From an optimization exercise on the open Yosys and OpenROAD flow, aimed at small area; shortcuts taken in it are not production practice. Where RTL was checked, it was by simulation tests only, not by an equivalence proof against the original. Not every run is shown, and edits may drop behaviour that the tests do not exercise. For run 2, only the layout was checked, not whether the RTL still works.

==> design.v <==
`timescale 1ns / 1ps
module transmitter #(
    parameter T0H = 30,
    parameter T1H = 60,
    parameter T0L = 90,
    parameter T1L = 60,
    parameter TRST = 8000,
    parameter pixel_width = 24
) (
    input wire clk,
    input wire aresetn,
    input wire reset,
    input wire ready_in,
    input wire [pixel_width -1 : 0] pixelData,
    output reg ready_out,
    output reg data_out
);
    localparam Ready = 0; 
    localparam WaitingForHandShake = 1;
    localparam PixelHigh = 2;
    localparam PixelLow = 3;
    localparam Reset = 4;
    reg[2:0] state;
    integer index;
    integer counter;
    integer threshold;
    reg [pixel_width -1 : 0] currentPixelData;
    always @ (posedge clk) begin
        if (aresetn == 1'b0) begin
            state <= Ready;
            index <= 0;
            counter <= 0;
            currentPixelData <= 0;
            ready_out <= 0;
        end else
        case (state)
            Ready: begin
                state <= WaitingForHandShake;
                ready_out <= 1;
            end
            WaitingForHandShake: begin
                if (ready_in == 1) begin
                    if (reset == 1) begin
                        state <= Reset;
                        ready_out <= 0;
                        index <= 0;
                        counter <= 0;
                        currentPixelData <= 0;
                    end else begin
                        state <= PixelHigh;
                        currentPixelData <= pixelData;
                        ready_out <= 0;
                        index <= 0;
                        counter <= 0;
                    end
                end else begin
                    state <= WaitingForHandShake;
                end
            end
            PixelHigh: begin 
                if (counter >= threshold) begin
                    state <= PixelLow;
                    counter <= 0;
                end else begin
                    state <= PixelHigh;
                    counter <= counter + 1;
                end
            end
            PixelLow: begin 
                if (counter >= threshold) begin
                    index <= index + 1;
                    if (index >= (pixel_width - 1)) begin
                        state <= Ready;
                        counter <= 0;
                    end else begin
                        state <= PixelHigh;
                        counter <= 0;
                        currentPixelData <= currentPixelData << 1;
                    end
                end else begin
                    state <= PixelLow;
                    counter <= counter + 1;
                end
            end
            Reset: begin 
                if (counter == threshold) begin
                    state <= Ready;
                    counter <= 0;
                end else begin
                    state <= Reset;
                    counter <= counter + 1;
                end
            end
        endcase
    end
    always @ (posedge clk) begin
        if (aresetn == 1'b0) begin
            threshold <= TRST;
            data_out <= 0;
        end else
        case (state)
            PixelHigh: begin
                threshold <= currentPixelData[(pixel_width - 1)] == 1'b0 ? T0H : T1H;
                data_out <= 1;
            end
            PixelLow: begin
                threshold <= currentPixelData[(pixel_width - 1)] == 1'b0 ? T0L : T1L;
                data_out <= 0;
            end
            Reset: begin
                threshold <= TRST;
                data_out <= 0;
            end
            default: begin
                threshold <= threshold;
                data_out <= data_out;
            end
        endcase
    end
endmodule
module led_controller # (
    parameter T0H = 30,
    parameter T1H = 60,
    parameter T0L = 90,
    parameter T1L = 60,
    parameter TRST = 8000,
    parameter ADDR_WIDTH = 32,
    parameter PIXEL_WIDTH = 24,
    parameter PIXEL_OFFSET = 4
)(
        input wire clk,
        input wire aresetn,
        input wire [ADDR_WIDTH - 1:0] dout,
        output reg [ADDR_WIDTH - 1:0] addr,
        output reg en,
        output wire led_data,
        output reg [3:0]web,
        output reg rst
    );
    localparam Idle = 0;
    localparam RequestPixelCount = 1;
    localparam WaitForPixelCount = 2;
    localparam SetPixelCount = 3;
    localparam IsValidToContinue = 4;
    localparam WaitForPixelValue = 5;
    localparam GetPixelValue = 6;
    localparam WaitForHandShake = 7;
    localparam ShakeHand = 8;
    localparam AdvanceState = 9;
    reg [3:0] state;
    reg [PIXEL_WIDTH -1 : 0] nextPixelData;
    reg [ADDR_WIDTH -1 : 0] pixelCount;
    reg [ADDR_WIDTH -1 : 0] pixelIndex;
    reg handshake;
    reg set_reset;
    wire handshake_in;
    transmitter #(.T0H(T0H), .T1H(T1H), .T0L(T0L), .T1L(T1L), .TRST(TRST), .pixel_width(PIXEL_WIDTH)) transmitter_int(
        .clk(clk),
        .aresetn(aresetn),
        .reset(set_reset),
        .ready_in(handshake),
        .pixelData(nextPixelData),
        .ready_out(handshake_in),
        .data_out(led_data)
    );
    always @ (posedge clk) begin
        rst <= 0;
        web <= 0;
    end
    always @ (posedge clk) begin
        if (aresetn == 1'b0) begin
            state <= Idle;
            addr <= 0;
            en <= 0;
            pixelCount <= 0;
            nextPixelData <= 0;
            set_reset <= 0;
            handshake <= 0;
            pixelIndex <= 0;
        end else begin
            case (state)
                Idle: begin
                    state <= RequestPixelCount;
                end
                RequestPixelCount: begin
                    addr <= 0;
                    en <= 1;
                    state <= WaitForPixelCount;
                end
                WaitForPixelCount: begin
                    en <= 0;
                    state <= SetPixelCount;
                end
                SetPixelCount: begin
                    pixelCount <= dout;
                    state <= IsValidToContinue;
                end
                IsValidToContinue: begin
                    if (pixelCount == 0) begin
                        state <= RequestPixelCount;
                    end else if (pixelIndex >= pixelCount) begin
                        state <= WaitForHandShake;
                        set_reset <= 1;
                    end else begin
                        addr <= addr + PIXEL_OFFSET;
                        en <= 1;
                        state <= WaitForPixelValue;
                    end
                end
                WaitForPixelValue: begin
                    state <= GetPixelValue;
                    en <= 0;
                end
                GetPixelValue: begin
                    state <= WaitForHandShake;
                    nextPixelData <= dout[PIXEL_WIDTH -1 : 0];
                end
                WaitForHandShake: begin
                    if (handshake_in == 1) begin
                        state <= ShakeHand;
                        handshake <= 1;
                    end else begin
                        state <= WaitForHandShake;
                        handshake <= 0;
                    end
                end
                ShakeHand: begin
                    if (handshake_in == 0) begin
                        state <= AdvanceState;
                        handshake <= 0;
                    end else begin
                        state <= ShakeHand;
                        handshake <= 1;
                    end
                end
                AdvanceState: begin
                    if (set_reset == 1) begin
                        state <= RequestPixelCount;
                        pixelIndex <= 0;
                        set_reset <= 0;
                    end else begin
                        state <= IsValidToContinue;
                        pixelIndex <= pixelIndex + 1;
                    end
                end
            endcase
        end
    end
endmodule
==> run.sh <==
#!/bin/bash
# synth_recipe.tcl (not shown) runs the flow's synth.tcl, then flattens the netlist and writes it again
# the make line also repeats each setting of config.mk as NAME=value (left out here)
make -C /OpenROAD-flow-scripts/flow DESIGN_CONFIG=/design/flow/config.mk WORK_HOME=/design/flow/orfs CLKGATE_MAP_FILE= SYNTH_SCRIPT=/design/flow/synth_recipe.tcl finish
==> config.mk <==
export PLATFORM = sky130hd
export DESIGN_NAME = led_controller
export DESIGN_NICKNAME = led_controller
export VERILOG_FILES = /design/flow/design.v
export SDC_FILE = /design/flow/constraint.sdc
export NUM_CORES = 4
export LEC_CHECK = 0
export CAP_MARGIN = 20
export CORE_MARGIN = 2
export CORE_UTILIZATION = 40
export SLEW_MARGIN = 20
==> constraint.sdc <==
create_clock -name core_clock -period 10.0 [get_ports {clk}]
set_input_delay 2.0000 -clock core_clock [delete_from_list [all_inputs] [get_ports {clk}]]
set_output_delay 2.0000 -clock core_clock [all_outputs]
set_load 0.01 [all_outputs]
**Run 1: M2 wires**

Scale bar: 50 um.
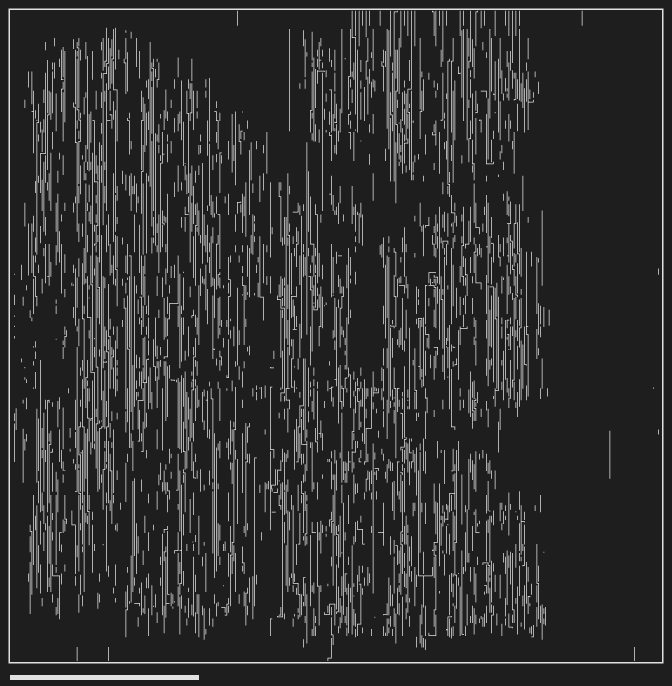
The wires run mostly vertical. The layer carries 13200 um of wire. The longest straight run is 50.7 um.

**Run 1: nets reached from selected ports**

Scale bar: 50 um.
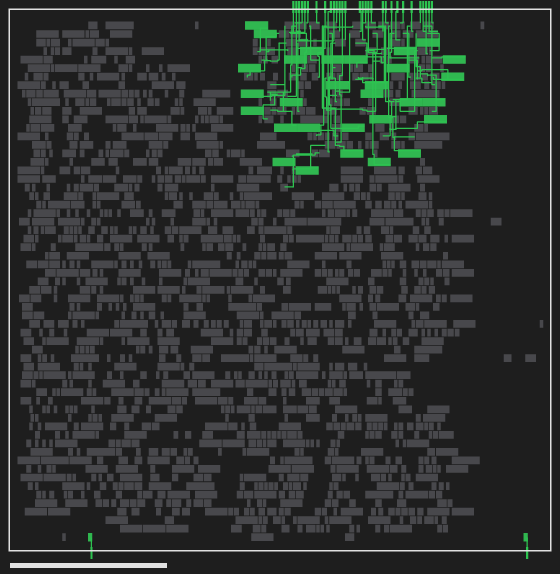
addr: shown in green, bits 32, direction output, end cells 32, buffers 30, wire 1390 um.

==> impl_metrics.env, run 1 <==
export IMPL_root_buffer="clkbuf_16"
export IMPL_cpMostUsedCell="nand2_1"
export IMPL_synth_distinct_cells=64
export IMPL_first_pass_iters=5
export IMPL_period_minus_slack_ps=3860
export IMPL_n_fill_cell=2793
export IMPL_cts_max_level=1
export IMPL_end_kind="register"
export IMPL_maxSlewViolCount=0
export IMPL_layout_common_cells="224 x dfxtp_1, 218 x nand2_1, 137 x a21oi_1"
export IMPL_synth_cells=1427
export IMPL_die_area_sq_um=29700
export IMPL_dr_total_vias=9908
export IMPL_path_cells="clkdlybuf4s50_1 > buf_4 > nand2_1 > or4_1 > nand2_1"
export IMPL_finish_instance_area_sq_um=13000
export IMPL_post_cts_buffers=0
export IMPL_cts_clk_slew_worst_paths_ps=60
export IMPL_syn_area_per_cell_sq_um=7.93
export IMPL_setup_worst_path_start_class="input pin"
export IMPL_nets=1529
export IMPL_ys_flop_type="dfxtp_1"
export IMPL_max_freq_mhz=259
export IMPL_syn_area_sq_um=11300
export IMPL_holdPathStages=2
export IMPL_cts_buffer_depth=3
export IMPL_place_area_sq_um=12100
export IMPL_drive_gt1_share_pct=5.95
export IMPL_yosys_warnings=2
export IMPL_ff2ff_path_depth=8
export IMPL_hold_path_class="register to register"
export IMPL_rsz0062_at_grt="false"
export IMPL_grt_overflow=0
export IMPL_layout_commonest_cell="dfxtp_1"
export IMPL_ys_seq_area_share_pct=39.6
export IMPL_hpwl_um=19300
export IMPL_setup_tns_ps=0
export IMPL_place_congestion=0.785
export IMPL_async_reset_ff_share_pct=0
export IMPL_port_buffers=65
export IMPL_required_ps=10470
export IMPL_diodes=0
export IMPL_area_growth_pct=14.8
export IMPL_antenna_found_initial=0
export IMPL_ys_ff_latch=224
export IMPL_holdBufCountCts=0
export IMPL_wire_per_inst_um=15.0
export IMPL_ant_nets=0
export IMPL_drv_cap=0
export IMPL_cts_sinks=224
export IMPL_final_setup_skew_ps=14.3
export IMPL_critPathMaxFanout=41
export IMPL_path_class="input pin to register"
export IMPL_grt_max_degree=78
export IMPL_slew_headroom_pct=31.6
export IMPL_worstPathArrival_ps=4330
export IMPL_tightestPinTransition_ps=1030
export IMPL_drt_first_iter_violations=506
export IMPL_grt_pass1_wl_um=46800
export IMPL_hold_viol=0
export IMPL_cts_tree="built"
export IMPL_ctsResizeCount=0
export IMPL_setup_violations=0
export IMPL_cp_slowest_cell="or4_1"
export IMPL_status="complete, no violations"
export IMPL_core_area_sq_um=27900
export IMPL_grtUsageTotal_pct=19.0
export IMPL_cp_slowest_stage_delay_ps=690
export IMPL_insertion_delay_ps=530
export IMPL_viasPerCell=5.39
export IMPL_drc=0
export IMPL_grt_pass1_vias=9388
export IMPL_cts_buffers=25
export IMPL_start_util_pct=40.6
export IMPL_timing_final_crit_share_pct=38.6
export IMPL_synth_edf_count=0
**Run 1: the whole layout, all layers**

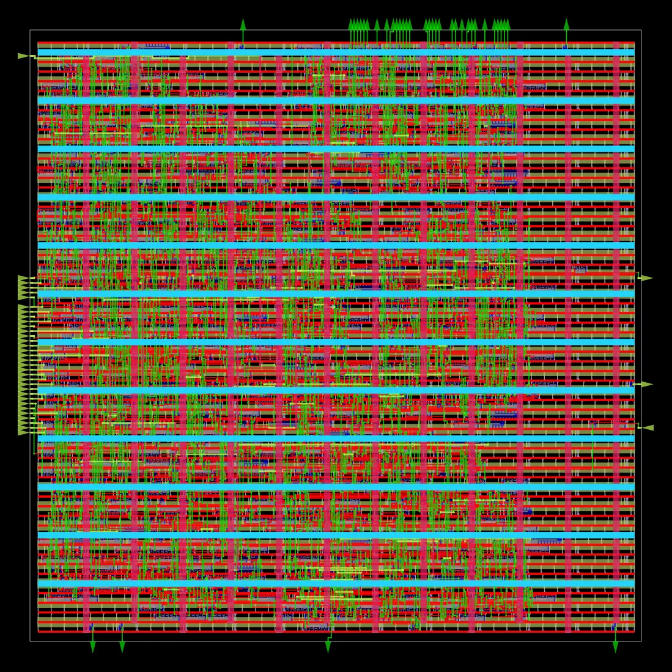
WL final: 27600 um
num rows: 61
IO Count: 73
DIE HEIGHT: 172 um
Die Wd: 172 um

==> run 1: state kept, by name (all words and copies together), names as in the netlist <==
signal                            cells
addr                                 30
en                                    1
handshake                             1
nextPixelData                        24
pixelCount                           32
pixelIndex                           32
set_reset                             1
state                                 4
transmitter_int.counter              32
transmitter_int.currentPixelData     24
transmitter_int.data_out              1
transmitter_int.index                32
transmitter_int.ready_out             1
transmitter_int.state                 3
transmitter_int.threshold             6
==> run 1: path summary, 6_finish.rpt <==
kind | startpoint | endpoint | slack [ps]
worst max-delay path | aresetn | transmitter_int.index[14] | 6140
worst min-delay path | nextPixelData[14] | nextPixelData[14] | 450
worst max register to register | transmitter_int.counter[16] | transmitter_int.currentPixelData[23] | 6600
worst min register to register | nextPixelData[14] | nextPixelData[14] | 450
==> run 1: per-stage QoR <==
stage | setup slack [ps] | hold WS, ps | util (%) | instances
final | 6140 | 449 | 46.6 | 1839
after global routing | 5940 | 474 | 46.6 | 1839
after CTS | 5930 | 450 | 46.5 | 1837
after detailed placement | 5400 | 442 | 43.6 | 1797
after global placement | 5480 | 439 | 43.6 | 1797
after floorplan | 7050 | 432 | - | 1433
==> run 1: area by class of cell <==
| type | count | area (sq um) | area share [%] |
|---|---|---|---|
| Clock inverter | 4 | 73.8 | 0.568 |
| Inverter | 62 | 233 | 1.79 |
| Tap cell | 378 | 473 | 3.64 |
| Timing Repair Buffer | 73 | 726 | 5.59 |
| Clock buffer | 36 | 727 | 5.60 |
| Multi-Input combinational cell | 1062 | 6270 | 48.3 |
| Sequential cell | 224 | 4480 | 34.5 |
==> run 1: synth_stat cells, drive strengths merged, types with 8 or more instances <==
| cell type | count | area (sq um) |
|---|---|---|
| dfxtp | 224 | 4480 |
| nand2 | 218 | 818 |
| a21oi | 159 | 878 |
| nor2 | 113 | 424 |
| o21ai | 68 | 340 |
| nand3 | 65 | 325 |
| inv | 62 | 233 |
| clkbuf | 60 | 225 |
| and3 | 52 | 325 |
| ha | 47 | 588 |
| nand4 | 47 | 294 |
| xor2 | 45 | 394 |
| o31ai | 30 | 230 |
| xnor2 | 27 | 236 |
| buf | 25 | 158 |
| nor4 | 25 | 169 |
| and2 | 17 | 106 |
| nor3 | 17 | 90.1 |
| or3 | 15 | 98.8 |
| a211oi | 11 | 95.1 |
| a31oi | 10 | 62.6 |
| and4 | 10 | 87.6 |
| a21o | 8 | 61.3 |
==> run 1: cells by family after synthesis <==
family	Yosys count	share of synthesized area [%]
fa+ha+maj	47	5.20
mux	3	0.265
compound gates	325	17.9
buf+inv	147	5.44
other cells	1	0.0331
simple gates	608	26.0
flops	224	39.6
xor+xnor	72	5.57
==> run 1: metal layers <==
metal / wire [um] / GRT usage [%] / share of wire [%] / up-vias
met2: 13200 / 31.8 / 48 / 160
met1: 13000 / 25.8 / 47 / 4675
met3: 969 / 2.59 / 3.5 / 32
met5: 0 / 0 / 0 / -
met4: 433 / 4.75 / 1.6 / 0
li1: - / - / - / 5041
==> run 1: critical path: cells and delay by family <==
kind,cells,cell delay (ps)
buf+inv,2,860
simple gates,3,1440
**Run 1: placement by cell class**

Scale bar: 50 um. Fill, decap, tap and diode cells in grey.
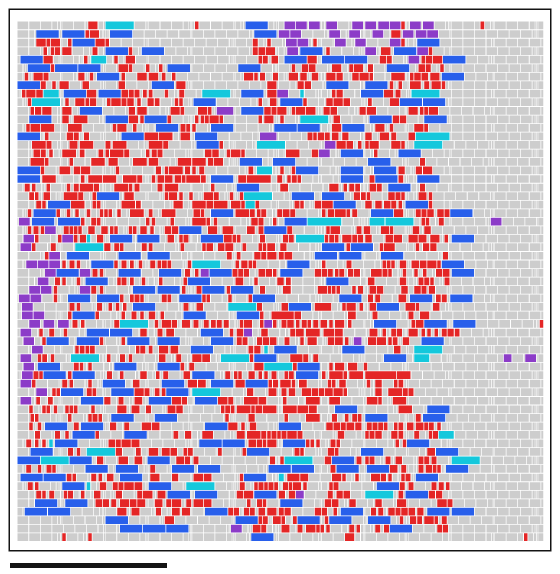

==> run 2: changes to the inputs <==
==> design.v (replaced) <==
`timescale 1ns / 1ps
module led_controller # (
    parameter T0H = 30,
    parameter T1H = 60,
    parameter T0L = 90,
    parameter T1L = 60,
    parameter TRST = 8000,
    parameter ADDR_WIDTH = 32,
    parameter PIXEL_WIDTH = 24,
    parameter PIXEL_OFFSET = 4
)(
        input wire clk,
        input wire aresetn,
        input wire [ADDR_WIDTH - 1:0] dout,
        output wire [ADDR_WIDTH - 1:0] addr,
        output reg en,
        output reg led_data,
        output wire [3:0] web,
        output wire rst
    );
    localparam Advance = 3'd0;
    localparam RequestPixelCount = 3'd1;
    localparam WaitForPixelCount = 3'd2;
    localparam SetPixelCount = 3'd3;
    localparam IsValidToContinue = 3'd4;
    localparam WaitForPixelValue = 3'd5;
    localparam GetPixelValue = 3'd6;
    localparam Sending = 3'd7;
    localparam [6:0] TSTART = 7'd3;                  
    localparam [6:0] TBIT = 7'd128 - (T0H + T0L + 2);  
    localparam [12:0] LSTART = 13'd8191 - TRST;      
    reg [2:0] cst;
    reg [31:0] pixelCount;
    reg [31:0] pixelIndex;
    reg [23:0] pixel;
    reg latch;       
    reg last;        
    reg tx;
    reg [4:0] tb;
    reg [6:0] tt;
    assign addr = {pixelIndex[29:0], 2'b00};
    assign web = 4'b0000;
    assign rst = 1'b0;
    wire tpre = !latch && tt < TBIT;                
    wire twait = !latch && tt == TSTART + 7'd1;
    wire tgo = !latch && tt == TSTART + 7'd2;
    wire tbitend = !latch && tt == 7'd127;
    wire hold = twait && cst != Sending;
    wire eq = pixelIndex == pixelCount;
    wire pcheck = !latch && tb == 5'd8 && tt == TBIT + 7'd2;
    wire check = cst == IsValidToContinue || pcheck;
    always @(posedge clk) begin
        if (!aresetn) begin
            latch <= 1'b0;
            tb <= 5'd8;
            tt <= TSTART;
        end else if (hold) begin
        end else if (tgo && last) begin
            latch <= 1'b1;
            {tx, tb, tt} <= LSTART;
        end else if (tbitend) begin
            if (tb == 5'd31) begin
                tb <= 5'd8;
                tt <= TSTART;
            end else begin
                tb <= tb + 5'd1;
                tt <= TBIT;
            end
        end else if (latch && {tx, tb, tt} == 13'h1fff) begin
            latch <= 1'b0;
            tb <= 5'd8;
            tt <= TSTART;
        end else begin
            {tx, tb, tt} <= {tx, tb, tt} + 13'd1;
        end
    end
    always @(posedge clk) begin
        if (tpre)
            pixel <= dout[23:0];
    end
    always @(posedge clk) begin
        if (!aresetn)
            led_data <= 1'b0;
        else
            led_data <= !latch && !tpre
                && tt <= (pixel[~tb] ? TBIT + T1H : TBIT + T0H);
    end
    always @(posedge clk) begin
        if (!aresetn)
            cst <= Advance;
        else case (cst)
            IsValidToContinue: cst <= eq ? RequestPixelCount : WaitForPixelValue;
            Sending: if (latch && last) cst <= Advance;
            default: cst <= cst + 3'd1;
        endcase
    end
    always @(posedge clk) begin
        if (!aresetn)
            last <= 1'b0;
        else if (pcheck && eq)
            last <= 1'b1;
        else if (cst == Advance)
            last <= 1'b0;
    end
    always @(posedge clk) begin
        if (!aresetn)
            en <= 1'b0;
        else
            en <= cst == RequestPixelCount || (check && !eq);
    end
    always @(posedge clk) begin
        if (cst == RequestPixelCount)
            pixelIndex <= 32'd0;
        else if (check && !eq)
            pixelIndex <= pixelIndex + 32'd1;
    end
    always @(posedge clk) begin
        if (cst == SetPixelCount)
            pixelCount <= dout;
    end
endmodule
==> flow/run.sh (new file) <==
#!/bin/bash
# Layout flow: the standard ORFS flow (standard.sh), with the input and
# output ports buffered by the smallest buffer and a clock tree of small
# clock buffers without dummy loads.
set -euo pipefail
export BUFFER_PORTS_ARGS="-buffer_cell sky130_fd_sc_hd__buf_1"
export CTS_ARGS="-sink_clustering_enable -repair_clock_nets -dont_use_dummy_load -buf_list sky130_fd_sc_hd__clkbuf_8 -sink_clustering_size 20 -sink_clustering_max_diameter 60"
bash standard.sh > flow_make.log 2>&1
==> standard.sh (new file) <==
#!/bin/bash
# synth_recipe.tcl (not shown) runs the flow's synth.tcl, then flattens the netlist and writes it again
# the make line also repeats each setting of config.mk as NAME=value (left out here)
make -C /OpenROAD-flow-scripts/flow DESIGN_CONFIG=/design/flow/config.mk WORK_HOME=/design/flow/orfs CLKGATE_MAP_FILE= SYNTH_SCRIPT=/design/flow/synth_recipe.tcl "${@:-finish}"
removed: run.sh
**Run 2: placement by cell class**

Scale bar: 20 um. Fill, decap, tap and diode cells in grey.
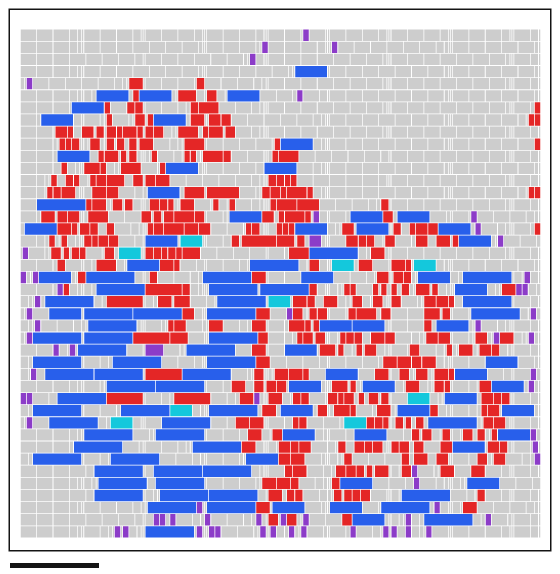
flip-flops: shown in blue, cells 108. cells driving clock nets: shown in cyan, cells 9. other buffers and delay cells: shown in purple, cells 67. all other logic: shown in red, cells 365.

**Run 2: nets reached from selected ports**

Scale bar: 20 um.
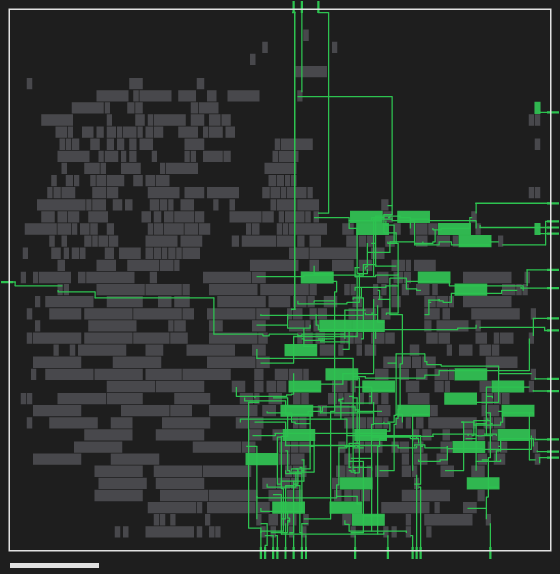
addr: shown in green, bits 32, direction output, end cells 32, buffers 30, wire 2300 um.

**Run 2: where the registers sit**

Other sequential cells in the stronger grey, the rest of the logic in the fainter grey.
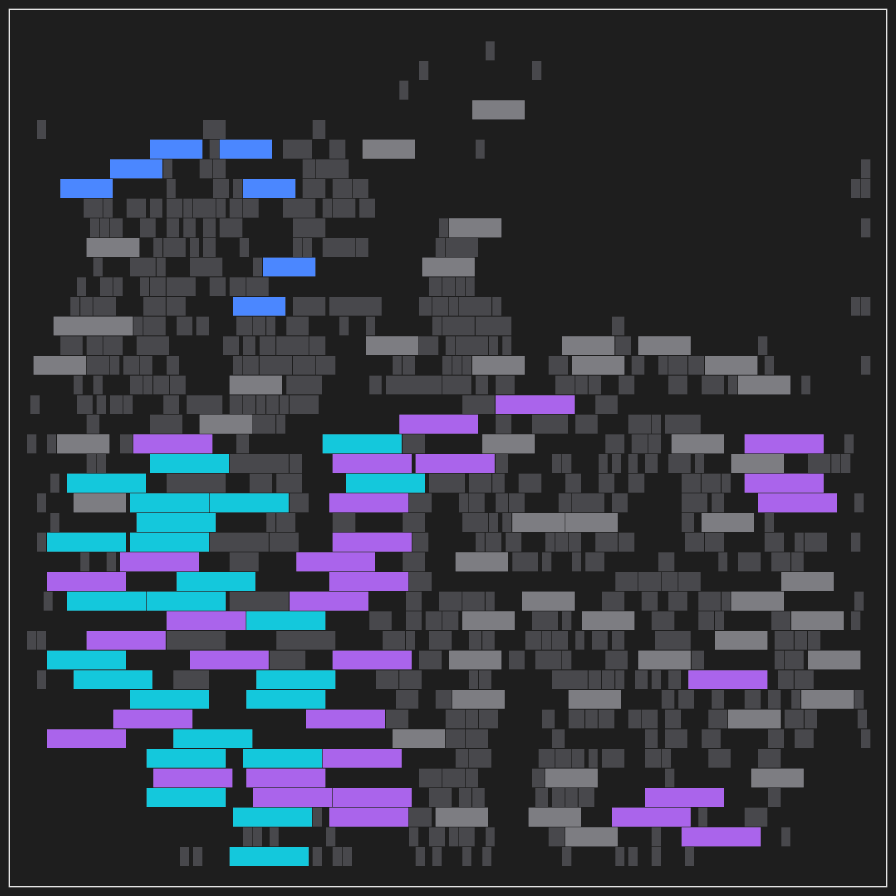
pixel: shown in cyan, placed flops 24. tt: shown in blue, placed flops 7, where top left. pixelCount: shown in purple, placed flops 32.

**Run 2: M2 wires**

Scale bar: 20 um.
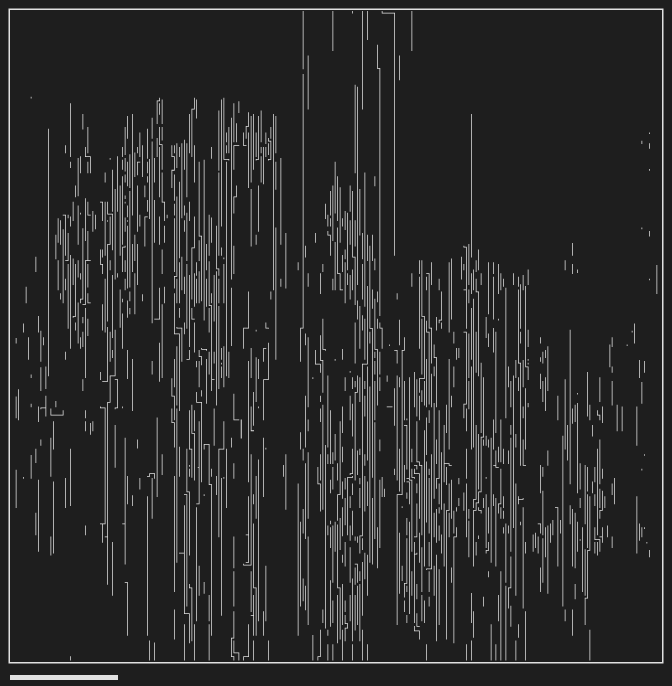
The layer holds 48% of the routed length. 525 nets have wire on it. The wires run mostly vertical.

==> impl_metrics.env, run 2 <==
export IMPL_status="complete, no violations"
export IMPL_slew_headroom_pct=40.7
export IMPL_async_reset_ff_share_pct=0
export IMPL_yosys_warnings=2
export IMPL_yosysMostFrequentCell="edfxtp_1"
export IMPL_nets=601
export IMPL_die_area_sq_um=14700
export IMPL_worstPathArrival_ps=3640
export IMPL_rows=42
export IMPL_insertion_delay_ps=370
export IMPL_cp_slowest_cell="dfxtp_1"
export IMPL_cts_sinks=108
export IMPL_rsz0062_at_grt="false"
export IMPL_reg_largest_list="pixelCount: 32 flops, pixelIndex: 32 flops, pixel: 24 flops"
export IMPL_synth_top_area_cell="edfxtp_1"
export IMPL_ant_nets=0
export IMPL_layout_common_cells="65 x buf_1, 57 x edfxtp_1, 51 x dfxtp_1"
export IMPL_max_freq_mhz=297
export IMPL_utilization_pct=43.3
export IMPL_cts_buffer_depth=2
export IMPL_crit_family="compound AO/OA/AOI/OAI gates"
export IMPL_synth_cells=527
export IMPL_die_h_um=121
export IMPL_cts_clk_slew_worst_paths_ps=90
export IMPL_synth_common_cells="57 x edfxtp_1, 51 x dfxtp_1, 37 x a21oi_1, 37 x buf_4, 37 x xor2_1"
export IMPL_grtUsageTotal_pct=18.2
export IMPL_setup_tns_ps=0
export IMPL_start_util_pct=41.2
export IMPL_timing_final_crit_share_pct=33.7
export IMPL_n_fill_cell=1334
export IMPL_finalNonFillerCells=725
export IMPL_ys_ff_latch=108
export IMPL_syn_area_sq_um=5500
export IMPL_synth_edf_count=57
export IMPL_grt_pass1_wl_um=20600
export IMPL_period_minus_slack_ps=3370
export IMPL_setup_worst_path_start_class="register"
export IMPL_cts_buffers=9
export IMPL_cts_max_level=3
export IMPL_first_pass_iters=5
export IMPL_core_area_sq_um=13300
export IMPL_place_congestion=0.846
export IMPL_root_buffer="clkbuf_8"
export IMPL_required_ps=10270
export IMPL_holdBufCountCts=0
export IMPL_ctsResizeCount=0
export IMPL_port_buffers=65
export IMPL_cp_slowest_stage_delay_ps=680
export IMPL_setup_violations=0
export IMPL_hpwl_um=9600
export IMPL_ys_flop_type="edfxtp_1"
export IMPL_wl_um=13000
export IMPL_drt_first_iter_violations=226
export IMPL_drv_cap=0
export IMPL_synth_distinct_cells=60
export IMPL_grt_pass1_vias=3885
export IMPL_io_pins=73
export IMPL_antenna_found_initial=0
export IMPL_path_cells="mux4_2 > mux2_2 > a22o_1 > a22oi_1 > inv_1 > ha_1 > nor2b_1 > o41ai_1 > nand2b_1 > a21oi_1 > a41oi_1 > nor4_1"
export IMPL_end_kind="register"
export IMPL_pre_cts_slack_ps=6560
export IMPL_area_growth_pct=5.12
export IMPL_syn_area_per_cell_sq_um=10.4
export IMPL_yosys_area_top_type_share_pct=31.1
export IMPL_critPathMaxFanout=11
export IMPL_viasPerCell=5.60
export IMPL_drive_gt1_share_pct=5.65
export IMPL_diodes=0
export IMPL_maxSlewViolCount=0
export IMPL_dp_cells=716
export IMPL_tightestPinTransition_ps=877
export IMPL_cts_tree="built"
export IMPL_yosys_top_cells_area="edfxtp_1 31%, dfxtp_1 19%, xor2_1 5.9%"
export IMPL_post_cts_buffers=0
export IMPL_layout_commonest_cell="buf_1"
export IMPL_wire_per_inst_um=17.9
export IMPL_dr_total_vias=4062
export IMPL_fp_dieW_um=121
export IMPL_hold_path_class="register to register"
export IMPL_path_class="register to register"
export IMPL_ys_seq_area_share_pct=49.7
export IMPL_drc=0
export IMPL_hold_viol=0
export IMPL_grt_overflow=0
export IMPL_grt_max_degree=33
export IMPL_finalWorstSetupSlack_ps=6630
export IMPL_path_buf_inv=1
export IMPL_timing_reg2reg_setup_slack_ps=6630
export IMPL_final_setup_skew_ps=28.2
run 2: area by class of cell:
class	count	area, sq um	share of cell area, %
clock buffers	9	124	2.14
inverters	12	45.0	0.779
multi-input cells	353	2400	41.5
flip-flops and latches	108	2730	47.3
well taps	176	220	3.81
repair buffers	67	263	4.54
run 2: final timing paths:
path / endpoint / depth (start not counted) / start
worst min register to register: pixelIndex[31] / 2 / pixelIndex[31]
worst min-delay path: pixelIndex[31] / 2 / pixelIndex[31]
worst max-delay path: led_data / 12 / tb[0]
worst max register to register: led_data / 12 / tb[0]
run 2: tightest hold or removal path: cells and delay by family, from the launching register on:
family / cells / cell delay [ps]
flops: 1 / 340
compound gates: 2 / 110
run 2: per-stage QoR:
stage                     hold slack (ps)  area, sq um
after floorplan                       460         5520
after global placement                473         5640
after CTS                             498         5770
after detailed placement              485         5650
after global routing                  518         5780
final                                 492         5780
run 2: kinds of logic after synthesis:
kind of cell    Yosys count  share of synthesized area [%]
fa+ha+maj                16                           3.64
mux                       9                           3.03
flops                   108                           49.7
other cells               1                         0.0682
xor+xnor                 44                           7.01
compound gates          102                           12.0
simple gates            175                           17.0
buf+inv                  72                           7.62
run 2: routing by layer:
layer  vias to the layer above  part of all wire, %  GRT usage [%]
met5                         -                    0              0
li1                       1935                    -              -
met4                         0                  1.4           4.81
met3                         9                  5.8           3.24
met1                      1986                   45           25.2
met2                       132                   48           29.5
**Run 2: the whole layout, all layers**

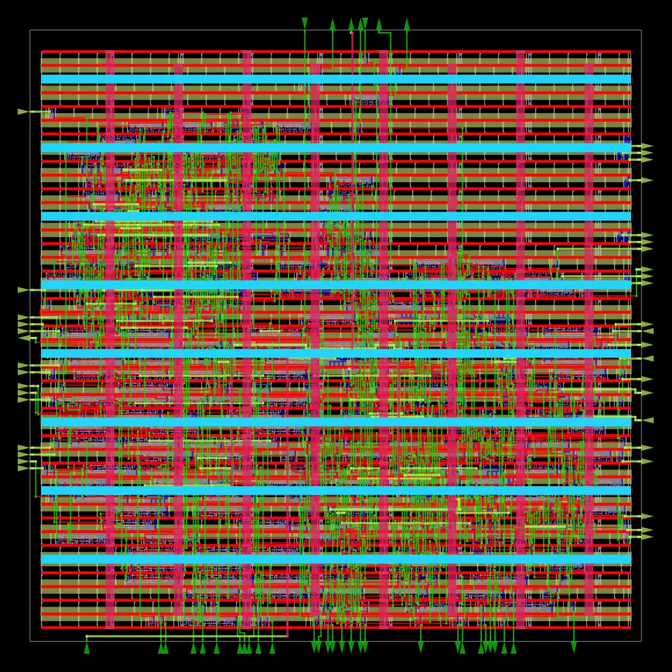

==> run 3: changes to the inputs <==
--- a/design.v
+++ b/design.v
@@ -79,2 +79,4 @@
             pixel <= dout[23:0];
+        else if (tbitend)
+            pixel <= {pixel[22:0], 1'b0};
     end
@@ -85,3 +87,3 @@
             led_data <= !latch && !tpre
-                && tt <= (pixel[~tb] ? TBIT + T1H : TBIT + T0H);
+                && tt <= (pixel[23] ? TBIT + T1H : TBIT + T0H);
     end
==> run.sh (new file) <==
#!/bin/bash
# synth_recipe.tcl (not shown) runs the flow's synth.tcl, then flattens the netlist and writes it again
# the make line also repeats each setting of config.mk as NAME=value (left out here)
make -C /OpenROAD-flow-scripts/flow DESIGN_CONFIG=/design/flow/config.mk WORK_HOME=/design/flow/orfs CLKGATE_MAP_FILE= SYNTH_SCRIPT=/design/flow/synth_recipe.tcl finish
removed: flow/run.sh
removed: standard.sh
**Run 3: the whole layout, all layers**

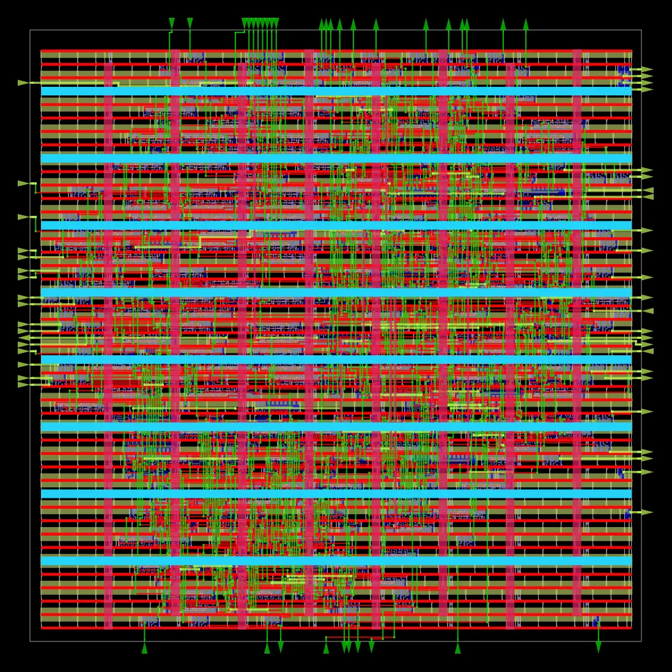
DIE HEIGHT: 124 um
Die Wd: 124 um

**Run 3: where the registers sit**

Other sequential cells in the stronger grey, the rest of the logic in the fainter grey.
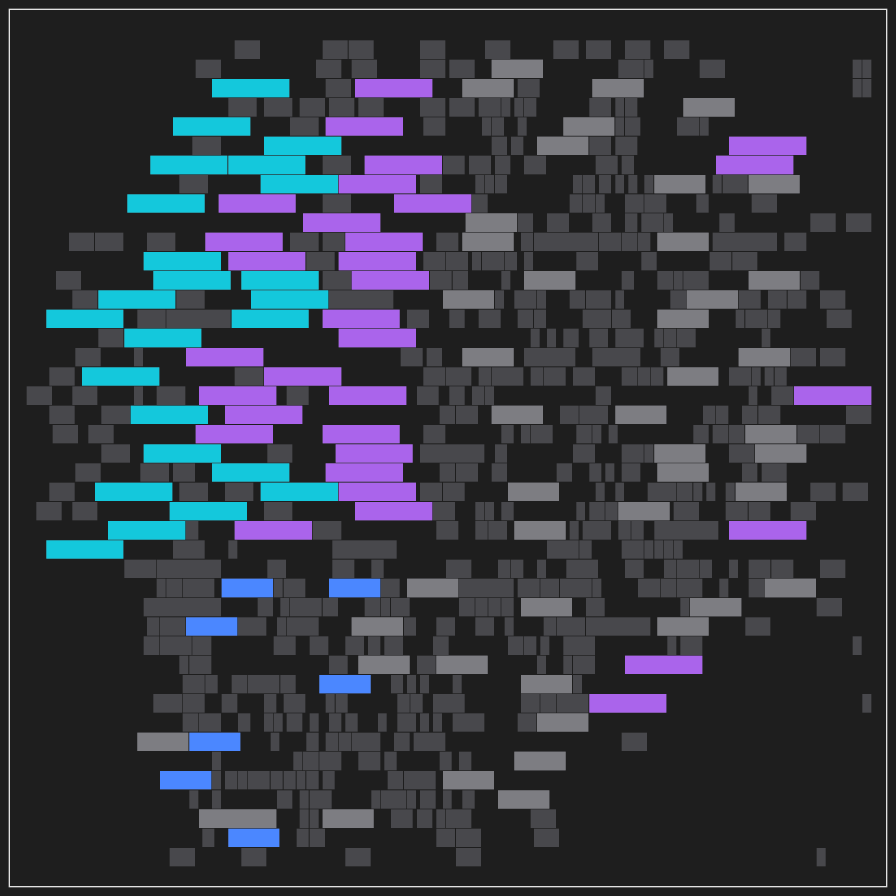
tt: shown in blue, placed flops 7, where bottom left. pixel: shown in cyan, placed flops 24. pixelCount: shown in purple, placed flops 32.
Another 45 sequential cells are not coloured.

==> impl_metrics.env, run 3 <==
export IMPL_critPathMaxFanout=8
export IMPL_cp_slowest_cell="clkdlybuf4s50_1"
export IMPL_min_to="pixelIndex[16]"
export IMPL_start_util_pct=41.1
export IMPL_hold_ws_ps=543
export IMPL_cts_clk_slew_worst_paths_ps=80
export IMPL_grt_pass1_vias=3955
export IMPL_drv_cap=0
export IMPL_cts_buffer_depth=2
export IMPL_layout_common_cells="65 x clkdlybuf4s50_1, 57 x edfxtp_1, 51 x dfxtp_1"
export IMPL_cts_sinks=108
export IMPL_maxSlewViolCount=0
export IMPL_synth_common_cells="57 x edfxtp_1, 51 x dfxtp_1, 43 x nor2_1"
export IMPL_end_kind="output port"
export IMPL_reg_largest_list="pixelCount: 32 flops, pixelIndex: 32 flops, pixel: 24 flops"
export IMPL_drt_first_iter_violations=341
export IMPL_port_buffers=65
export IMPL_die_area_sq_um=15400
export IMPL_period_minus_slack_ps=3500
export IMPL_yosysMostFrequentCell="edfxtp_1"
export IMPL_drive_gt1_share_pct=13.3
export IMPL_core_area_sq_um=14000
export IMPL_cts_tree="built"
export IMPL_hold_path_class="register to register"
export IMPL_status="complete, no violations"
export IMPL_worstPathArrival_ps=1500
export IMPL_async_reset_ff_share_pct=0
export IMPL_post_cts_buffers=0
export IMPL_cts_max_level=3
export IMPL_holdPathStages=2
export IMPL_ys_ff_latch=108
export IMPL_rows=43
export IMPL_synth_distinct_cells=69
export IMPL_ctsResizeCount=0
export IMPL_wire_per_inst_um=17.4
export IMPL_timing_reg2reg_setup_slack_ps=6980
export IMPL_nets=623
export IMPL_crit_family="buffers and inverters"
export IMPL_synth_edf_count=57
export IMPL_n_fill_cell=1299
export IMPL_layout_commonest_cell="clkdlybuf4s50_1"
export IMPL_final_setup_skew_ps=8.42
export IMPL_ys_flop_type="edfxtp_1"
export IMPL_cp_slowest_stage_delay_ps=630
export IMPL_hold_viol=0
export IMPL_io_pins=73
export IMPL_setup_violations=0
export IMPL_syn_area_per_cell_sq_um=10.5
export IMPL_grt_max_degree=31
export IMPL_syn_area_sq_um=5750
export IMPL_grt_overflow=0
export IMPL_holdBufCountCts=0
export IMPL_path_buf_inv=1
export IMPL_grt_pass1_wl_um=21200
export IMPL_cts_buffers=9
export IMPL_antenna_found_initial=0
export IMPL_viasPerCell=5.37
export IMPL_setup_tns_ps=0
export IMPL_yosys_top_cells_area="edfxtp_1 30%, dfxtp_1 18%, xor2_1 5.5%"
export IMPL_r2r_start="tt[4]"
export IMPL_required_ps=8000
export IMPL_synth_cells=547
export IMPL_grtUsageTotal_pct=18.2
export IMPL_yosys_warnings=2
export IMPL_area_growth_pct=13.9
export IMPL_place_congestion=0.860
export IMPL_root_buffer="clkbuf_16"
export IMPL_first_pass_iters=4
export IMPL_timing_final_crit_share_pct=35.0
export IMPL_timing_rr_end="pixel[10]"
export IMPL_insertion_delay_ps=360
export IMPL_drc=0
export IMPL_hpwl_um=9620
export IMPL_synth_top_area_cell="edfxtp_1"
export IMPL_max_freq_mhz=286
export IMPL_yosys_area_top_type_share_pct=29.8
export IMPL_diodes=0
export IMPL_path_class="register to output port"
export IMPL_slew_headroom_pct=33.5
**Run 3: M2 wires**

Scale bar: 20 um.
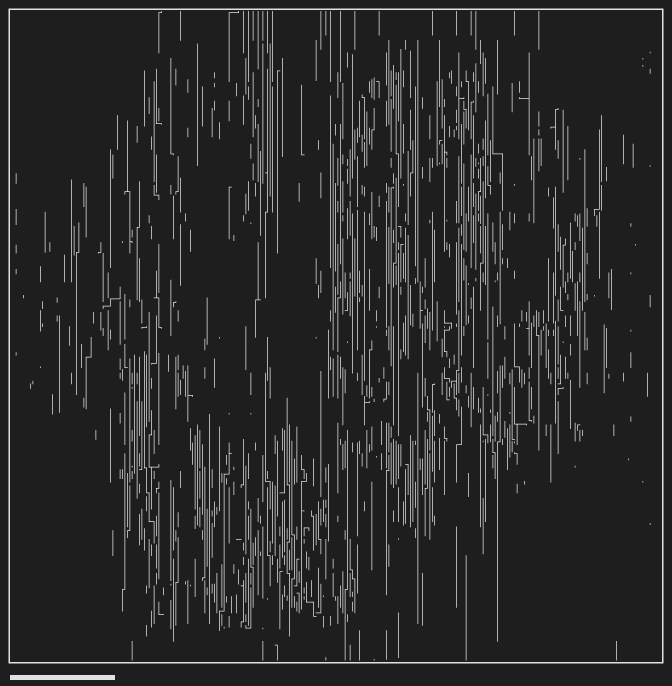
The longest straight run is 47.6 um. The layer carries 5810 um of wire. The wires run mostly vertical.

**Run 3: nets reached from selected ports**

Scale bar: 20 um.
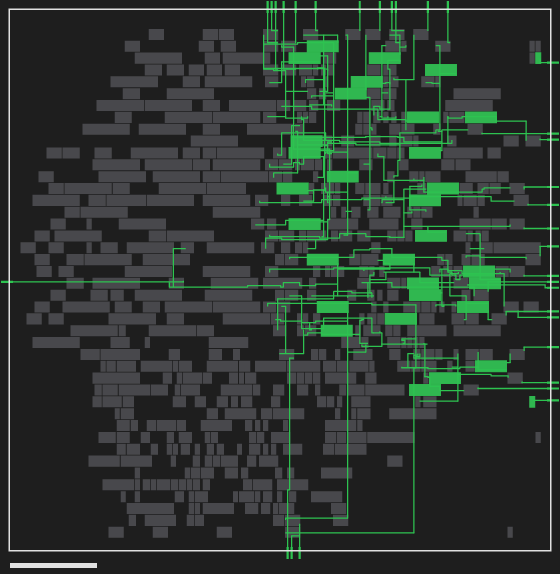
addr: shown in green, bits 32, direction output, end cells 32, buffers 30, wire 2150 um.

==> run 3: worst max path at each step <==
stage	start	end	slack (ps)	cells past startpoint
2_1_floorplan	tt[4]	pixel[0]	7230	7
3_3_place_gp	aresetn	tx	6430	3
3_5_place_dp	aresetn	tx	6400	3
4_1_cts	pixelIndex[17]	addr[19]	6500	1
5_1_grt	pixelIndex[17]	addr[19]	6430	1
6_report	pixelIndex[17]	addr[19]	6500	1
==> run 3: per-layer routing <==
metal  part of all wire [%]  routed length, um  up-vias  global-route usage, %
met4                    2.1                273        0                   5.62
met2                     44               5810      117                   28.1
met5                      0                  0        -                      0
li1                       -                  -     1998                      -
met3                    5.4                717       21                   4.76
met1                     48               6350     1937                   25.1
==> run 3: cell families after synthesis <==
kind of cell,synth area share (%)
simple gates,15.7
flops,47.5
compound gates,13.4
buf+inv,8.29
xor+xnor,6.70
mux,4.85
fa+ha+maj,3.48
other cells,0.0652
==> run 3: per-stage QoR <==
stage	cells	area (sq um)	setup WS (ps)	util, %
floorplan	553	5780	7230	-
global placement	742	6240	6430	44.6
detailed placement	742	6240	6400	44.6
CTS	758	6550	6500	46.8
global route	758	6550	6430	46.8
finish	758	6550	6500	46.8
==> run 3: cell type report <==
cell class              instances  area, sq um  area share [%]
multi-input cells             375         2570            39.2
clock buffers                   9          225            3.44
well taps                     180          225            3.44
repair buffers                 67          666            10.2
inverters                      12         45.0           0.688
clock inverters                 7         87.6            1.34
flip-flops and latches        108         2730            41.7
**Run 3: placement by cell class**

Scale bar: 20 um. Fill, decap, tap and diode cells in grey.
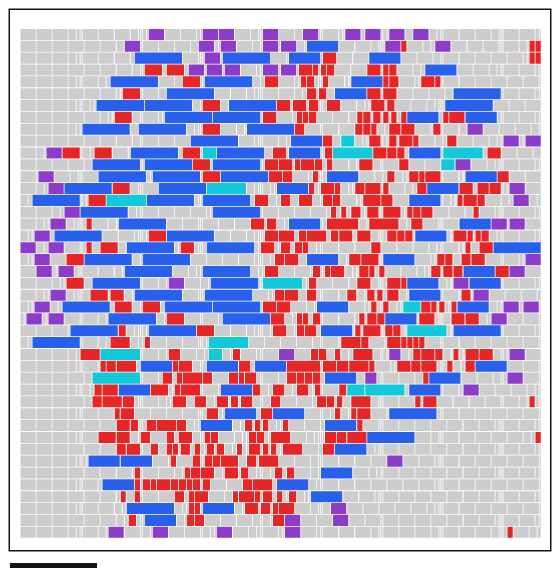

==> run 4: changes to the inputs <==
--- a/design.v
+++ b/design.v
@@ -51,2 +51,4 @@
     wire check = cst == IsValidToContinue || pcheck;
+    wire [12:0] tnext = {tx, tb, tt} + 13'd1;
+    wire tpend = tb == 5'd31 && tt == 7'd127 && (tx || !latch);
     always @(posedge clk) begin
@@ -60,16 +62,8 @@
             {tx, tb, tt} <= LSTART;
-        end else if (tbitend) begin
-            if (tb == 5'd31) begin
-                tb <= 5'd8;
-                tt <= TSTART;
-            end else begin
-                tb <= tb + 5'd1;
-                tt <= TBIT;
-            end
-        end else if (latch && {tx, tb, tt} == 13'h1fff) begin
-            latch <= 1'b0;
-            tb <= 5'd8;
-            tt <= TSTART;
         end else begin
-            {tx, tb, tt} <= {tx, tb, tt} + 13'd1;
+            if (tpend)
+                latch <= 1'b0;
+            tx <= tnext[12];
+            tb <= tnext[11:7] | (tpend ? 5'd8 : 5'd0);
+            tt <= tnext[6:0] | (tpend ? TSTART : tbitend ? TBIT : 7'd0);
         end
@@ -79,4 +73,2 @@
             pixel <= dout[23:0];
-        else if (tbitend)
-            pixel <= {pixel[22:0], 1'b0};
     end
@@ -87,3 +79,3 @@
             led_data <= !latch && !tpre
-                && tt <= (pixel[23] ? TBIT + T1H : TBIT + T0H);
+                && tt <= (pixel[~tb] ? TBIT + T1H : TBIT + T0H);
     end
==> flow/run.sh (new file) <==
#!/bin/bash
# Layout flow: the standard ORFS flow (standard.sh) with three changes:
# * synthesis maps the logic with an area-recovering ABC script (flow/area.abc)
#   instead of ORFS's delay script; everything else in synthesis, including
#   the registers, is the standard synthesis (synth_recipe.tcl);
# * the input and output ports are buffered with the smallest buffer;
# * the clock tree is built from clkbuf_8 cells, without dummy loads.
# Each tool's output goes to ORFS's logs (orfs/logs/...); make's output to
# flow_make.log here.
set -euo pipefail
W=$PWD
sed 's#^\( *\)log_cmd abc {\*}\$abc_args#\1set abc_args [lreplace $abc_args 1 1 '"$W"'/flow/area.abc]\n\1log_cmd abc {*}$abc_args#' \
    "$FLOW_HOME/scripts/synth.tcl" > my_synth.tcl
grep -q "flow/area.abc" my_synth.tcl
sed "s#source \$::env(SCRIPTS_DIR)/synth.tcl#source $W/my_synth.tcl#" synth_recipe.tcl > my_synth_recipe.tcl
grep -q "my_synth.tcl" my_synth_recipe.tcl
sed "s#SYNTH_SCRIPT=[^ ]*#SYNTH_SCRIPT=$W/my_synth_recipe.tcl#" standard.sh > my_standard.sh
grep -q "my_synth_recipe.tcl" my_standard.sh
export BUFFER_PORTS_ARGS="-buffer_cell sky130_fd_sc_hd__buf_1"
export CTS_ARGS="${CTS_ARGS_OVERRIDE:--sink_clustering_enable -repair_clock_nets -dont_use_dummy_load -buf_list {sky130_fd_sc_hd__clkbuf_2 sky130_fd_sc_hd__clkbuf_4 sky130_fd_sc_hd__clkbuf_8}}"
bash my_standard.sh > flow_make.log 2>&1
==> flow/area.abc (new file) <==
&get -n
&st
&dch
&nf -R 1000
&st
&syn2
&if -g -K 6
&synch2
&nf -R 1000
&st
&syn2
&if -g -K 6
&synch2
&nf -R 1000
&put
topo
==> standard.sh (new file) <==
#!/bin/bash
# synth_recipe.tcl (not shown) runs the flow's synth.tcl, then flattens the netlist and writes it again
# the make line also repeats each setting of config.mk as NAME=value (left out here)
make -C /OpenROAD-flow-scripts/flow DESIGN_CONFIG=/design/flow/config.mk WORK_HOME=/design/flow/orfs CLKGATE_MAP_FILE= SYNTH_SCRIPT=/design/flow/synth_recipe.tcl "${@:-finish}"
removed: run.sh
**Run 4: placement by cell class**

Scale bar: 20 um. Fill, decap, tap and diode cells in grey.
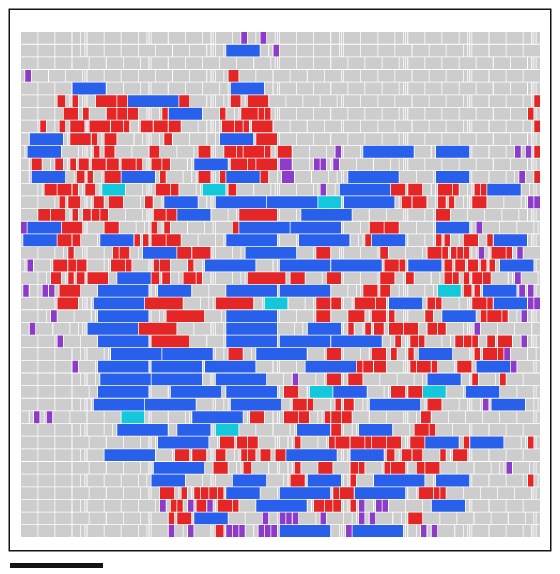
cells driving clock nets: shown in cyan, cells 9. all other logic: shown in red, cells 309. flip-flops: shown in blue, cells 108. other buffers and delay cells: shown in purple, cells 67.

**Run 4: M2 wires**

Scale bar: 20 um.
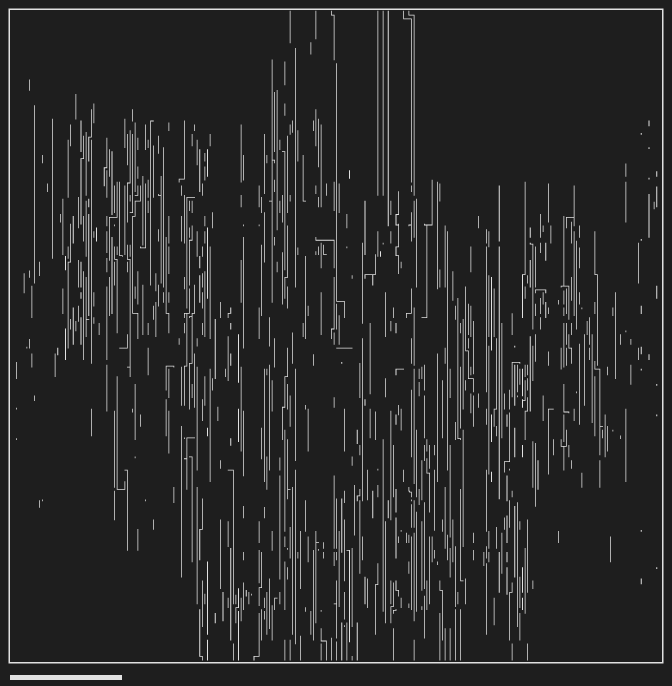
The layer carries 4700 um of wire. The layer holds 46% of the routed length. 452 nets have wire on it. The wires run mostly vertical.

==> impl_metrics.env, run 4 <==
export IMPL_yosys_area_top_type_share_pct=34.0
export IMPL_cts_clk_slew_worst_paths_ps=90
export IMPL_synth_distinct_cells=40
export IMPL_reg_largest_list="pixelCount: 32 flops, pixelIndex: 32 flops, pixel: 24 flops"
export IMPL_grt_pass1_vias=3177
export IMPL_yosys_top_cells_area="edfxtp_1 34%, dfxtp_1 20%, xnor2_1 8.5%"
export IMPL_layout_commonest_cell="buf_1"
export IMPL_synth_edf_count=57
export IMPL_maxSlewViolCount=0
export IMPL_grt_busiest_layer="met2"
export IMPL_hold_ws_ps=535
export IMPL_tightestPinTransition_ps=688
export IMPL_required_ps=10270
export IMPL_path_class="register to register"
export IMPL_place_area_sq_um=5250
export IMPL_end_kind="register"
export IMPL_status="complete, no violations"
export IMPL_viasPerCell=4.97
export IMPL_wire_per_inst_um=15.5
export IMPL_ys_ff_latch=108
export IMPL_cts_buffers=9
export IMPL_start_util_pct=41.4
export IMPL_die_area_sq_um=13500
export IMPL_yosys_warnings=2
export IMPL_async_reset_ff_share_pct=0
export IMPL_area_growth_pct=6.79
export IMPL_ys_seq_area_share_pct=54.3
export IMPL_cts_tree="built"
export IMPL_first_pass_iters=4
export IMPL_critPathMaxFanout=12
export IMPL_fp_dieW_um=116
export IMPL_io_pins=73
export IMPL_post_cts_buffers=0
export IMPL_hpwl_um=7620
export IMPL_drive_gt1_share_pct=4.06
export IMPL_ant_nets=0
export IMPL_drv_cap=0
export IMPL_setup_worst_path_start_class="register"
export IMPL_diodes=0
export IMPL_worstPathArrival_ps=3590
export IMPL_timing_rr_end="led_data"
export IMPL_syn_area_sq_um=5030
export IMPL_synth_common_cells="57 x edfxtp_1, 51 x dfxtp_1, 51 x nor2_1"
export IMPL_layout_common_cells="65 x buf_1, 57 x edfxtp_1, 51 x nor2_1, 51 x dfxtp_1, 49 x xnor2_1"
export IMPL_core_area_sq_um=12200
export IMPL_cts_max_level=3
export IMPL_dr_total_vias=3282
export IMPL_hold_viol=0
export IMPL_place_congestion=0.825
export IMPL_yosysMostFrequentCell="edfxtp_1"
export IMPL_antenna_found_initial=0
export IMPL_max_freq_mhz=301
export IMPL_final_setup_skew_ps=15.9
export IMPL_ff2ff_path_depth=13
export IMPL_port_buffers=65
export IMPL_grtUsageTotal_pct=16.3
export IMPL_grt_pass1_wl_um=16400
export IMPL_drt_first_iter_violations=236
export IMPL_grt_use_met3_pct=4.72
export IMPL_synth_top_area_cell="edfxtp_1"
export IMPL_timing_final_crit_share_pct=33.2
export IMPL_hold_path_class="register to register"
export IMPL_synth_cells=448
export IMPL_root_buffer="clkbuf_8"
export IMPL_holdBufCountCts=0
export IMPL_setup_violations=0
export IMPL_grt_overflow=0
export IMPL_cts_sinks=108
export IMPL_slew_headroom_pct=54.1
export IMPL_rsz0062_at_grt="false"
export IMPL_insertion_delay_ps=370
export IMPL_crit_path_end="led_data"
export IMPL_timing_reg2reg_setup_slack_ps=6680
export IMPL_finalNonFillerCells=661
export IMPL_syn_area_per_cell_sq_um=11.2
export IMPL_grtUsageMet2_pct=25.3
export IMPL_grt_max_degree=34
export IMPL_dp_cells=652
export IMPL_ys_flop_type="edfxtp_1"
export IMPL_cts_buffer_depth=2
export IMPL_critPathLaunch="tb[0]"
export IMPL_period_minus_slack_ps=3320
export IMPL_grt_use_met1_pct=22.3
export IMPL_drc=0
export IMPL_setup_tns_ps=0
export IMPL_ctsResizeCount=0
export IMPL_nets=542
export IMPL_r2r_start="tb[0]"
export IMPL_die_h_um=116
**Run 4: nets reached from selected ports**

Scale bar: 20 um.
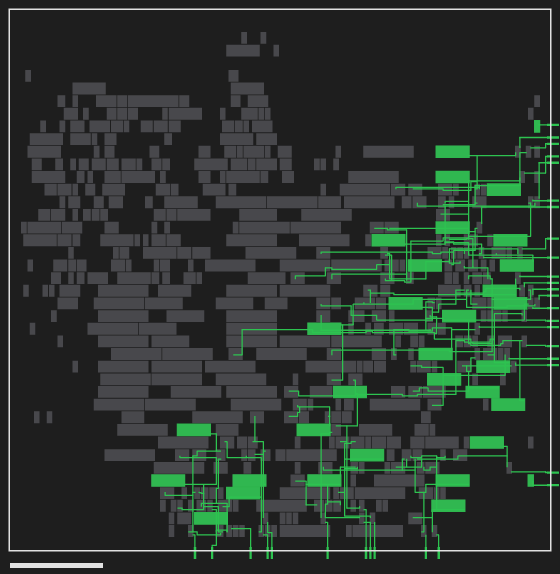
addr: shown in green, bits 32, direction output, end cells 32, buffers 30, wire 1690 um.

**Run 4: the whole layout, all layers**

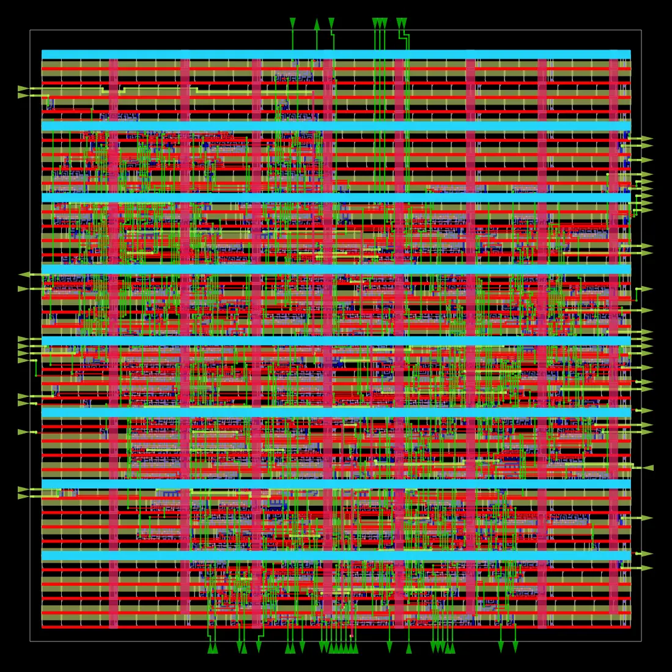
num rows: 40
Final Instance Area: 5370 sq um
post-layout util: 44.2%
WL final: 10200 um

-- run 4: changes by cell type after synthesis, moves of 9 or more --
| cell | change |
|---|---|
| a31o_2 | -9 |
| clkinv_1 | +15 |
| mux2_2 | -23 |
| xnor2_1 | +41 |
| inv_1 | -12 |
| a21oi_1 | -21 |
| xor2_1 | -18 |
| nand2_1 | -10 |
-- run 4: area by class of cell --
type	instances	area, sq um
sequential	108	2730
timing repair buffer	67	259
multi-input combinational	294	1990
fill	1176	6790
tap	168	210
clock buffer	9	124
inverter	15	56.3
-- run 4: per-stage QoR --
step	setup slack [ps]	util [%]
after global routing	6320	44.2
after detailed placement	6700	43.2
after global placement	6820	43.2
after CTS	6640	44.2
after floorplan	7020	-
final	6680	44.2
-- run 4: worst min path at each step --
stage	cells past startpoint	end	startpoint	slack, ps
finish	2	pixelIndex[22]	pixelIndex[22]	540
global route	2	pixelIndex[22]	pixelIndex[22]	560
CTS	2	pixelIndex[22]	pixelIndex[22]	540
detailed placement	2	pixelIndex[22]	pixelIndex[22]	530
global placement	2	pixelIndex[22]	pixelIndex[22]	520
floorplan	1	led_data	latch	490
-- run 4: layer usage --
layer  part of all wire, %  vias up
met5                     0        -
met4                   1.7        0
met3                   5.5       11
met2                    46       91
met1                    47     1554
li1                      -     1626
-- run 4: cells by family (layout without fill, tap and decap cells) --
group                      after synthesis  after routing  synth area share [%]
muxes                                   10             10                  3.75
other                                    1              7                0.0745
DFF                                    108            108                  54.3
xor gates and xnor gates                67             67                  11.7
buffers and inverters                   52             91                  6.64
and+or+nand+nor                        156            156                  15.1
AOI/OAI and AO/OA                       41             41                  5.20
adders and majority gates               13             13                  3.23
-- run 4: worst max-delay path, cell delays in order, from the launching register on --
cell and delay (ps):
dfxtp_1 690, mux4_2 580, mux4_2 460, nand2_1 80, o21a_1 160, clkinv_1 130
ha_1 310, clkinv_1 50, o21ai_0 80, o21ai_0 170, nand2b_1 70, a21oi_1 150
a41oi_1 60, nor4b_1 240
**Run 4: where the registers sit**

Other sequential cells in the stronger grey, the rest of the logic in the fainter grey.
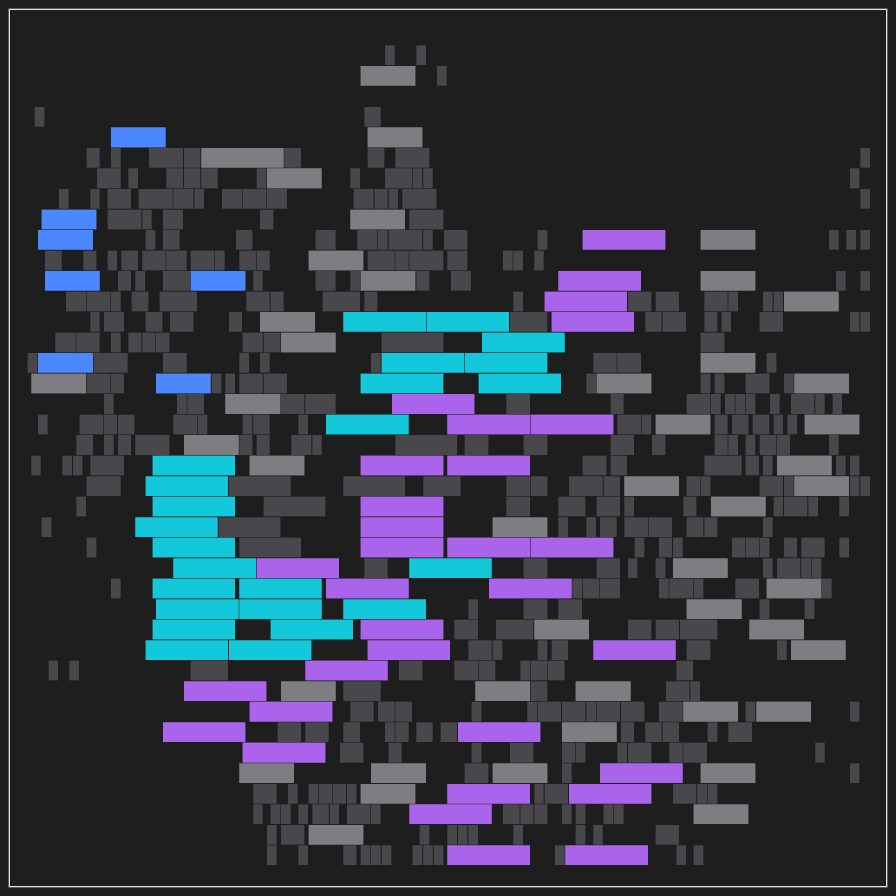

==> run 5: changes to the inputs <==
--- a/flow/run.sh
+++ b/flow/run.sh
@@ -19,3 +19,3 @@
 export BUFFER_PORTS_ARGS="-buffer_cell sky130_fd_sc_hd__buf_1"
-export CTS_ARGS="${CTS_ARGS_OVERRIDE:--sink_clustering_enable -repair_clock_nets -dont_use_dummy_load -buf_list {sky130_fd_sc_hd__clkbuf_2 sky130_fd_sc_hd__clkbuf_4 sky130_fd_sc_hd__clkbuf_8}}"
+export CTS_ARGS="${CTS_ARGS_OVERRIDE:--sink_clustering_enable -repair_clock_nets -dont_use_dummy_load -buf_list sky130_fd_sc_hd__clkbuf_16 -sink_clustering_size 40 -sink_clustering_max_diameter 200}"
 bash my_standard.sh > flow_make.log 2>&1
**Run 5: where the registers sit**

Other sequential cells in the stronger grey, the rest of the logic in the fainter grey.
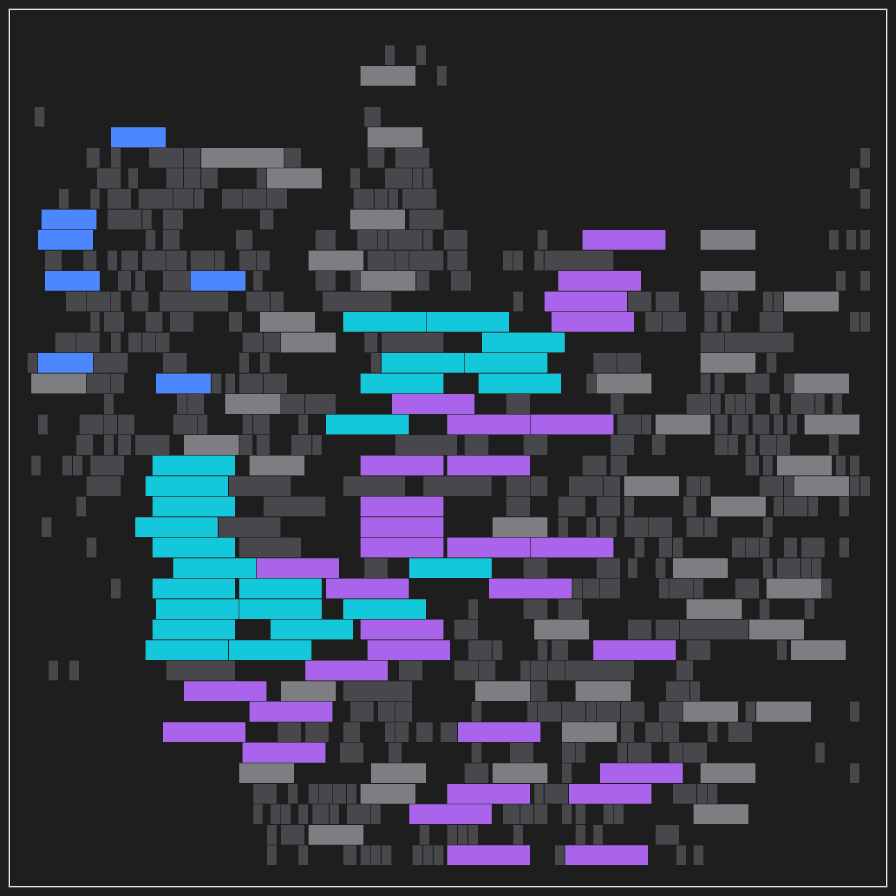
pixelCount: shown in purple, placed flops 32. pixel: shown in cyan, placed flops 24. tt: shown in blue, placed flops 7.

**Run 5: placement by cell class**

Scale bar: 20 um. Fill, decap, tap and diode cells in grey.
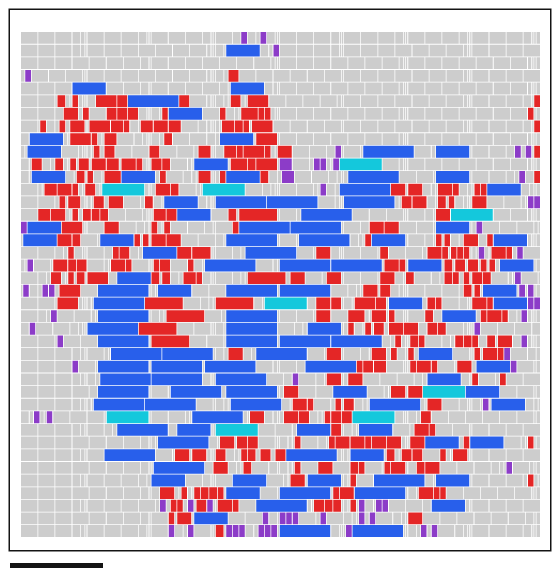
all other logic: shown in red, cells 309. flip-flops: shown in blue, cells 108. cells driving clock nets: shown in cyan, cells 9. other buffers and delay cells: shown in purple, cells 67.

**Run 5: the whole layout, all layers**

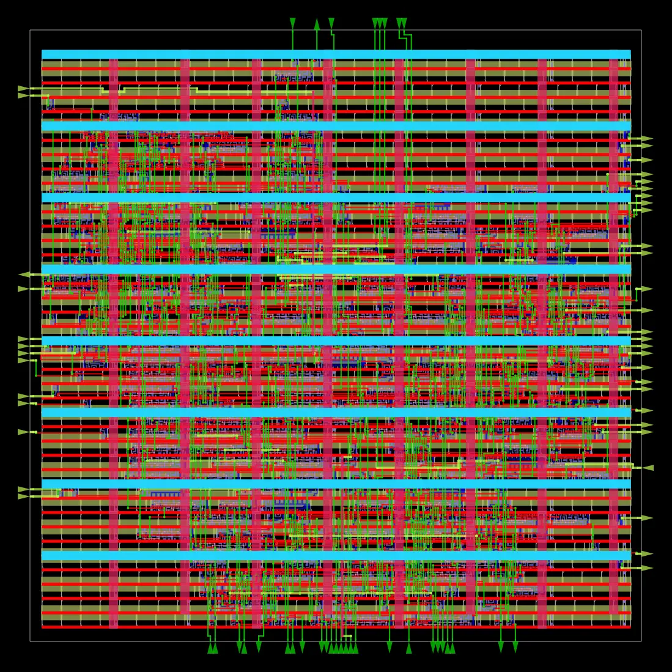
DIE HEIGHT: 116 um
post-layout util: 45.0%
Die Wd: 116 um

**Run 5: M2 wires**

Scale bar: 20 um.
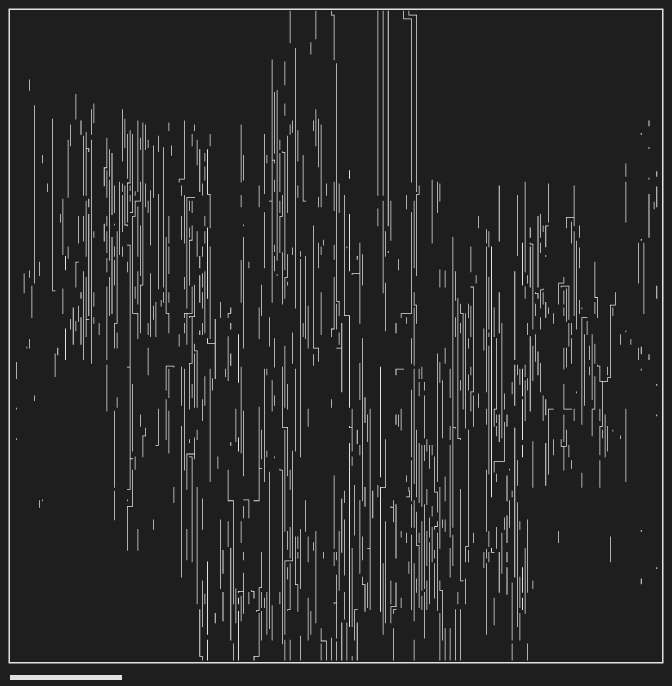
The layer holds 47% of the routed length. The wires run mostly vertical. The longest straight run is 51.7 um. 451 nets have wire on it.

==> impl_metrics.env, run 5 <==
export IMPL_cts_sinks=108
export IMPL_syn_area_per_cell_sq_um=11.2
export IMPL_die_area_sq_um=13500
export IMPL_area_growth_pct=8.80
export IMPL_grt_pass1_wl_um=16500
export IMPL_syn_area_sq_um=5030
export IMPL_yosys_warnings=2
export IMPL_finalNonFillerCells=661
export IMPL_yosys_top_cells_area="edfxtp_1 34%, dfxtp_1 20%, xnor2_1 8.5%"
export IMPL_place_area_sq_um=5250
export IMPL_synth_common_cells="57 x edfxtp_1, 51 x dfxtp_1, 51 x nor2_1"
export IMPL_post_cts_buffers=0
export IMPL_core_area_sq_um=12200
export IMPL_reg_largest_list="pixelCount: 32 flops, pixelIndex: 32 flops, pixel: 24 flops"
export IMPL_setup_violations=0
export IMPL_critPathMaxFanout=12
export IMPL_rows=40
export IMPL_layout_commonest_cell="buf_1"
export IMPL_antenna_found_initial=0
export IMPL_cts_buffers=9
export IMPL_cts_clk_slew_worst_paths_ps=60
export IMPL_cts_buffer_depth=2
export IMPL_hold_ws_ps=530
export IMPL_yosysMostFrequentCell="edfxtp_1"
export IMPL_synth_top_area_cell="edfxtp_1"
export IMPL_dr_total_vias=3283
export IMPL_io_pins=73
export IMPL_holdPathStages=2
export IMPL_diodes=0
export IMPL_ys_ff_latch=108
export IMPL_synth_edf_count=57
export IMPL_grtUsageTotal_pct=16.3
export IMPL_maxSlewViolCount=0
export IMPL_dp_cells=652
export IMPL_hpwl_um=7620
export IMPL_root_buffer="clkbuf_16"
export IMPL_status="complete, no violations"
export IMPL_tightestPinTransition_ps=665
export IMPL_ff2ff_path_depth=13
export IMPL_max_freq_mhz=301
export IMPL_synth_cells=448
export IMPL_wl_met2_um=4870
export IMPL_async_reset_ff_share_pct=0
export IMPL_finalWorstSetupSlack_ps=6680
export IMPL_hold_viol=0
export IMPL_finish_instance_area_sq_um=5480
export IMPL_final_setup_skew_ps=10.5
export IMPL_timing_final_crit_share_pct=33.2
export IMPL_drive_gt1_share_pct=4.06
export IMPL_required_ps=10250
export IMPL_port_buffers=65
export IMPL_period_minus_slack_ps=3320
export IMPL_path_class="register to register"
export IMPL_top_layer="met4"
export IMPL_setup_worst_path_start_class="register"
export IMPL_hold_path_class="register to register"
export IMPL_ctsResizeCount=0
export IMPL_grt_pass1_vias=3192
export IMPL_place_congestion=0.825
export IMPL_synth_distinct_cells=40
export IMPL_setup_tns_ps=0
export IMPL_ys_seq_area_share_pct=54.3
export IMPL_first_pass_iters=4
export IMPL_wire_per_inst_um=15.6
export IMPL_grt_max_degree=34
export IMPL_slew_headroom_pct=55.7
export IMPL_rsz0062_at_grt="false"
export IMPL_cts_tree="built"
export IMPL_ant_nets=0
export IMPL_start_util_pct=41.4
export IMPL_nets=542
export IMPL_holdBufCountCts=0
export IMPL_drc=0
export IMPL_wl_met3_um=559
export IMPL_cts_max_level=3
export IMPL_drt_first_iter_violations=272
export IMPL_viasPerCell=4.97
export IMPL_met1Wirelength_um=4720
export IMPL_ys_flop_type="edfxtp_1"
export IMPL_insertion_delay_ps=350
export IMPL_wl_um=10300
export IMPL_grt_overflow=0
export IMPL_yosys_area_top_type_share_pct=34.0
export IMPL_layout_common_cells="65 x buf_1, 57 x edfxtp_1, 51 x nor2_1, 51 x dfxtp_1, 49 x xnor2_1"
export IMPL_end_kind="register"
export IMPL_pre_cts_slack_ps=6700
export IMPL_worstPathArrival_ps=3570
export IMPL_drv_cap=0
export IMPL_timing_reg2reg_setup_slack_ps=6680
-- run 5: final cells by class --
cell class | count | area (sq um)
Fill cell | 1160 | 6690
Tap cell | 168 | 210
Timing Repair Buffer | 67 | 259
Multi-Input combinational cell | 294 | 1990
Clock buffer | 9 | 225
Inverter | 15 | 56.3
Sequential cell | 108 | 2730
-- run 5: logic make-up after synthesis --
kind of cell	count (synthesis)	share of synthesized area (%)
and+or+nand+nor	156	15.1
DFF	108	54.3
buffers and inverters	52	6.64
AOI/OAI and AO/OA	41	5.20
muxes	10	3.75
xor gates and xnor gates	67	11.7
other	1	0.0745
adders and majority gates	13	3.23
-- run 5: critical path, cell delays in order (launching register included) --
cell and delay [ps]:
dfxtp_1 690, mux4_2 580, mux4_2 460, nand2_1 80
o21a_1 160, clkinv_1 130, ha_1 310, clkinv_1 50
o21ai_0 80, o21ai_0 170, nand2b_1 70, a21oi_1 150
a41oi_1 60, nor4b_1 240
-- run 5: layer usage --
metal / track usage, % / vias to the layer above
met1: 22.5 / 1558
li1: - / 1631
met5: 0 / -
met3: 4.57 / 6
met2: 25.4 / 88
met4: 4.92 / 0
-- run 5: path summary, 6_finish.rpt --
kind                                      from              to
worst min-delay path            pixelIndex[22]  pixelIndex[22]
worst max-delay path                     tb[0]        led_data
worst min register to register  pixelIndex[22]  pixelIndex[22]
worst max register to register           tb[0]        led_data
==> run 6: changes to the inputs <==
--- a/flow/run.sh
+++ b/flow/run.sh
@@ -19,3 +19,3 @@
 export BUFFER_PORTS_ARGS="-buffer_cell sky130_fd_sc_hd__buf_1"
-export CTS_ARGS="${CTS_ARGS_OVERRIDE:--sink_clustering_enable -repair_clock_nets -dont_use_dummy_load -buf_list sky130_fd_sc_hd__clkbuf_16 -sink_clustering_size 40 -sink_clustering_max_diameter 200}"
+export CTS_ARGS="${CTS_ARGS_OVERRIDE:--sink_clustering_enable -repair_clock_nets -dont_use_dummy_load -buf_list sky130_fd_sc_hd__clkbuf_8}"
 bash my_standard.sh > flow_make.log 2>&1
==> impl_metrics.env, run 6 <==
export IMPL_grt_max_degree=34
export IMPL_critPathMaxFanout=12
export IMPL_cts_buffers=9
export IMPL_drive_gt1_share_pct=4.06
export IMPL_io_pins=73
export IMPL_dp_cells=652
export IMPL_fp_dieW_um=116
export IMPL_drt_first_iter_violations=236
export IMPL_synth_edf_count=57
export IMPL_cts_max_level=3
export IMPL_die_area_sq_um=13500
export IMPL_first_pass_iters=4
export IMPL_top_layer="met4"
export IMPL_syn_area_per_cell_sq_um=11.2
export IMPL_crit_family="multiplexers"
export IMPL_yosys_top_cells_area="edfxtp_1 34%, dfxtp_1 20%, xnor2_1 8.5%"
export IMPL_wl_um=10200
export IMPL_cp_slowest_cell="dfxtp_1"
export IMPL_slew_headroom_pct=54.1
export IMPL_finalNonFillerCells=661
export IMPL_rows=40
export IMPL_place_congestion=0.825
export IMPL_cts_clk_slew_worst_paths_ps=90
export IMPL_setup_tns_ps=0
export IMPL_synth_common_cells="57 x edfxtp_1, 51 x dfxtp_1, 51 x nor2_1"
export IMPL_ctsResizeCount=0
export IMPL_worstPathArrival_ps=3590
export IMPL_rsz0062_at_grt="false"
export IMPL_reg_largest_list="pixelCount: 32 flops, pixelIndex: 32 flops, pixel: 24 flops"
export IMPL_cp_slowest_stage_delay_ps=690
export IMPL_utilization_pct=44.2
export IMPL_synth_top_area_cell="edfxtp_1"
export IMPL_root_buffer="clkbuf_8"
export IMPL_required_ps=10270
export IMPL_setup_violations=0
export IMPL_drc=0
export IMPL_port_buffers=65
export IMPL_path_cells="mux4_2 > mux4_2 > nand2_1 > o21a_1 > clkinv_1 > ha_1 > clkinv_1 > o21ai_0 > o21ai_0 > nand2b_1 > a21oi_1 > a41oi_1 > nor4b_1"
export IMPL_status="complete, no violations"
export IMPL_drv_cap=0
export IMPL_hold_viol=0
export IMPL_met1Wirelength_um=4800
export IMPL_ys_ff_latch=108
export IMPL_timing_final_crit_share_pct=33.2
export IMPL_yosysMostFrequentCell="edfxtp_1"
export IMPL_grtUsageTotal_pct=16.3
export IMPL_hold_path_class="register to register"
export IMPL_cts_sinks=108
export IMPL_async_reset_ff_share_pct=0
export IMPL_start_util_pct=41.4
export IMPL_viasPerCell=4.97
export IMPL_max_freq_mhz=301
export IMPL_grt_pass1_vias=3177
export IMPL_layout_common_cells="65 x buf_1, 57 x edfxtp_1, 51 x nor2_1, 51 x dfxtp_1, 49 x xnor2_1"
export IMPL_syn_area_sq_um=5030
export IMPL_ys_seq_area_share_pct=54.3
export IMPL_layout_commonest_cell="buf_1"
export IMPL_grt_pass1_wl_um=16400
export IMPL_end_kind="register"
export IMPL_core_area_sq_um=12200
export IMPL_ys_flop_type="edfxtp_1"
export IMPL_ant_nets=0
export IMPL_yosys_area_top_type_share_pct=34.0
export IMPL_cts_buffer_depth=2
export IMPL_cts_tree="built"
export IMPL_hold_ws_ps=535
export IMPL_wl_met2_um=4700
export IMPL_holdBufCountCts=0
export IMPL_wl_met3_um=567
export IMPL_post_cts_buffers=0
export IMPL_diodes=0
run 6: worst paths after layout:
check	from	to	slack [ps]	depth (start not counted)
hold reg to reg	pixelIndex[22]	pixelIndex[22]	540	2
setup reg to reg	tb[0]	led_data	6680	13
hold / removal	pixelIndex[22]	pixelIndex[22]	540	2
setup / recovery	tb[0]	led_data	6680	13
run 6: through the flow:
step,setup WS [ps],area (sq um)
after floorplan,7020,5050
after global placement,6820,5250
after detailed placement,6700,5250
after CTS,6640,5370
after global routing,6320,5370
final,6680,5370
run 6: area by class of cell:
type	count	area [sq um]	share of cell area [%]
Sequential cell	108	2730	50.8
Tap cell	168	210	3.91
Clock buffer	9	124	2.31
Inverter	15	56.3	1.05
Timing Repair Buffer	67	259	4.82
Multi-Input combinational cell	294	1990	37.1
run 6: worst reg2reg max path: cells and delay by family (launching register included):
kind,cells,cell delay (ps)
mux,2,1040
simple gates,3,390
fa+ha+maj,1,310
compound gates,5,620
buf+inv,2,180
flops,1,690
run 6: metal layers:
layer  up-vias  track usage, %
met1      1554            22.3
met2        91            25.3
li1       1626               -
met3        11            4.72
met5         -               0
met4         0            4.76
run 6: cell families (layout without fill, tap and decap cells):
logic type                 after synthesis  in the layout  synth area share, %
AOI/OAI and AO/OA                       41             41                 5.20
buffers and inverters                   52             91                 6.64
muxes                                   10             10                 3.75
adders and majority gates               13             13                 3.23
DFF                                    108            108                 54.3
xor gates and xnor gates                67             67                 11.7
other                                    1              7               0.0745
and+or+nand+nor                        156            156                 15.1
==> run 7: changes to the inputs <==
--- a/flow/run.sh
+++ b/flow/run.sh
@@ -19,3 +19,3 @@
 export BUFFER_PORTS_ARGS="-buffer_cell sky130_fd_sc_hd__buf_1"
-export CTS_ARGS="${CTS_ARGS_OVERRIDE:--sink_clustering_enable -repair_clock_nets -dont_use_dummy_load -buf_list sky130_fd_sc_hd__clkbuf_8}"
+export CTS_ARGS="${CTS_ARGS_OVERRIDE:--sink_clustering_enable -repair_clock_nets -dont_use_dummy_load -buf_list sky130_fd_sc_hd__clkbuf_8 -sink_buffer_max_cap_derate 1.0 -sink_clustering_size 40 -sink_clustering_max_diameter 200}"
 bash my_standard.sh > flow_make.log 2>&1
==> impl_metrics.env, run 7 <==
export IMPL_root_buffer="clkbuf_8"
export IMPL_finish_instance_area_sq_um=5370
export IMPL_diodes=0
export IMPL_hold_path_class="register to register"
export IMPL_layout_common_cells="65 x buf_1, 57 x edfxtp_1, 51 x nor2_1, 51 x dfxtp_1, 49 x xnor2_1"
export IMPL_cts_clk_slew_worst_paths_ps=90
export IMPL_rsz0062_at_grt="false"
export IMPL_path_cells="mux4_2 > mux4_2 > nand2_1 > o21a_1 > clkinv_1 > ha_1 > clkinv_1 > o21ai_0 > o21ai_0 > nand2b_1 > a21oi_1 > a41oi_1 > nor4b_1"
export IMPL_cts_sinks=108
export IMPL_dr_total_vias=3282
export IMPL_final_setup_skew_ps=15.9
export IMPL_setup_worst_path_start_class="register"
export IMPL_synth_top_area_cell="edfxtp_1"
export IMPL_drt_first_iter_violations=236
export IMPL_die_h_um=116
export IMPL_place_congestion=0.825
export IMPL_synth_edf_count=57
export IMPL_antenna_found_initial=0
export IMPL_grtUsageTotal_pct=16.3
export IMPL_ctsResizeCount=0
export IMPL_hold_viol=0
export IMPL_cts_tree="built"
export IMPL_rows=40
export IMPL_cts_buffer_depth=2
export IMPL_yosys_area_top_type_share_pct=34.0
export IMPL_synth_common_cells="57 x edfxtp_1, 51 x dfxtp_1, 51 x nor2_1"
export IMPL_cp_slowest_cell="dfxtp_1"
export IMPL_ys_seq_area_share_pct=54.3
export IMPL_drv_cap=0
export IMPL_wl_met3_um=567
export IMPL_cts_buffers=9
export IMPL_finalWorstSetupSlack_ps=6680
export IMPL_syn_area_sq_um=5030
export IMPL_core_area_sq_um=12200
export IMPL_setup_violations=0
export IMPL_drc=0
export IMPL_yosys_warnings=2
export IMPL_n_fill_cell=1176
export IMPL_first_pass_iters=4
export IMPL_wl_um=10200
export IMPL_ant_nets=0
export IMPL_slew_headroom_pct=54.1
export IMPL_status="complete, no violations"
export IMPL_port_buffers=65
export IMPL_max_freq_mhz=301
export IMPL_insertion_delay_ps=370
export IMPL_yosysMostFrequentCell="edfxtp_1"
export IMPL_async_reset_ff_share_pct=0
export IMPL_yosys_top_cells_area="edfxtp_1 34%, dfxtp_1 20%, xnor2_1 8.5%"
export IMPL_period_minus_slack_ps=3320
export IMPL_tightestPinTransition_ps=688
export IMPL_layout_commonest_cell="buf_1"
export IMPL_place_area_sq_um=5250
export IMPL_nets=542
export IMPL_grt_pass1_vias=3177
export IMPL_area_growth_pct=6.79
export IMPL_viasPerCell=4.97
export IMPL_wl_met2_um=4700
export IMPL_hpwl_um=7620
export IMPL_end_kind="register"
export IMPL_wire_per_inst_um=15.5
export IMPL_reg_largest_list="pixelCount: 32 flops, pixelIndex: 32 flops, pixel: 24 flops"
export IMPL_top_layer="met4"
export IMPL_holdBufCountCts=0
export IMPL_drive_gt1_share_pct=4.06
export IMPL_required_ps=10270
export IMPL_grt_pass1_wl_um=16400
export IMPL_grt_max_degree=34
export IMPL_fp_dieW_um=116
export IMPL_hold_ws_ps=535
export IMPL_syn_area_per_cell_sq_um=11.2
export IMPL_critPathMaxFanout=12
export IMPL_die_area_sq_um=13500
export IMPL_cp_slowest_stage_delay_ps=690
export IMPL_synth_distinct_cells=40
export IMPL_synth_cells=448
export IMPL_io_pins=73
export IMPL_grt_overflow=0
export IMPL_maxSlewViolCount=0
export IMPL_start_util_pct=41.4
export IMPL_ys_ff_latch=108
export IMPL_post_cts_buffers=0
export IMPL_setup_tns_ps=0
export IMPL_ys_flop_type="edfxtp_1"
export IMPL_cts_max_level=3
export IMPL_worstPathArrival_ps=3590
export IMPL_pre_cts_slack_ps=6700
export IMPL_timing_reg2reg_setup_slack_ps=6680
export IMPL_met1Wirelength_um=4800
export IMPL_timing_final_crit_share_pct=33.2
export IMPL_path_class="register to register"
-- run 7: routing by layer --
metal	GRT usage (%)	up-vias
met5	0	-
met4	4.76	0
met3	4.72	11
met2	25.3	91
met1	22.3	1554
li1	-	1626
-- run 7: final cells by class --
| type | count | area, sq um | share of cell area (%) |
|---|---|---|---|
| multi-input cells | 294 | 1990 | 37.1 |
| clock buffers | 9 | 124 | 2.31 |
| well taps | 168 | 210 | 3.91 |
| repair buffers | 67 | 259 | 4.82 |
| flip-flops and latches | 108 | 2730 | 50.8 |
| inverters | 15 | 56.3 | 1.05 |
-- run 7: stage by stage --
step | instances | utilization (%)
after floorplan | 454 | -
after global placement | 652 | 43.2
after detailed placement | 652 | 43.2
after CTS | 661 | 44.2
after global routing | 661 | 44.2
final | 661 | 44.2
-- run 7: critical path, delay by kind of cell, from the launching register on --
kind	cells	cell delay, ps
mux	2	1040
compound gates	5	620
buf+inv	2	180
flops	1	690
fa+ha+maj	1	310
simple gates	3	390
-- run 7: worst paths after layout --
kind	endpoint	from	cells after the start
worst max-delay path	led_data	tb[0]	13
worst min-delay path	pixelIndex[22]	pixelIndex[22]	2
worst max register to register	led_data	tb[0]	13
worst min register to register	pixelIndex[22]	pixelIndex[22]	2
-- run 7: logic make-up (layout without fill, tap and decap cells) --
family	after synthesis	in the layout	synth area share [%]
flops	108	108	54.3
other cells	1	7	0.0745
fa+ha+maj	13	13	3.23
xor+xnor	67	67	11.7
compound gates	41	41	5.20
buf+inv	52	91	6.64
simple gates	156	156	15.1
mux	10	10	3.75
==> run 8: changes to the inputs <==
--- a/design.v
+++ b/design.v
@@ -15,4 +15,4 @@
         output wire [ADDR_WIDTH - 1:0] addr,
-        output reg en,
-        output reg led_data,
+        output wire en,
+        output wire led_data,
         output wire [3:0] web,
@@ -74,9 +74,4 @@
     end
-    always @(posedge clk) begin
-        if (!aresetn)
-            led_data <= 1'b0;
-        else
-            led_data <= !latch && !tpre
-                && tt <= (pixel[~tb] ? TBIT + T1H : TBIT + T0H);
-    end
+    assign led_data = !latch && tt > TBIT
+        && tt <= (pixel[~tb] ? TBIT + T1H + 7'd1 : TBIT + T0H + 7'd1);
     always @(posedge clk) begin
@@ -98,8 +93,4 @@
     end
-    always @(posedge clk) begin
-        if (!aresetn)
-            en <= 1'b0;
-        else
-            en <= cst == RequestPixelCount || (check && !eq);
-    end
+    assign en = cst == WaitForPixelCount || cst == WaitForPixelValue
+        || (!latch && tb == 5'd8 && tt == TBIT + 7'd3 && !last);
     always @(posedge clk) begin
--- a/flow/run.sh
+++ b/flow/run.sh
@@ -6,3 +6,4 @@
 # * the input and output ports are buffered with the smallest buffer;
-# * the clock tree is built from clkbuf_8 cells, without dummy loads.
+# * the clock tree is built from clkbuf_8 cells, without dummy loads;
+# * the constant outputs share one tie cell.
 # Each tool's output goes to ORFS's logs (orfs/logs/...); make's output to
@@ -19,3 +20,4 @@
 export BUFFER_PORTS_ARGS="-buffer_cell sky130_fd_sc_hd__buf_1"
-export CTS_ARGS="${CTS_ARGS_OVERRIDE:--sink_clustering_enable -repair_clock_nets -dont_use_dummy_load -buf_list sky130_fd_sc_hd__clkbuf_8 -sink_buffer_max_cap_derate 1.0 -sink_clustering_size 40 -sink_clustering_max_diameter 200}"
+export SKIP_REPAIR_TIE_FANOUT=1
+export CTS_ARGS="${CTS_ARGS_OVERRIDE:--sink_clustering_enable -repair_clock_nets -dont_use_dummy_load -buf_list sky130_fd_sc_hd__clkbuf_8}"
 bash my_standard.sh > flow_make.log 2>&1
==> flow/area.abc (replaced) <==
&get -n
&st
&deepsyn -T 30
&dch -f
&nf -R 1000 -p
&put
topo
--- a/config.mk
+++ b/config.mk
@@ -7,5 +7,6 @@
 export LEC_CHECK = 0
-export CAP_MARGIN = 20
+export CAP_MARGIN = 5
 export CORE_MARGIN = 2
 export CORE_UTILIZATION = 40
-export SLEW_MARGIN = 20
+export GPL_TIMING_DRIVEN = 0
+export SLEW_MARGIN = 5
**Run 8: the whole layout, all layers**

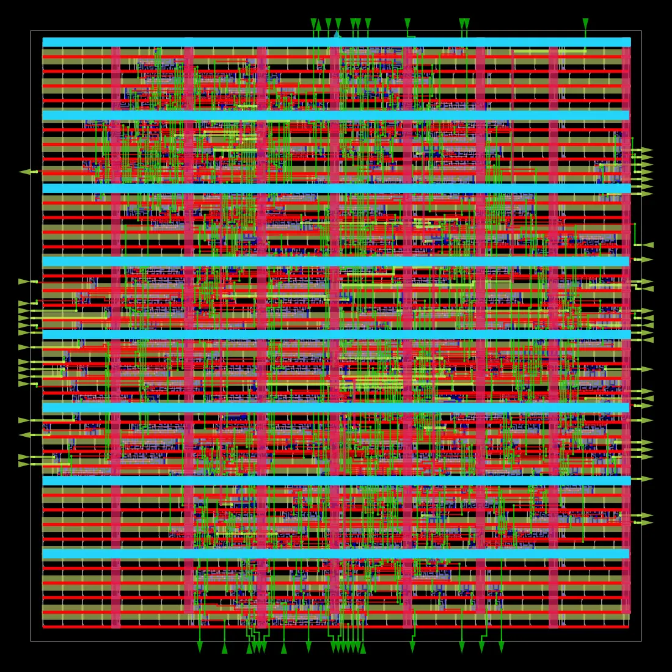
Die ar.: 12900 sq um
Final Instance Area: 5410 sq um
post-layout util: 45.6%
Die Wd: 114 um
DIE HEIGHT: 114 um

**Run 8: nets reached from selected ports**

Scale bar: 20 um.
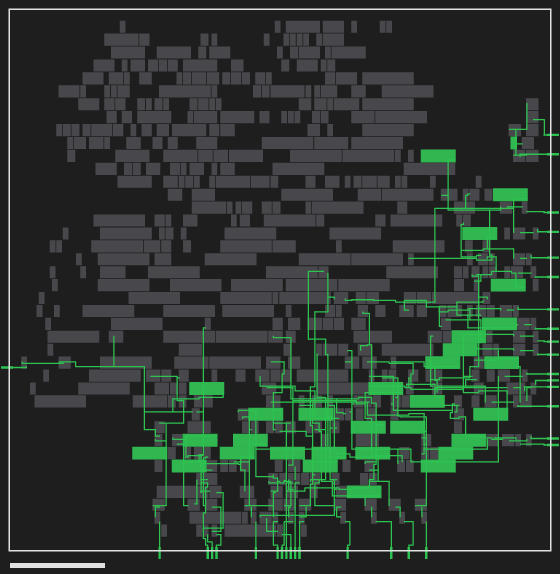
addr: shown in green, bits 32, direction output, end cells 31, buffers 62, wire 1870 um.

==> impl_metrics.env, run 8 <==
export IMPL_synth_top_area_cell="edfxtp_1"
export IMPL_layout_common_cells="65 x buf_1, 57 x edfxtp_1, 49 x dfxtp_1"
export IMPL_rows=40
export IMPL_reg_largest_list="pixelCount: 32 flops, pixelIndex: 32 flops, pixel: 24 flops"
export IMPL_wire_per_inst_um=16.0
export IMPL_syn_area_sq_um=4810
export IMPL_setup_violations=0
export IMPL_area_growth_pct=12.5
export IMPL_grt_pass1_wl_um=17000
export IMPL_worstPathArrival_ps=3690
export IMPL_path_cells="nand2_1 > o22ai_1 > nor2_1 > o211ai_1 > o21ai_0 > mux2_1 > a32oi_1 > clkinv_1 > ha_1 > a211o_1 > a21o_1 > a21oi_1 > nor2_1 > nor3_1 > buf_1"
export IMPL_synth_mux_area_share_pct=0.650
export IMPL_cts_sinks=106
export IMPL_start_util_pct=40.6
export IMPL_final_setup_skew_ps=16.5
export IMPL_synth_compound_area_share_pct=12.3
export IMPL_drive_gt1_share_pct=9.58
export IMPL_cpMostUsedCell="nor2_1"
export IMPL_pre_cts_slack_ps=4500
export IMPL_timing_rr_end="pixelIndex[31]"
export IMPL_place_congestion=0.881
export IMPL_antenna_found_initial=0
export IMPL_first_pass_iters=4
export IMPL_timing_final_crit_share_pct=56.9
export IMPL_ys_ff_latch=106
export IMPL_synth_cells=446
export IMPL_synth_distinct_cells=43
export IMPL_synth_top_family_by_area="simple AND/OR/NAND/NOR gates"
export IMPL_cts_tree="built"
export IMPL_period_minus_slack_ps=5690
export IMPL_multi_input_area_sq_um=1740
export IMPL_diodes=0
export IMPL_synth_common_cells="57 x edfxtp_1, 49 x dfxtp_1, 38 x a21oi_1"
export IMPL_layout_commonest_cell="buf_1"
export IMPL_finalWorstSetupSlack_ps=4310
export IMPL_drt_first_iter_violations=231
export IMPL_synth_edf_count=57
export IMPL_maxSlewViolCount=0
export IMPL_viasPerCell=5.40
export IMPL_async_reset_ff_share_pct=0
export IMPL_synth_xor_area_share_pct=3.64
export IMPL_syn_area_per_cell_sq_um=10.8
export IMPL_root_buffer="clkbuf_8"
export IMPL_min_from="cst[1]"
export IMPL_grtUsageTotal_pct=16.8
export IMPL_required_ps=8000
export IMPL_path_class="register to output port"
export IMPL_dp_cells=660
export IMPL_slew_headroom_pct=46.2
export IMPL_cts_buffer_depth=2
export IMPL_yosys_top_cells_area="edfxtp_1 36%, dfxtp_1 20%, buf_4 5.8%"
export IMPL_holdBufCountCts=0
export IMPL_finalNonFillerCells=669
export IMPL_holdPathStages=2
export IMPL_max_freq_mhz=176
export IMPL_synth_fa_ha_area_share_pct=3.90
export IMPL_cts_clk_slew_worst_paths_ps=80
export IMPL_cts_max_level=3
export IMPL_drc=0
export IMPL_timing_reg2reg_setup_slack_ps=4440
export IMPL_r2r_start="pixelIndex[11]"
export IMPL_tightestPinTransition_ps=806
export IMPL_nets=573
export IMPL_setup_worst_path_start_class="register"
export IMPL_place_area_sq_um=5290
export IMPL_cp_slowest_stage_delay_ps=500
export IMPL_grt_overflow=0
export IMPL_grt_pass1_vias=3349
export IMPL_end_kind="output port"
export IMPL_core_area_sq_um=11900
export IMPL_ff2ff_path_depth=24
export IMPL_cp_slowest_cell="dfxtp_1"
export IMPL_synth_simple_area_share_pct=15.4
export IMPL_ant_nets=0
export IMPL_wl_um=10700
export IMPL_hpwl_um=8250
export IMPL_cts_buffers=9
export IMPL_dr_total_vias=3610
export IMPL_ctsResizeCount=0
export IMPL_port_buffers=65
export IMPL_seq_area_sq_um=2690
export IMPL_hold_viol=0
export IMPL_critPathMaxFanout=10
export IMPL_yosysMostFrequentCell="edfxtp_1"
export IMPL_io_pins=73
export IMPL_hold_path_class="register to register"
export IMPL_ys_seq_area_share_pct=56.0
export IMPL_insertion_delay_ps=370
export IMPL_status="complete, no violations"
export IMPL_min_to="cst[1]"
export IMPL_rsz0062_at_grt="false"
export IMPL_yosys_warnings=2
export IMPL_drv_cap=0
export IMPL_ys_flop_type="edfxtp_1"
export IMPL_post_cts_buffers=0
export IMPL_n_fill_cell=1134
export IMPL_grt_max_degree=33
export IMPL_yosys_area_top_type_share_pct=35.6
export IMPL_setup_tns_ps=0
**Run 8: where the registers sit**

Other sequential cells in the stronger grey, the rest of the logic in the fainter grey.
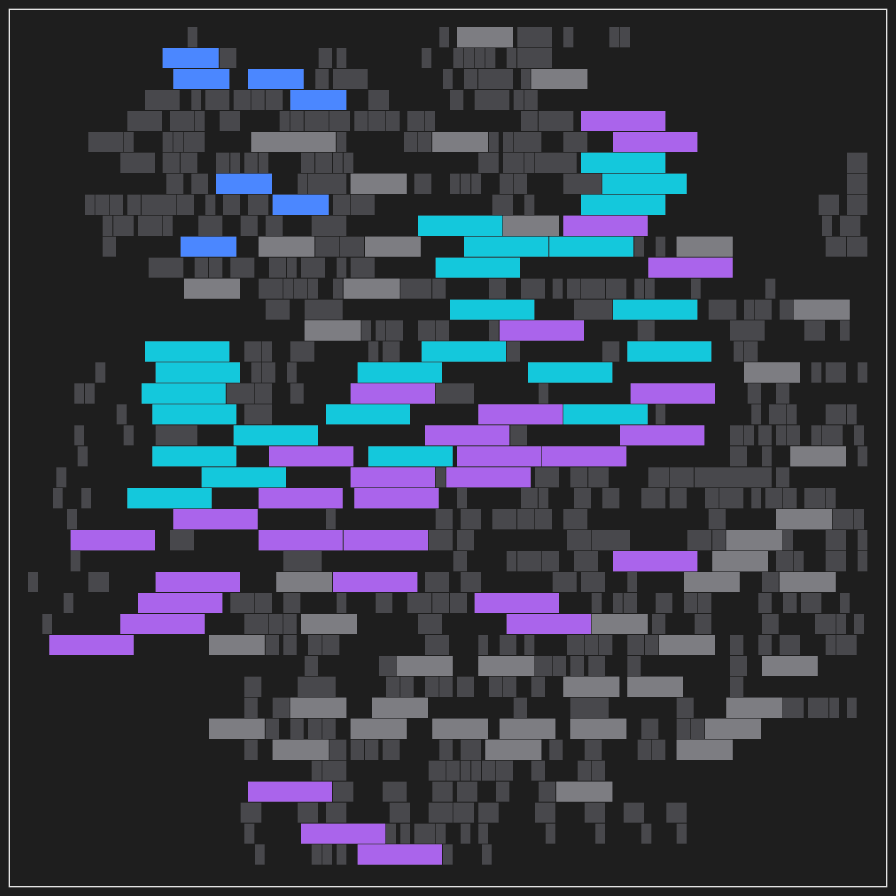
tt: shown in blue, placed flops 7, where top left. pixelCount: shown in purple, placed flops 32. pixel: shown in cyan, placed flops 24.
Another 43 sequential cells are not coloured.

**Run 8: placement by cell class**

Scale bar: 20 um. Fill, decap, tap and diode cells in grey.
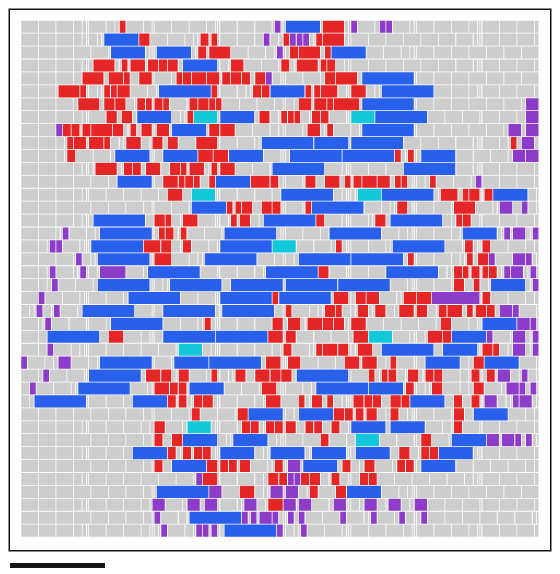
flip-flops: shown in blue, cells 106. all other logic: shown in red, cells 303. other buffers and delay cells: shown in purple, cells 104. cells driving clock nets: shown in cyan, cells 9.

## run 8: cell count changes in the layout (fill, tap and decap cells not counted), moves of 10 or more
cell	previous run	this run
and3_1	8	27
nor2_1	51	26
nand4_1	15	5
a21oi_1	7	38
buf_4	2	37
xnor2_1	49	5
nor3_1	8	33
o22ai_1	0	12
clkinv_1	15	29
nand2_1	31	12
## run 8: metal layers
layer	global-route usage, %	up-vias	wire length [um]	share of wire [%]
met5	0	-	0	0
met4	6.91	0	219	2.0
met3	2.39	19	531	5.0
met2	26.5	101	4860	45
met1	23.5	1721	5100	48
li1	-	1769	-	-
## run 8: how the worst max path moves through the flow
stage / startpoint / to / slack (ps) / cells past startpoint
floorplan: pixelIndex[11] / pixelIndex[31] / 5140 / 24
detailed placement: pixelIndex[11] / pixelIndex[31] / 4500 / 24
global placement: pixelIndex[11] / pixelIndex[31] / 4540 / 24
global route: tb[0] / led_data / 4020 / 15
CTS: tb[0] / led_data / 4310 / 15
finish: tb[0] / led_data / 4310 / 15
## run 8: critical path, delay by kind of cell (launching register included)
| family | cells | cell delay [ps] |
|---|---|---|
| multiplexers | 1 | 330 |
| AO/OA/AOI/OAI | 7 | 1300 |
| buffers and inverters | 2 | 360 |
| AND/OR/NAND/NOR | 4 | 510 |
| flip-flops | 1 | 500 |
| adder cells (fa/ha/maj) | 1 | 320 |
## run 8: area by class of cell
class | count | share of cell area [%]
inverters | 29 | 2.01
multi-input cells | 274 | 32.1
repair buffers | 67 | 5.29
plain buffers | 37 | 5.13
well taps | 147 | 3.40
clock buffers | 9 | 2.29
flip-flops and latches | 106 | 49.8
## run 8: stage by stage
stage | hold WS (ps) | utilization [%]
global route | 530 | 45.6
floorplan | 470 | -
global placement | 488 | 44.2
CTS | 511 | 45.6
detailed placement | 500 | 44.6
finish | 505 | 45.6
## run 8: cell families (layout without fill, tap and decap cells)
kind of cell	after synthesis	in the layout
AND/OR/NAND/NOR	141	141
multiplexers	3	3
flip-flops	106	106
AO/OA/AOI/OAI	94	94
adder cells (fa/ha/maj)	15	15
buffers and inverters	66	142
XOR/XNOR	20	20
other	1	1
**Run 8: M2 wires**

Scale bar: 20 um.
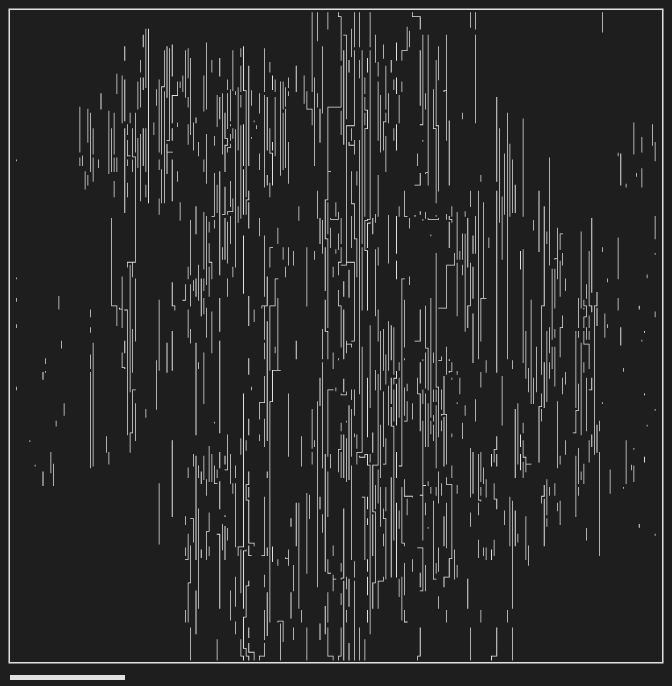

==> run 9: changes to the inputs <==
--- a/config.mk
+++ b/config.mk
@@ -7,6 +7,5 @@
 export LEC_CHECK = 0
-export CAP_MARGIN = 5
+export CAP_MARGIN = 10
 export CORE_MARGIN = 2
 export CORE_UTILIZATION = 40
-export GPL_TIMING_DRIVEN = 0
-export SLEW_MARGIN = 5
+export SLEW_MARGIN = 10
**Run 9: M2 wires**

Scale bar: 20 um.
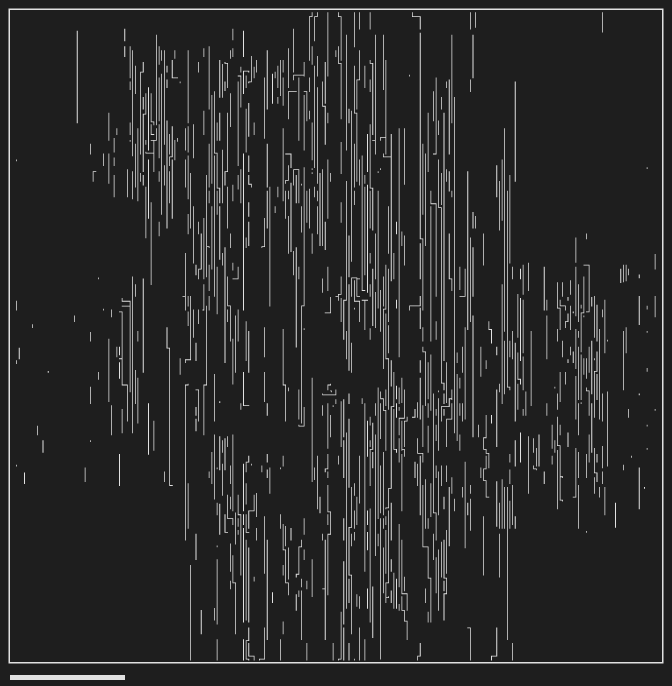
The longest straight run is 58.5 um. 462 nets have wire on it.

**Run 9: placement by cell class**

Scale bar: 20 um. Fill, decap, tap and diode cells in grey.
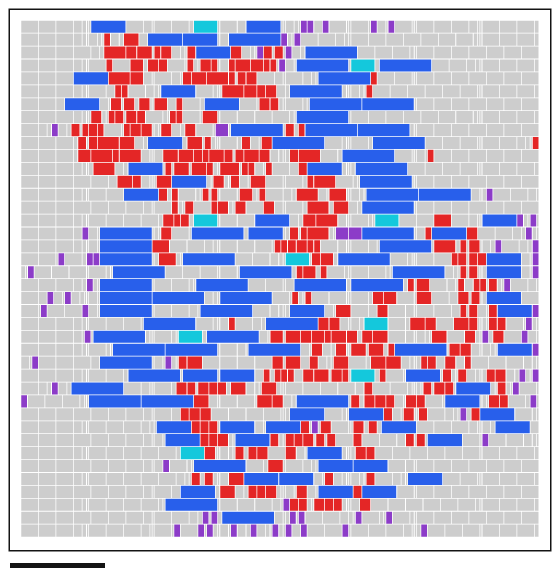
flip-flops: shown in blue, cells 106. all other logic: shown in red, cells 303. other buffers and delay cells: shown in purple, cells 68. cells driving clock nets: shown in cyan, cells 9.

**Run 9: nets reached from selected ports**

Scale bar: 20 um.
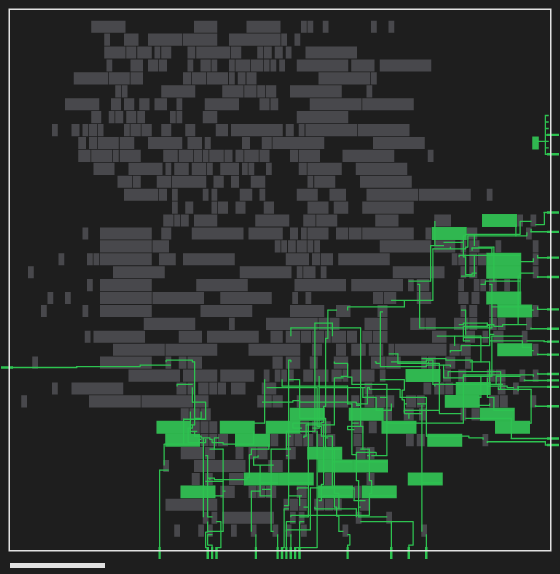
addr: shown in green, bits 32, direction output, end cells 31, buffers 30, wire 1700 um.

**Run 9: where the registers sit**

Other sequential cells in the stronger grey, the rest of the logic in the fainter grey.
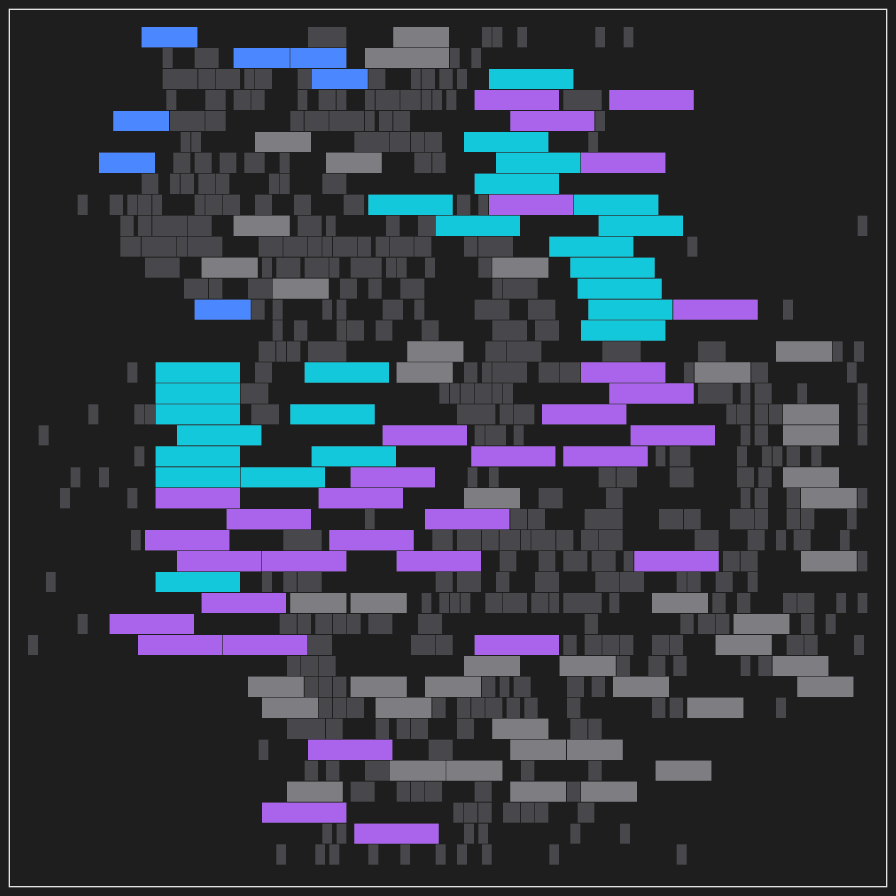
tt: shown in blue, placed flops 7, where top left. pixel: shown in cyan, placed flops 24. pixelCount: shown in purple, placed flops 32.
Another 43 sequential cells are not coloured.

==> impl_metrics.env, run 9 <==
export IMPL_area_growth_pct=6.21
export IMPL_hold_viol=0
export IMPL_hold_ws_ps=517
export IMPL_cp_slowest_stage_delay_ps=490
export IMPL_die_area_sq_um=12900
export IMPL_cts_clk_slew_worst_paths_ps=90
export IMPL_cpMostUsedCell="nor2_1"
export IMPL_holdBufCountCts=0
export IMPL_ff2ff_path_depth=24
export IMPL_worstPathArrival_ps=3520
export IMPL_hpwl_um=8200
export IMPL_place_congestion=0.864
export IMPL_setup_violations=0
export IMPL_synth_top_area_cell="edfxtp_1"
export IMPL_status="complete, no violations"
export IMPL_min_to="cst[1]"
export IMPL_path_cells="nand2_1 > o22ai_1 > nor2_1 > o211ai_1 > o21ai_0 > mux2_1 > a32oi_1 > clkinv_1 > ha_1 > a211o_1 > a21o_1 > a21oi_1 > nor2_1 > nor3_1 > buf_1"
export IMPL_synth_common_cells="57 x edfxtp_1, 49 x dfxtp_1, 38 x a21oi_1"
export IMPL_layout_common_cells="65 x buf_1, 57 x edfxtp_1, 49 x dfxtp_1"
export IMPL_port_buffers=65
export IMPL_cp_depth=15
export IMPL_path_class="register to output port"
export IMPL_syn_area_sq_um=4810
export IMPL_place_area_sq_um=4990
export IMPL_diodes=0
export IMPL_core_area_sq_um=11900
export IMPL_first_pass_iters=5
export IMPL_async_reset_ff_share_pct=0
export IMPL_start_util_pct=40.6
export IMPL_cts_max_level=3
export IMPL_max_freq_mhz=181
export IMPL_grt_overflow=0
export IMPL_holdPathStages=2
export IMPL_cts_sinks=106
export IMPL_drive_gt1_share_pct=2.67
export IMPL_required_ps=8000
export IMPL_grt_pass1_wl_um=17100
export IMPL_cts_buffers=9
export IMPL_min_from="cst[1]"
export IMPL_ys_flop_type="edfxtp_1"
export IMPL_rsz0062_at_grt="false"
export IMPL_grt_pass1_vias=3324
export IMPL_maxSlewViolCount=0
export IMPL_dr_total_vias=3476
export IMPL_setup_worst_path_start_class="register"
export IMPL_post_cts_buffers=0
export IMPL_yosys_warnings=2
export IMPL_ys_ff_latch=106
export IMPL_timing_final_crit_share_pct=55.2
export IMPL_die_h_um=114
export IMPL_yosysMostFrequentCell="edfxtp_1"
export IMPL_grt_max_degree=33
export IMPL_synth_distinct_cells=43
export IMPL_wire_per_inst_um=17.1
export IMPL_ys_seq_area_share_pct=56.0
export IMPL_nets=537
export IMPL_cp_slowest_cell="dfxtp_1"
export IMPL_io_pins=73
export IMPL_synth_cells=446
export IMPL_grtUsageTotal_pct=17.2
export IMPL_drc=0
export IMPL_antenna_found_initial=0
export IMPL_yosys_area_top_type_share_pct=35.6
export IMPL_fp_dieW_um=114
export IMPL_rows=40
export IMPL_hold_path_class="register to register"
export IMPL_r2r_start="pixelIndex[11]"
export IMPL_cts_buffer_depth=2
export IMPL_syn_area_per_cell_sq_um=10.8
export IMPL_wl_um=10800
export IMPL_synth_edf_count=57
export IMPL_insertion_delay_ps=380
export IMPL_end_kind="output port"
export IMPL_setup_tns_ps=0
export IMPL_ctsResizeCount=0
export IMPL_crit_family="compound AO/OA/AOI/OAI gates"
export IMPL_critPathMaxFanout=10
export IMPL_viasPerCell=5.49
export IMPL_timing_reg2reg_setup_slack_ps=4620
export IMPL_finish_instance_area_sq_um=5110
export IMPL_path_buf_inv=2
export IMPL_timing_rr_end="pixelIndex[31]"
export IMPL_slew_headroom_pct=46.2
export IMPL_yosys_top_cells_area="edfxtp_1 36%, dfxtp_1 20%, buf_4 5.8%"
export IMPL_root_buffer="clkbuf_8"
export IMPL_ant_nets=0
export IMPL_period_minus_slack_ps=5520
export IMPL_drt_first_iter_violations=195
export IMPL_utilization_pct=43.1
export IMPL_reg_largest_list="pixelCount: 32 flops, pixelIndex: 32 flops, pixel: 24 flops"
export IMPL_n_fill_cell=1133
export IMPL_layout_commonest_cell="buf_1"
export IMPL_drv_cap=0
export IMPL_tightestPinTransition_ps=807
export IMPL_cts_tree="built"
export IMPL_final_setup_skew_ps=36.9
==> run 9: final cells by class <==
| cell class | instances | area [sq um] | area share (%) |
|---|---|---|---|
| flip-flops and latches | 106 | 2690 | 52.7 |
| multi-input cells | 274 | 1740 | 34.0 |
| repair buffers | 68 | 267 | 5.21 |
| well taps | 147 | 184 | 3.60 |
| clock buffers | 9 | 124 | 2.42 |
| inverters | 29 | 109 | 2.13 |
==> run 9: worst max path at each step <==
stage	from	end	slack [ps]
2_1_floorplan	pixelIndex[11]	pixelIndex[31]	5140
3_3_place_gp	pixelIndex[11]	pixelIndex[31]	4770
3_5_place_dp	pixelIndex[11]	pixelIndex[31]	4690
4_1_cts	tb[0]	led_data	4450
5_1_grt	tb[0]	led_data	4120
6_report	tb[0]	led_data	4480
==> run 9: routing by layer <==
layer  vias up  part of all wire, %  global-route usage [%]
met3        14                  5.2                    3.67
li1       1692                    -                       -
met1      1669                   48                    24.0
met2       101                   45                    26.5
met5         -                    0                       0
met4         0                  1.7                    6.26
==> run 9: worst reg2reg max path, cell delays in order, from the launching register on <==
cell and delay, ps:
dfxtp_1 420, clkinv_1 120, a22o_1 210, nor4_1 260
nand4_1 110, or4_1 470, a21boi_0 240, and2_0 280
nand3_1 100, nor2_1 60, and3_1 200, and3_1 200
and3_1 210, and3_1 200, and3_1 210, and3_1 210
and3_1 210, and3_1 210, and3_1 200, and3_1 210
and3_1 210, and3_1 210, and3_1 210, and3_1 180
nor3_1 150
==> run 9: kinds of logic (layout without fill, tap and decap cells) <==
family	Yosys count	after routing	synth area share, %
and+or+nand+nor	141	141	15.4
DFF	106	106	56.0
adders and majority gates	15	15	3.90
buffers and inverters	66	106	8.03
other	1	1	0.0779
muxes	3	3	0.650
xor gates and xnor gates	20	20	3.64
AOI/OAI and AO/OA	94	94	12.3
==> run 9: through the flow <==
stage / setup WS (ps) / cells
6_report: 4480 / 633
2_1_floorplan: 5140 / 446
4_1_cts: 4450 / 633
3_5_place_dp: 4690 / 624
5_1_grt: 4120 / 633
3_3_place_gp: 4770 / 624
==> run 10: changes to the inputs <==
--- a/config.mk
+++ b/config.mk
@@ -7,5 +7,5 @@
 export LEC_CHECK = 0
-export CAP_MARGIN = 10
+export CAP_MARGIN = 20
 export CORE_MARGIN = 2
 export CORE_UTILIZATION = 40
-export SLEW_MARGIN = 10
+export SLEW_MARGIN = 20
**Run 10: the whole layout, all layers**

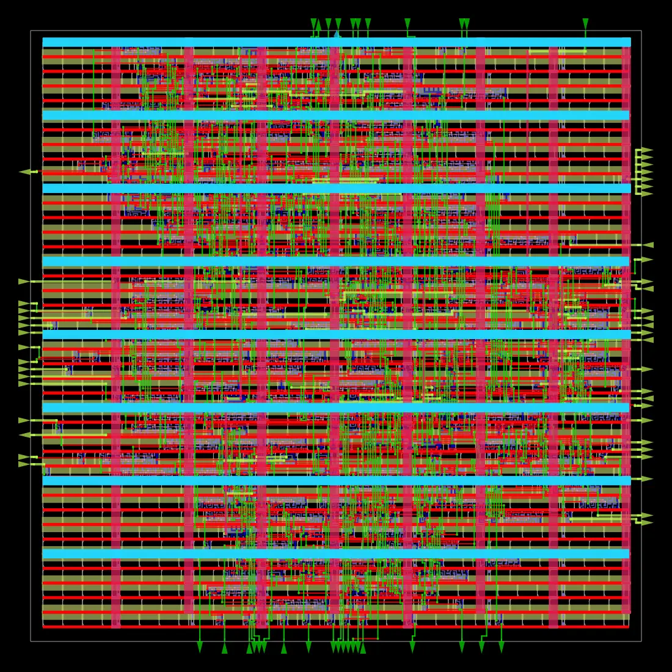
post-layout util: 43.1%
Final Instance Area: 5110 sq um
final non-filler cell total: 633
WL final: 10800 um

==> impl_metrics.env, run 10 <==
export IMPL_status="complete, no violations"
export IMPL_setup_tns_ps=0
export IMPL_ys_flop_type="edfxtp_1"
export IMPL_cp_slowest_cell="dfxtp_1"
export IMPL_tightestPinTransition_ps=807
export IMPL_insertion_delay_ps=380
export IMPL_ant_nets=0
export IMPL_dp_cells=624
export IMPL_cpMostUsedCell="nor2_1"
export IMPL_holdBufCountCts=0
export IMPL_critPathMaxFanout=10
export IMPL_grt_overflow=0
export IMPL_max_freq_mhz=181
export IMPL_grtUsageTotal_pct=17.2
export IMPL_post_cts_buffers=0
export IMPL_die_h_um=114
export IMPL_cts_clk_slew_worst_paths_ps=90
export IMPL_yosys_warnings=2
export IMPL_io_pins=73
export IMPL_ys_seq_area_share_pct=56.0
export IMPL_antenna_found_initial=0
export IMPL_nets=537
export IMPL_path_buf_inv=2
export IMPL_hold_viol=0
export IMPL_diodes=0
export IMPL_cts_max_level=3
export IMPL_synth_common_cells="57 x edfxtp_1, 49 x dfxtp_1, 38 x a21oi_1"
export IMPL_area_growth_pct=6.21
export IMPL_viasPerCell=5.49
export IMPL_yosys_top_cells_area="edfxtp_1 36%, dfxtp_1 20%, buf_4 5.8%"
export IMPL_dr_total_vias=3476
export IMPL_period_minus_slack_ps=5520
export IMPL_maxSlewViolCount=0
export IMPL_ys_ff_latch=106
export IMPL_yosysMostFrequentCell="edfxtp_1"
export IMPL_crit_family="compound AO/OA/AOI/OAI gates"
export IMPL_reg_largest_list="pixelCount: 32 flops, pixelIndex: 32 flops, pixel: 24 flops"
export IMPL_layout_commonest_cell="buf_1"
export IMPL_start_util_pct=40.6
export IMPL_fp_dieW_um=114
export IMPL_hold_path_class="register to register"
export IMPL_grt_pass1_vias=3324
export IMPL_port_buffers=65
export IMPL_path_cells="nand2_1 > o22ai_1 > nor2_1 > o211ai_1 > o21ai_0 > mux2_1 > a32oi_1 > clkinv_1 > ha_1 > a211o_1 > a21o_1 > a21oi_1 > nor2_1 > nor3_1 > buf_1"
export IMPL_path_class="register to output port"
export IMPL_root_buffer="clkbuf_8"
export IMPL_cp_slowest_stage_delay_ps=490
export IMPL_drt_first_iter_violations=195
export IMPL_grt_max_degree=33
export IMPL_setup_worst_path_start_class="register"
export IMPL_cts_buffer_depth=2
export IMPL_place_congestion=0.864
export IMPL_synth_top_area_cell="edfxtp_1"
export IMPL_worstPathArrival_ps=3520
export IMPL_syn_area_per_cell_sq_um=10.8
export IMPL_drc=0
export IMPL_synth_distinct_cells=43
export IMPL_hpwl_um=8200
export IMPL_final_setup_skew_ps=36.9
export IMPL_core_area_sq_um=11900
export IMPL_drv_cap=0
export IMPL_grt_pass1_wl_um=17100
export IMPL_layout_common_cells="65 x buf_1, 57 x edfxtp_1, 49 x dfxtp_1"
export IMPL_rows=40
export IMPL_synth_edf_count=57
export IMPL_required_ps=8000
export IMPL_wire_per_inst_um=17.1
run 10: worst paths after layout:
check,slack [ps],start,cells past startpoint,to
worst max-delay path,4480,tb[0],15,led_data
worst min-delay path,520,cst[1],2,cst[1]
worst max register to register,4620,pixelIndex[11],24,pixelIndex[31]
worst min register to register,520,cst[1],2,cst[1]
run 10: cell families (layout without fill, tap and decap cells):
group	after synthesis	in the layout	synth area share, %
AO/OA/AOI/OAI	94	94	12.3
XOR/XNOR	20	20	3.64
adder cells (fa/ha/maj)	15	15	3.90
buffers and inverters	66	106	8.03
flip-flops	106	106	56.0
multiplexers	3	3	0.650
other	1	1	0.0779
AND/OR/NAND/NOR	141	141	15.4
run 10: stage by stage:
| step | area [sq um] | setup WS (ps) | hold WS [ps] |
|---|---|---|---|
| 5_1_grt | 5110 | 4120 | 556 |
| 4_1_cts | 5110 | 4450 | 511 |
| 3_3_place_gp | 4990 | 4770 | 492 |
| 2_1_floorplan | 4810 | 5140 | 470 |
| 6_report | 5110 | 4480 | 517 |
| 3_5_place_dp | 4990 | 4690 | 497 |
run 10: worst min-delay path, delay by kind of cell (launching register included):
| kind | cells | cell delay (ps) |
|---|---|---|
| DFF | 1 | 340 |
| buffers and inverters | 1 | 80 |
| AOI/OAI and AO/OA | 1 | 60 |
run 10: metal layers:
metal	routed length [um]	share of wire, %	vias to the layer above	track usage (%)
li1	-	-	1692	-
met1	5210	48	1669	24.0
met2	4890	45	101	26.5
met3	561	5.2	14	3.67
met4	182	1.7	0	6.26
met5	0	0	-	0
run 10: cell type report:
class                           instances  area (sq um)
Timing Repair Buffer                   68           267
Multi-Input combinational cell        274          1740
Tap cell                              147           184
Fill cell                            1133          6750
Inverter                               29           109
Clock buffer                            9           124
Sequential cell                       106          2690

## port drivers added, routing unchanged
In the flow no input, the clock included, has a driving cell. The finished layouts below were timed again as built, in two steps. Step 1 (the two cells are an assumption about what drives the block):
set clk [get_ports {clk}]
set_driving_cell -lib_cell sky130_fd_sc_hd__clkbuf_16 $clk
set_driving_cell -lib_cell sky130_fd_sc_hd__buf_2 [delete_from_list [all_inputs] $clk]
Step 2 adds t to the input delays and takes it off the output delays; t is the mean of the earliest and latest rising clock arrival at the registers after step 1. Input paths then give back, and output paths get back, about the clock's delay inside the block. Slacks: ideal ports / drivers / drivers and shift; pairs: ideal ports / drivers.
run | t (ns) | setup WS [ns] | worst hold slack (ns) | worst register clock-pin slew, ns | worst data-port slew with drivers (ns)
run 1 | 0.568 | 6.138 / 6.159 / 5.591 | 0.449 / 0.449 / 0.449 | 0.06 / 0.06 | 0.04
run 2 | 0.391 | 6.634 / 6.634 / 6.634 | 0.492 / 0.492 / 0.492 | 0.10 / 0.10 | 0.04
run 3 | 0.392 | 6.500 / 6.459 / 6.385 | 0.543 / 0.543 / 0.543 | 0.08 / 0.08 | 0.04
run 4 | 0.392 | 6.675 / 6.675 / 6.675 | 0.535 / 0.535 / 0.535 | 0.09 / 0.09 | 0.05
run 5 | 0.379 | 6.680 / 6.680 / 6.680 | 0.530 / 0.530 / 0.530 | 0.07 / 0.07 | 0.05
run 6 | 0.392 | 6.675 / 6.675 / 6.675 | 0.535 / 0.535 / 0.535 | 0.09 / 0.09 | 0.05
run 7 | 0.392 | 6.675 / 6.675 / 6.675 | 0.535 / 0.535 / 0.535 | 0.09 / 0.09 | 0.05
run 8 | 0.396 | 4.312 / 4.280 / 4.444 | 0.505 / 0.505 / 0.505 | 0.10 / 0.10 | 0.03
run 9 | 0.395 | 4.476 / 4.444 / 4.624 | 0.517 / 0.517 / 0.517 | 0.11 / 0.11 | 0.04
run 10 | 0.395 | 4.476 / 4.444 / 4.624 | 0.517 / 0.517 / 0.517 | 0.11 / 0.11 | 0.04
After both steps setup and hold are still met in every run listed. The setup slack of run 1, which loses most, moves by +0.021 ns with the drivers and by -0.547 ns with both steps.
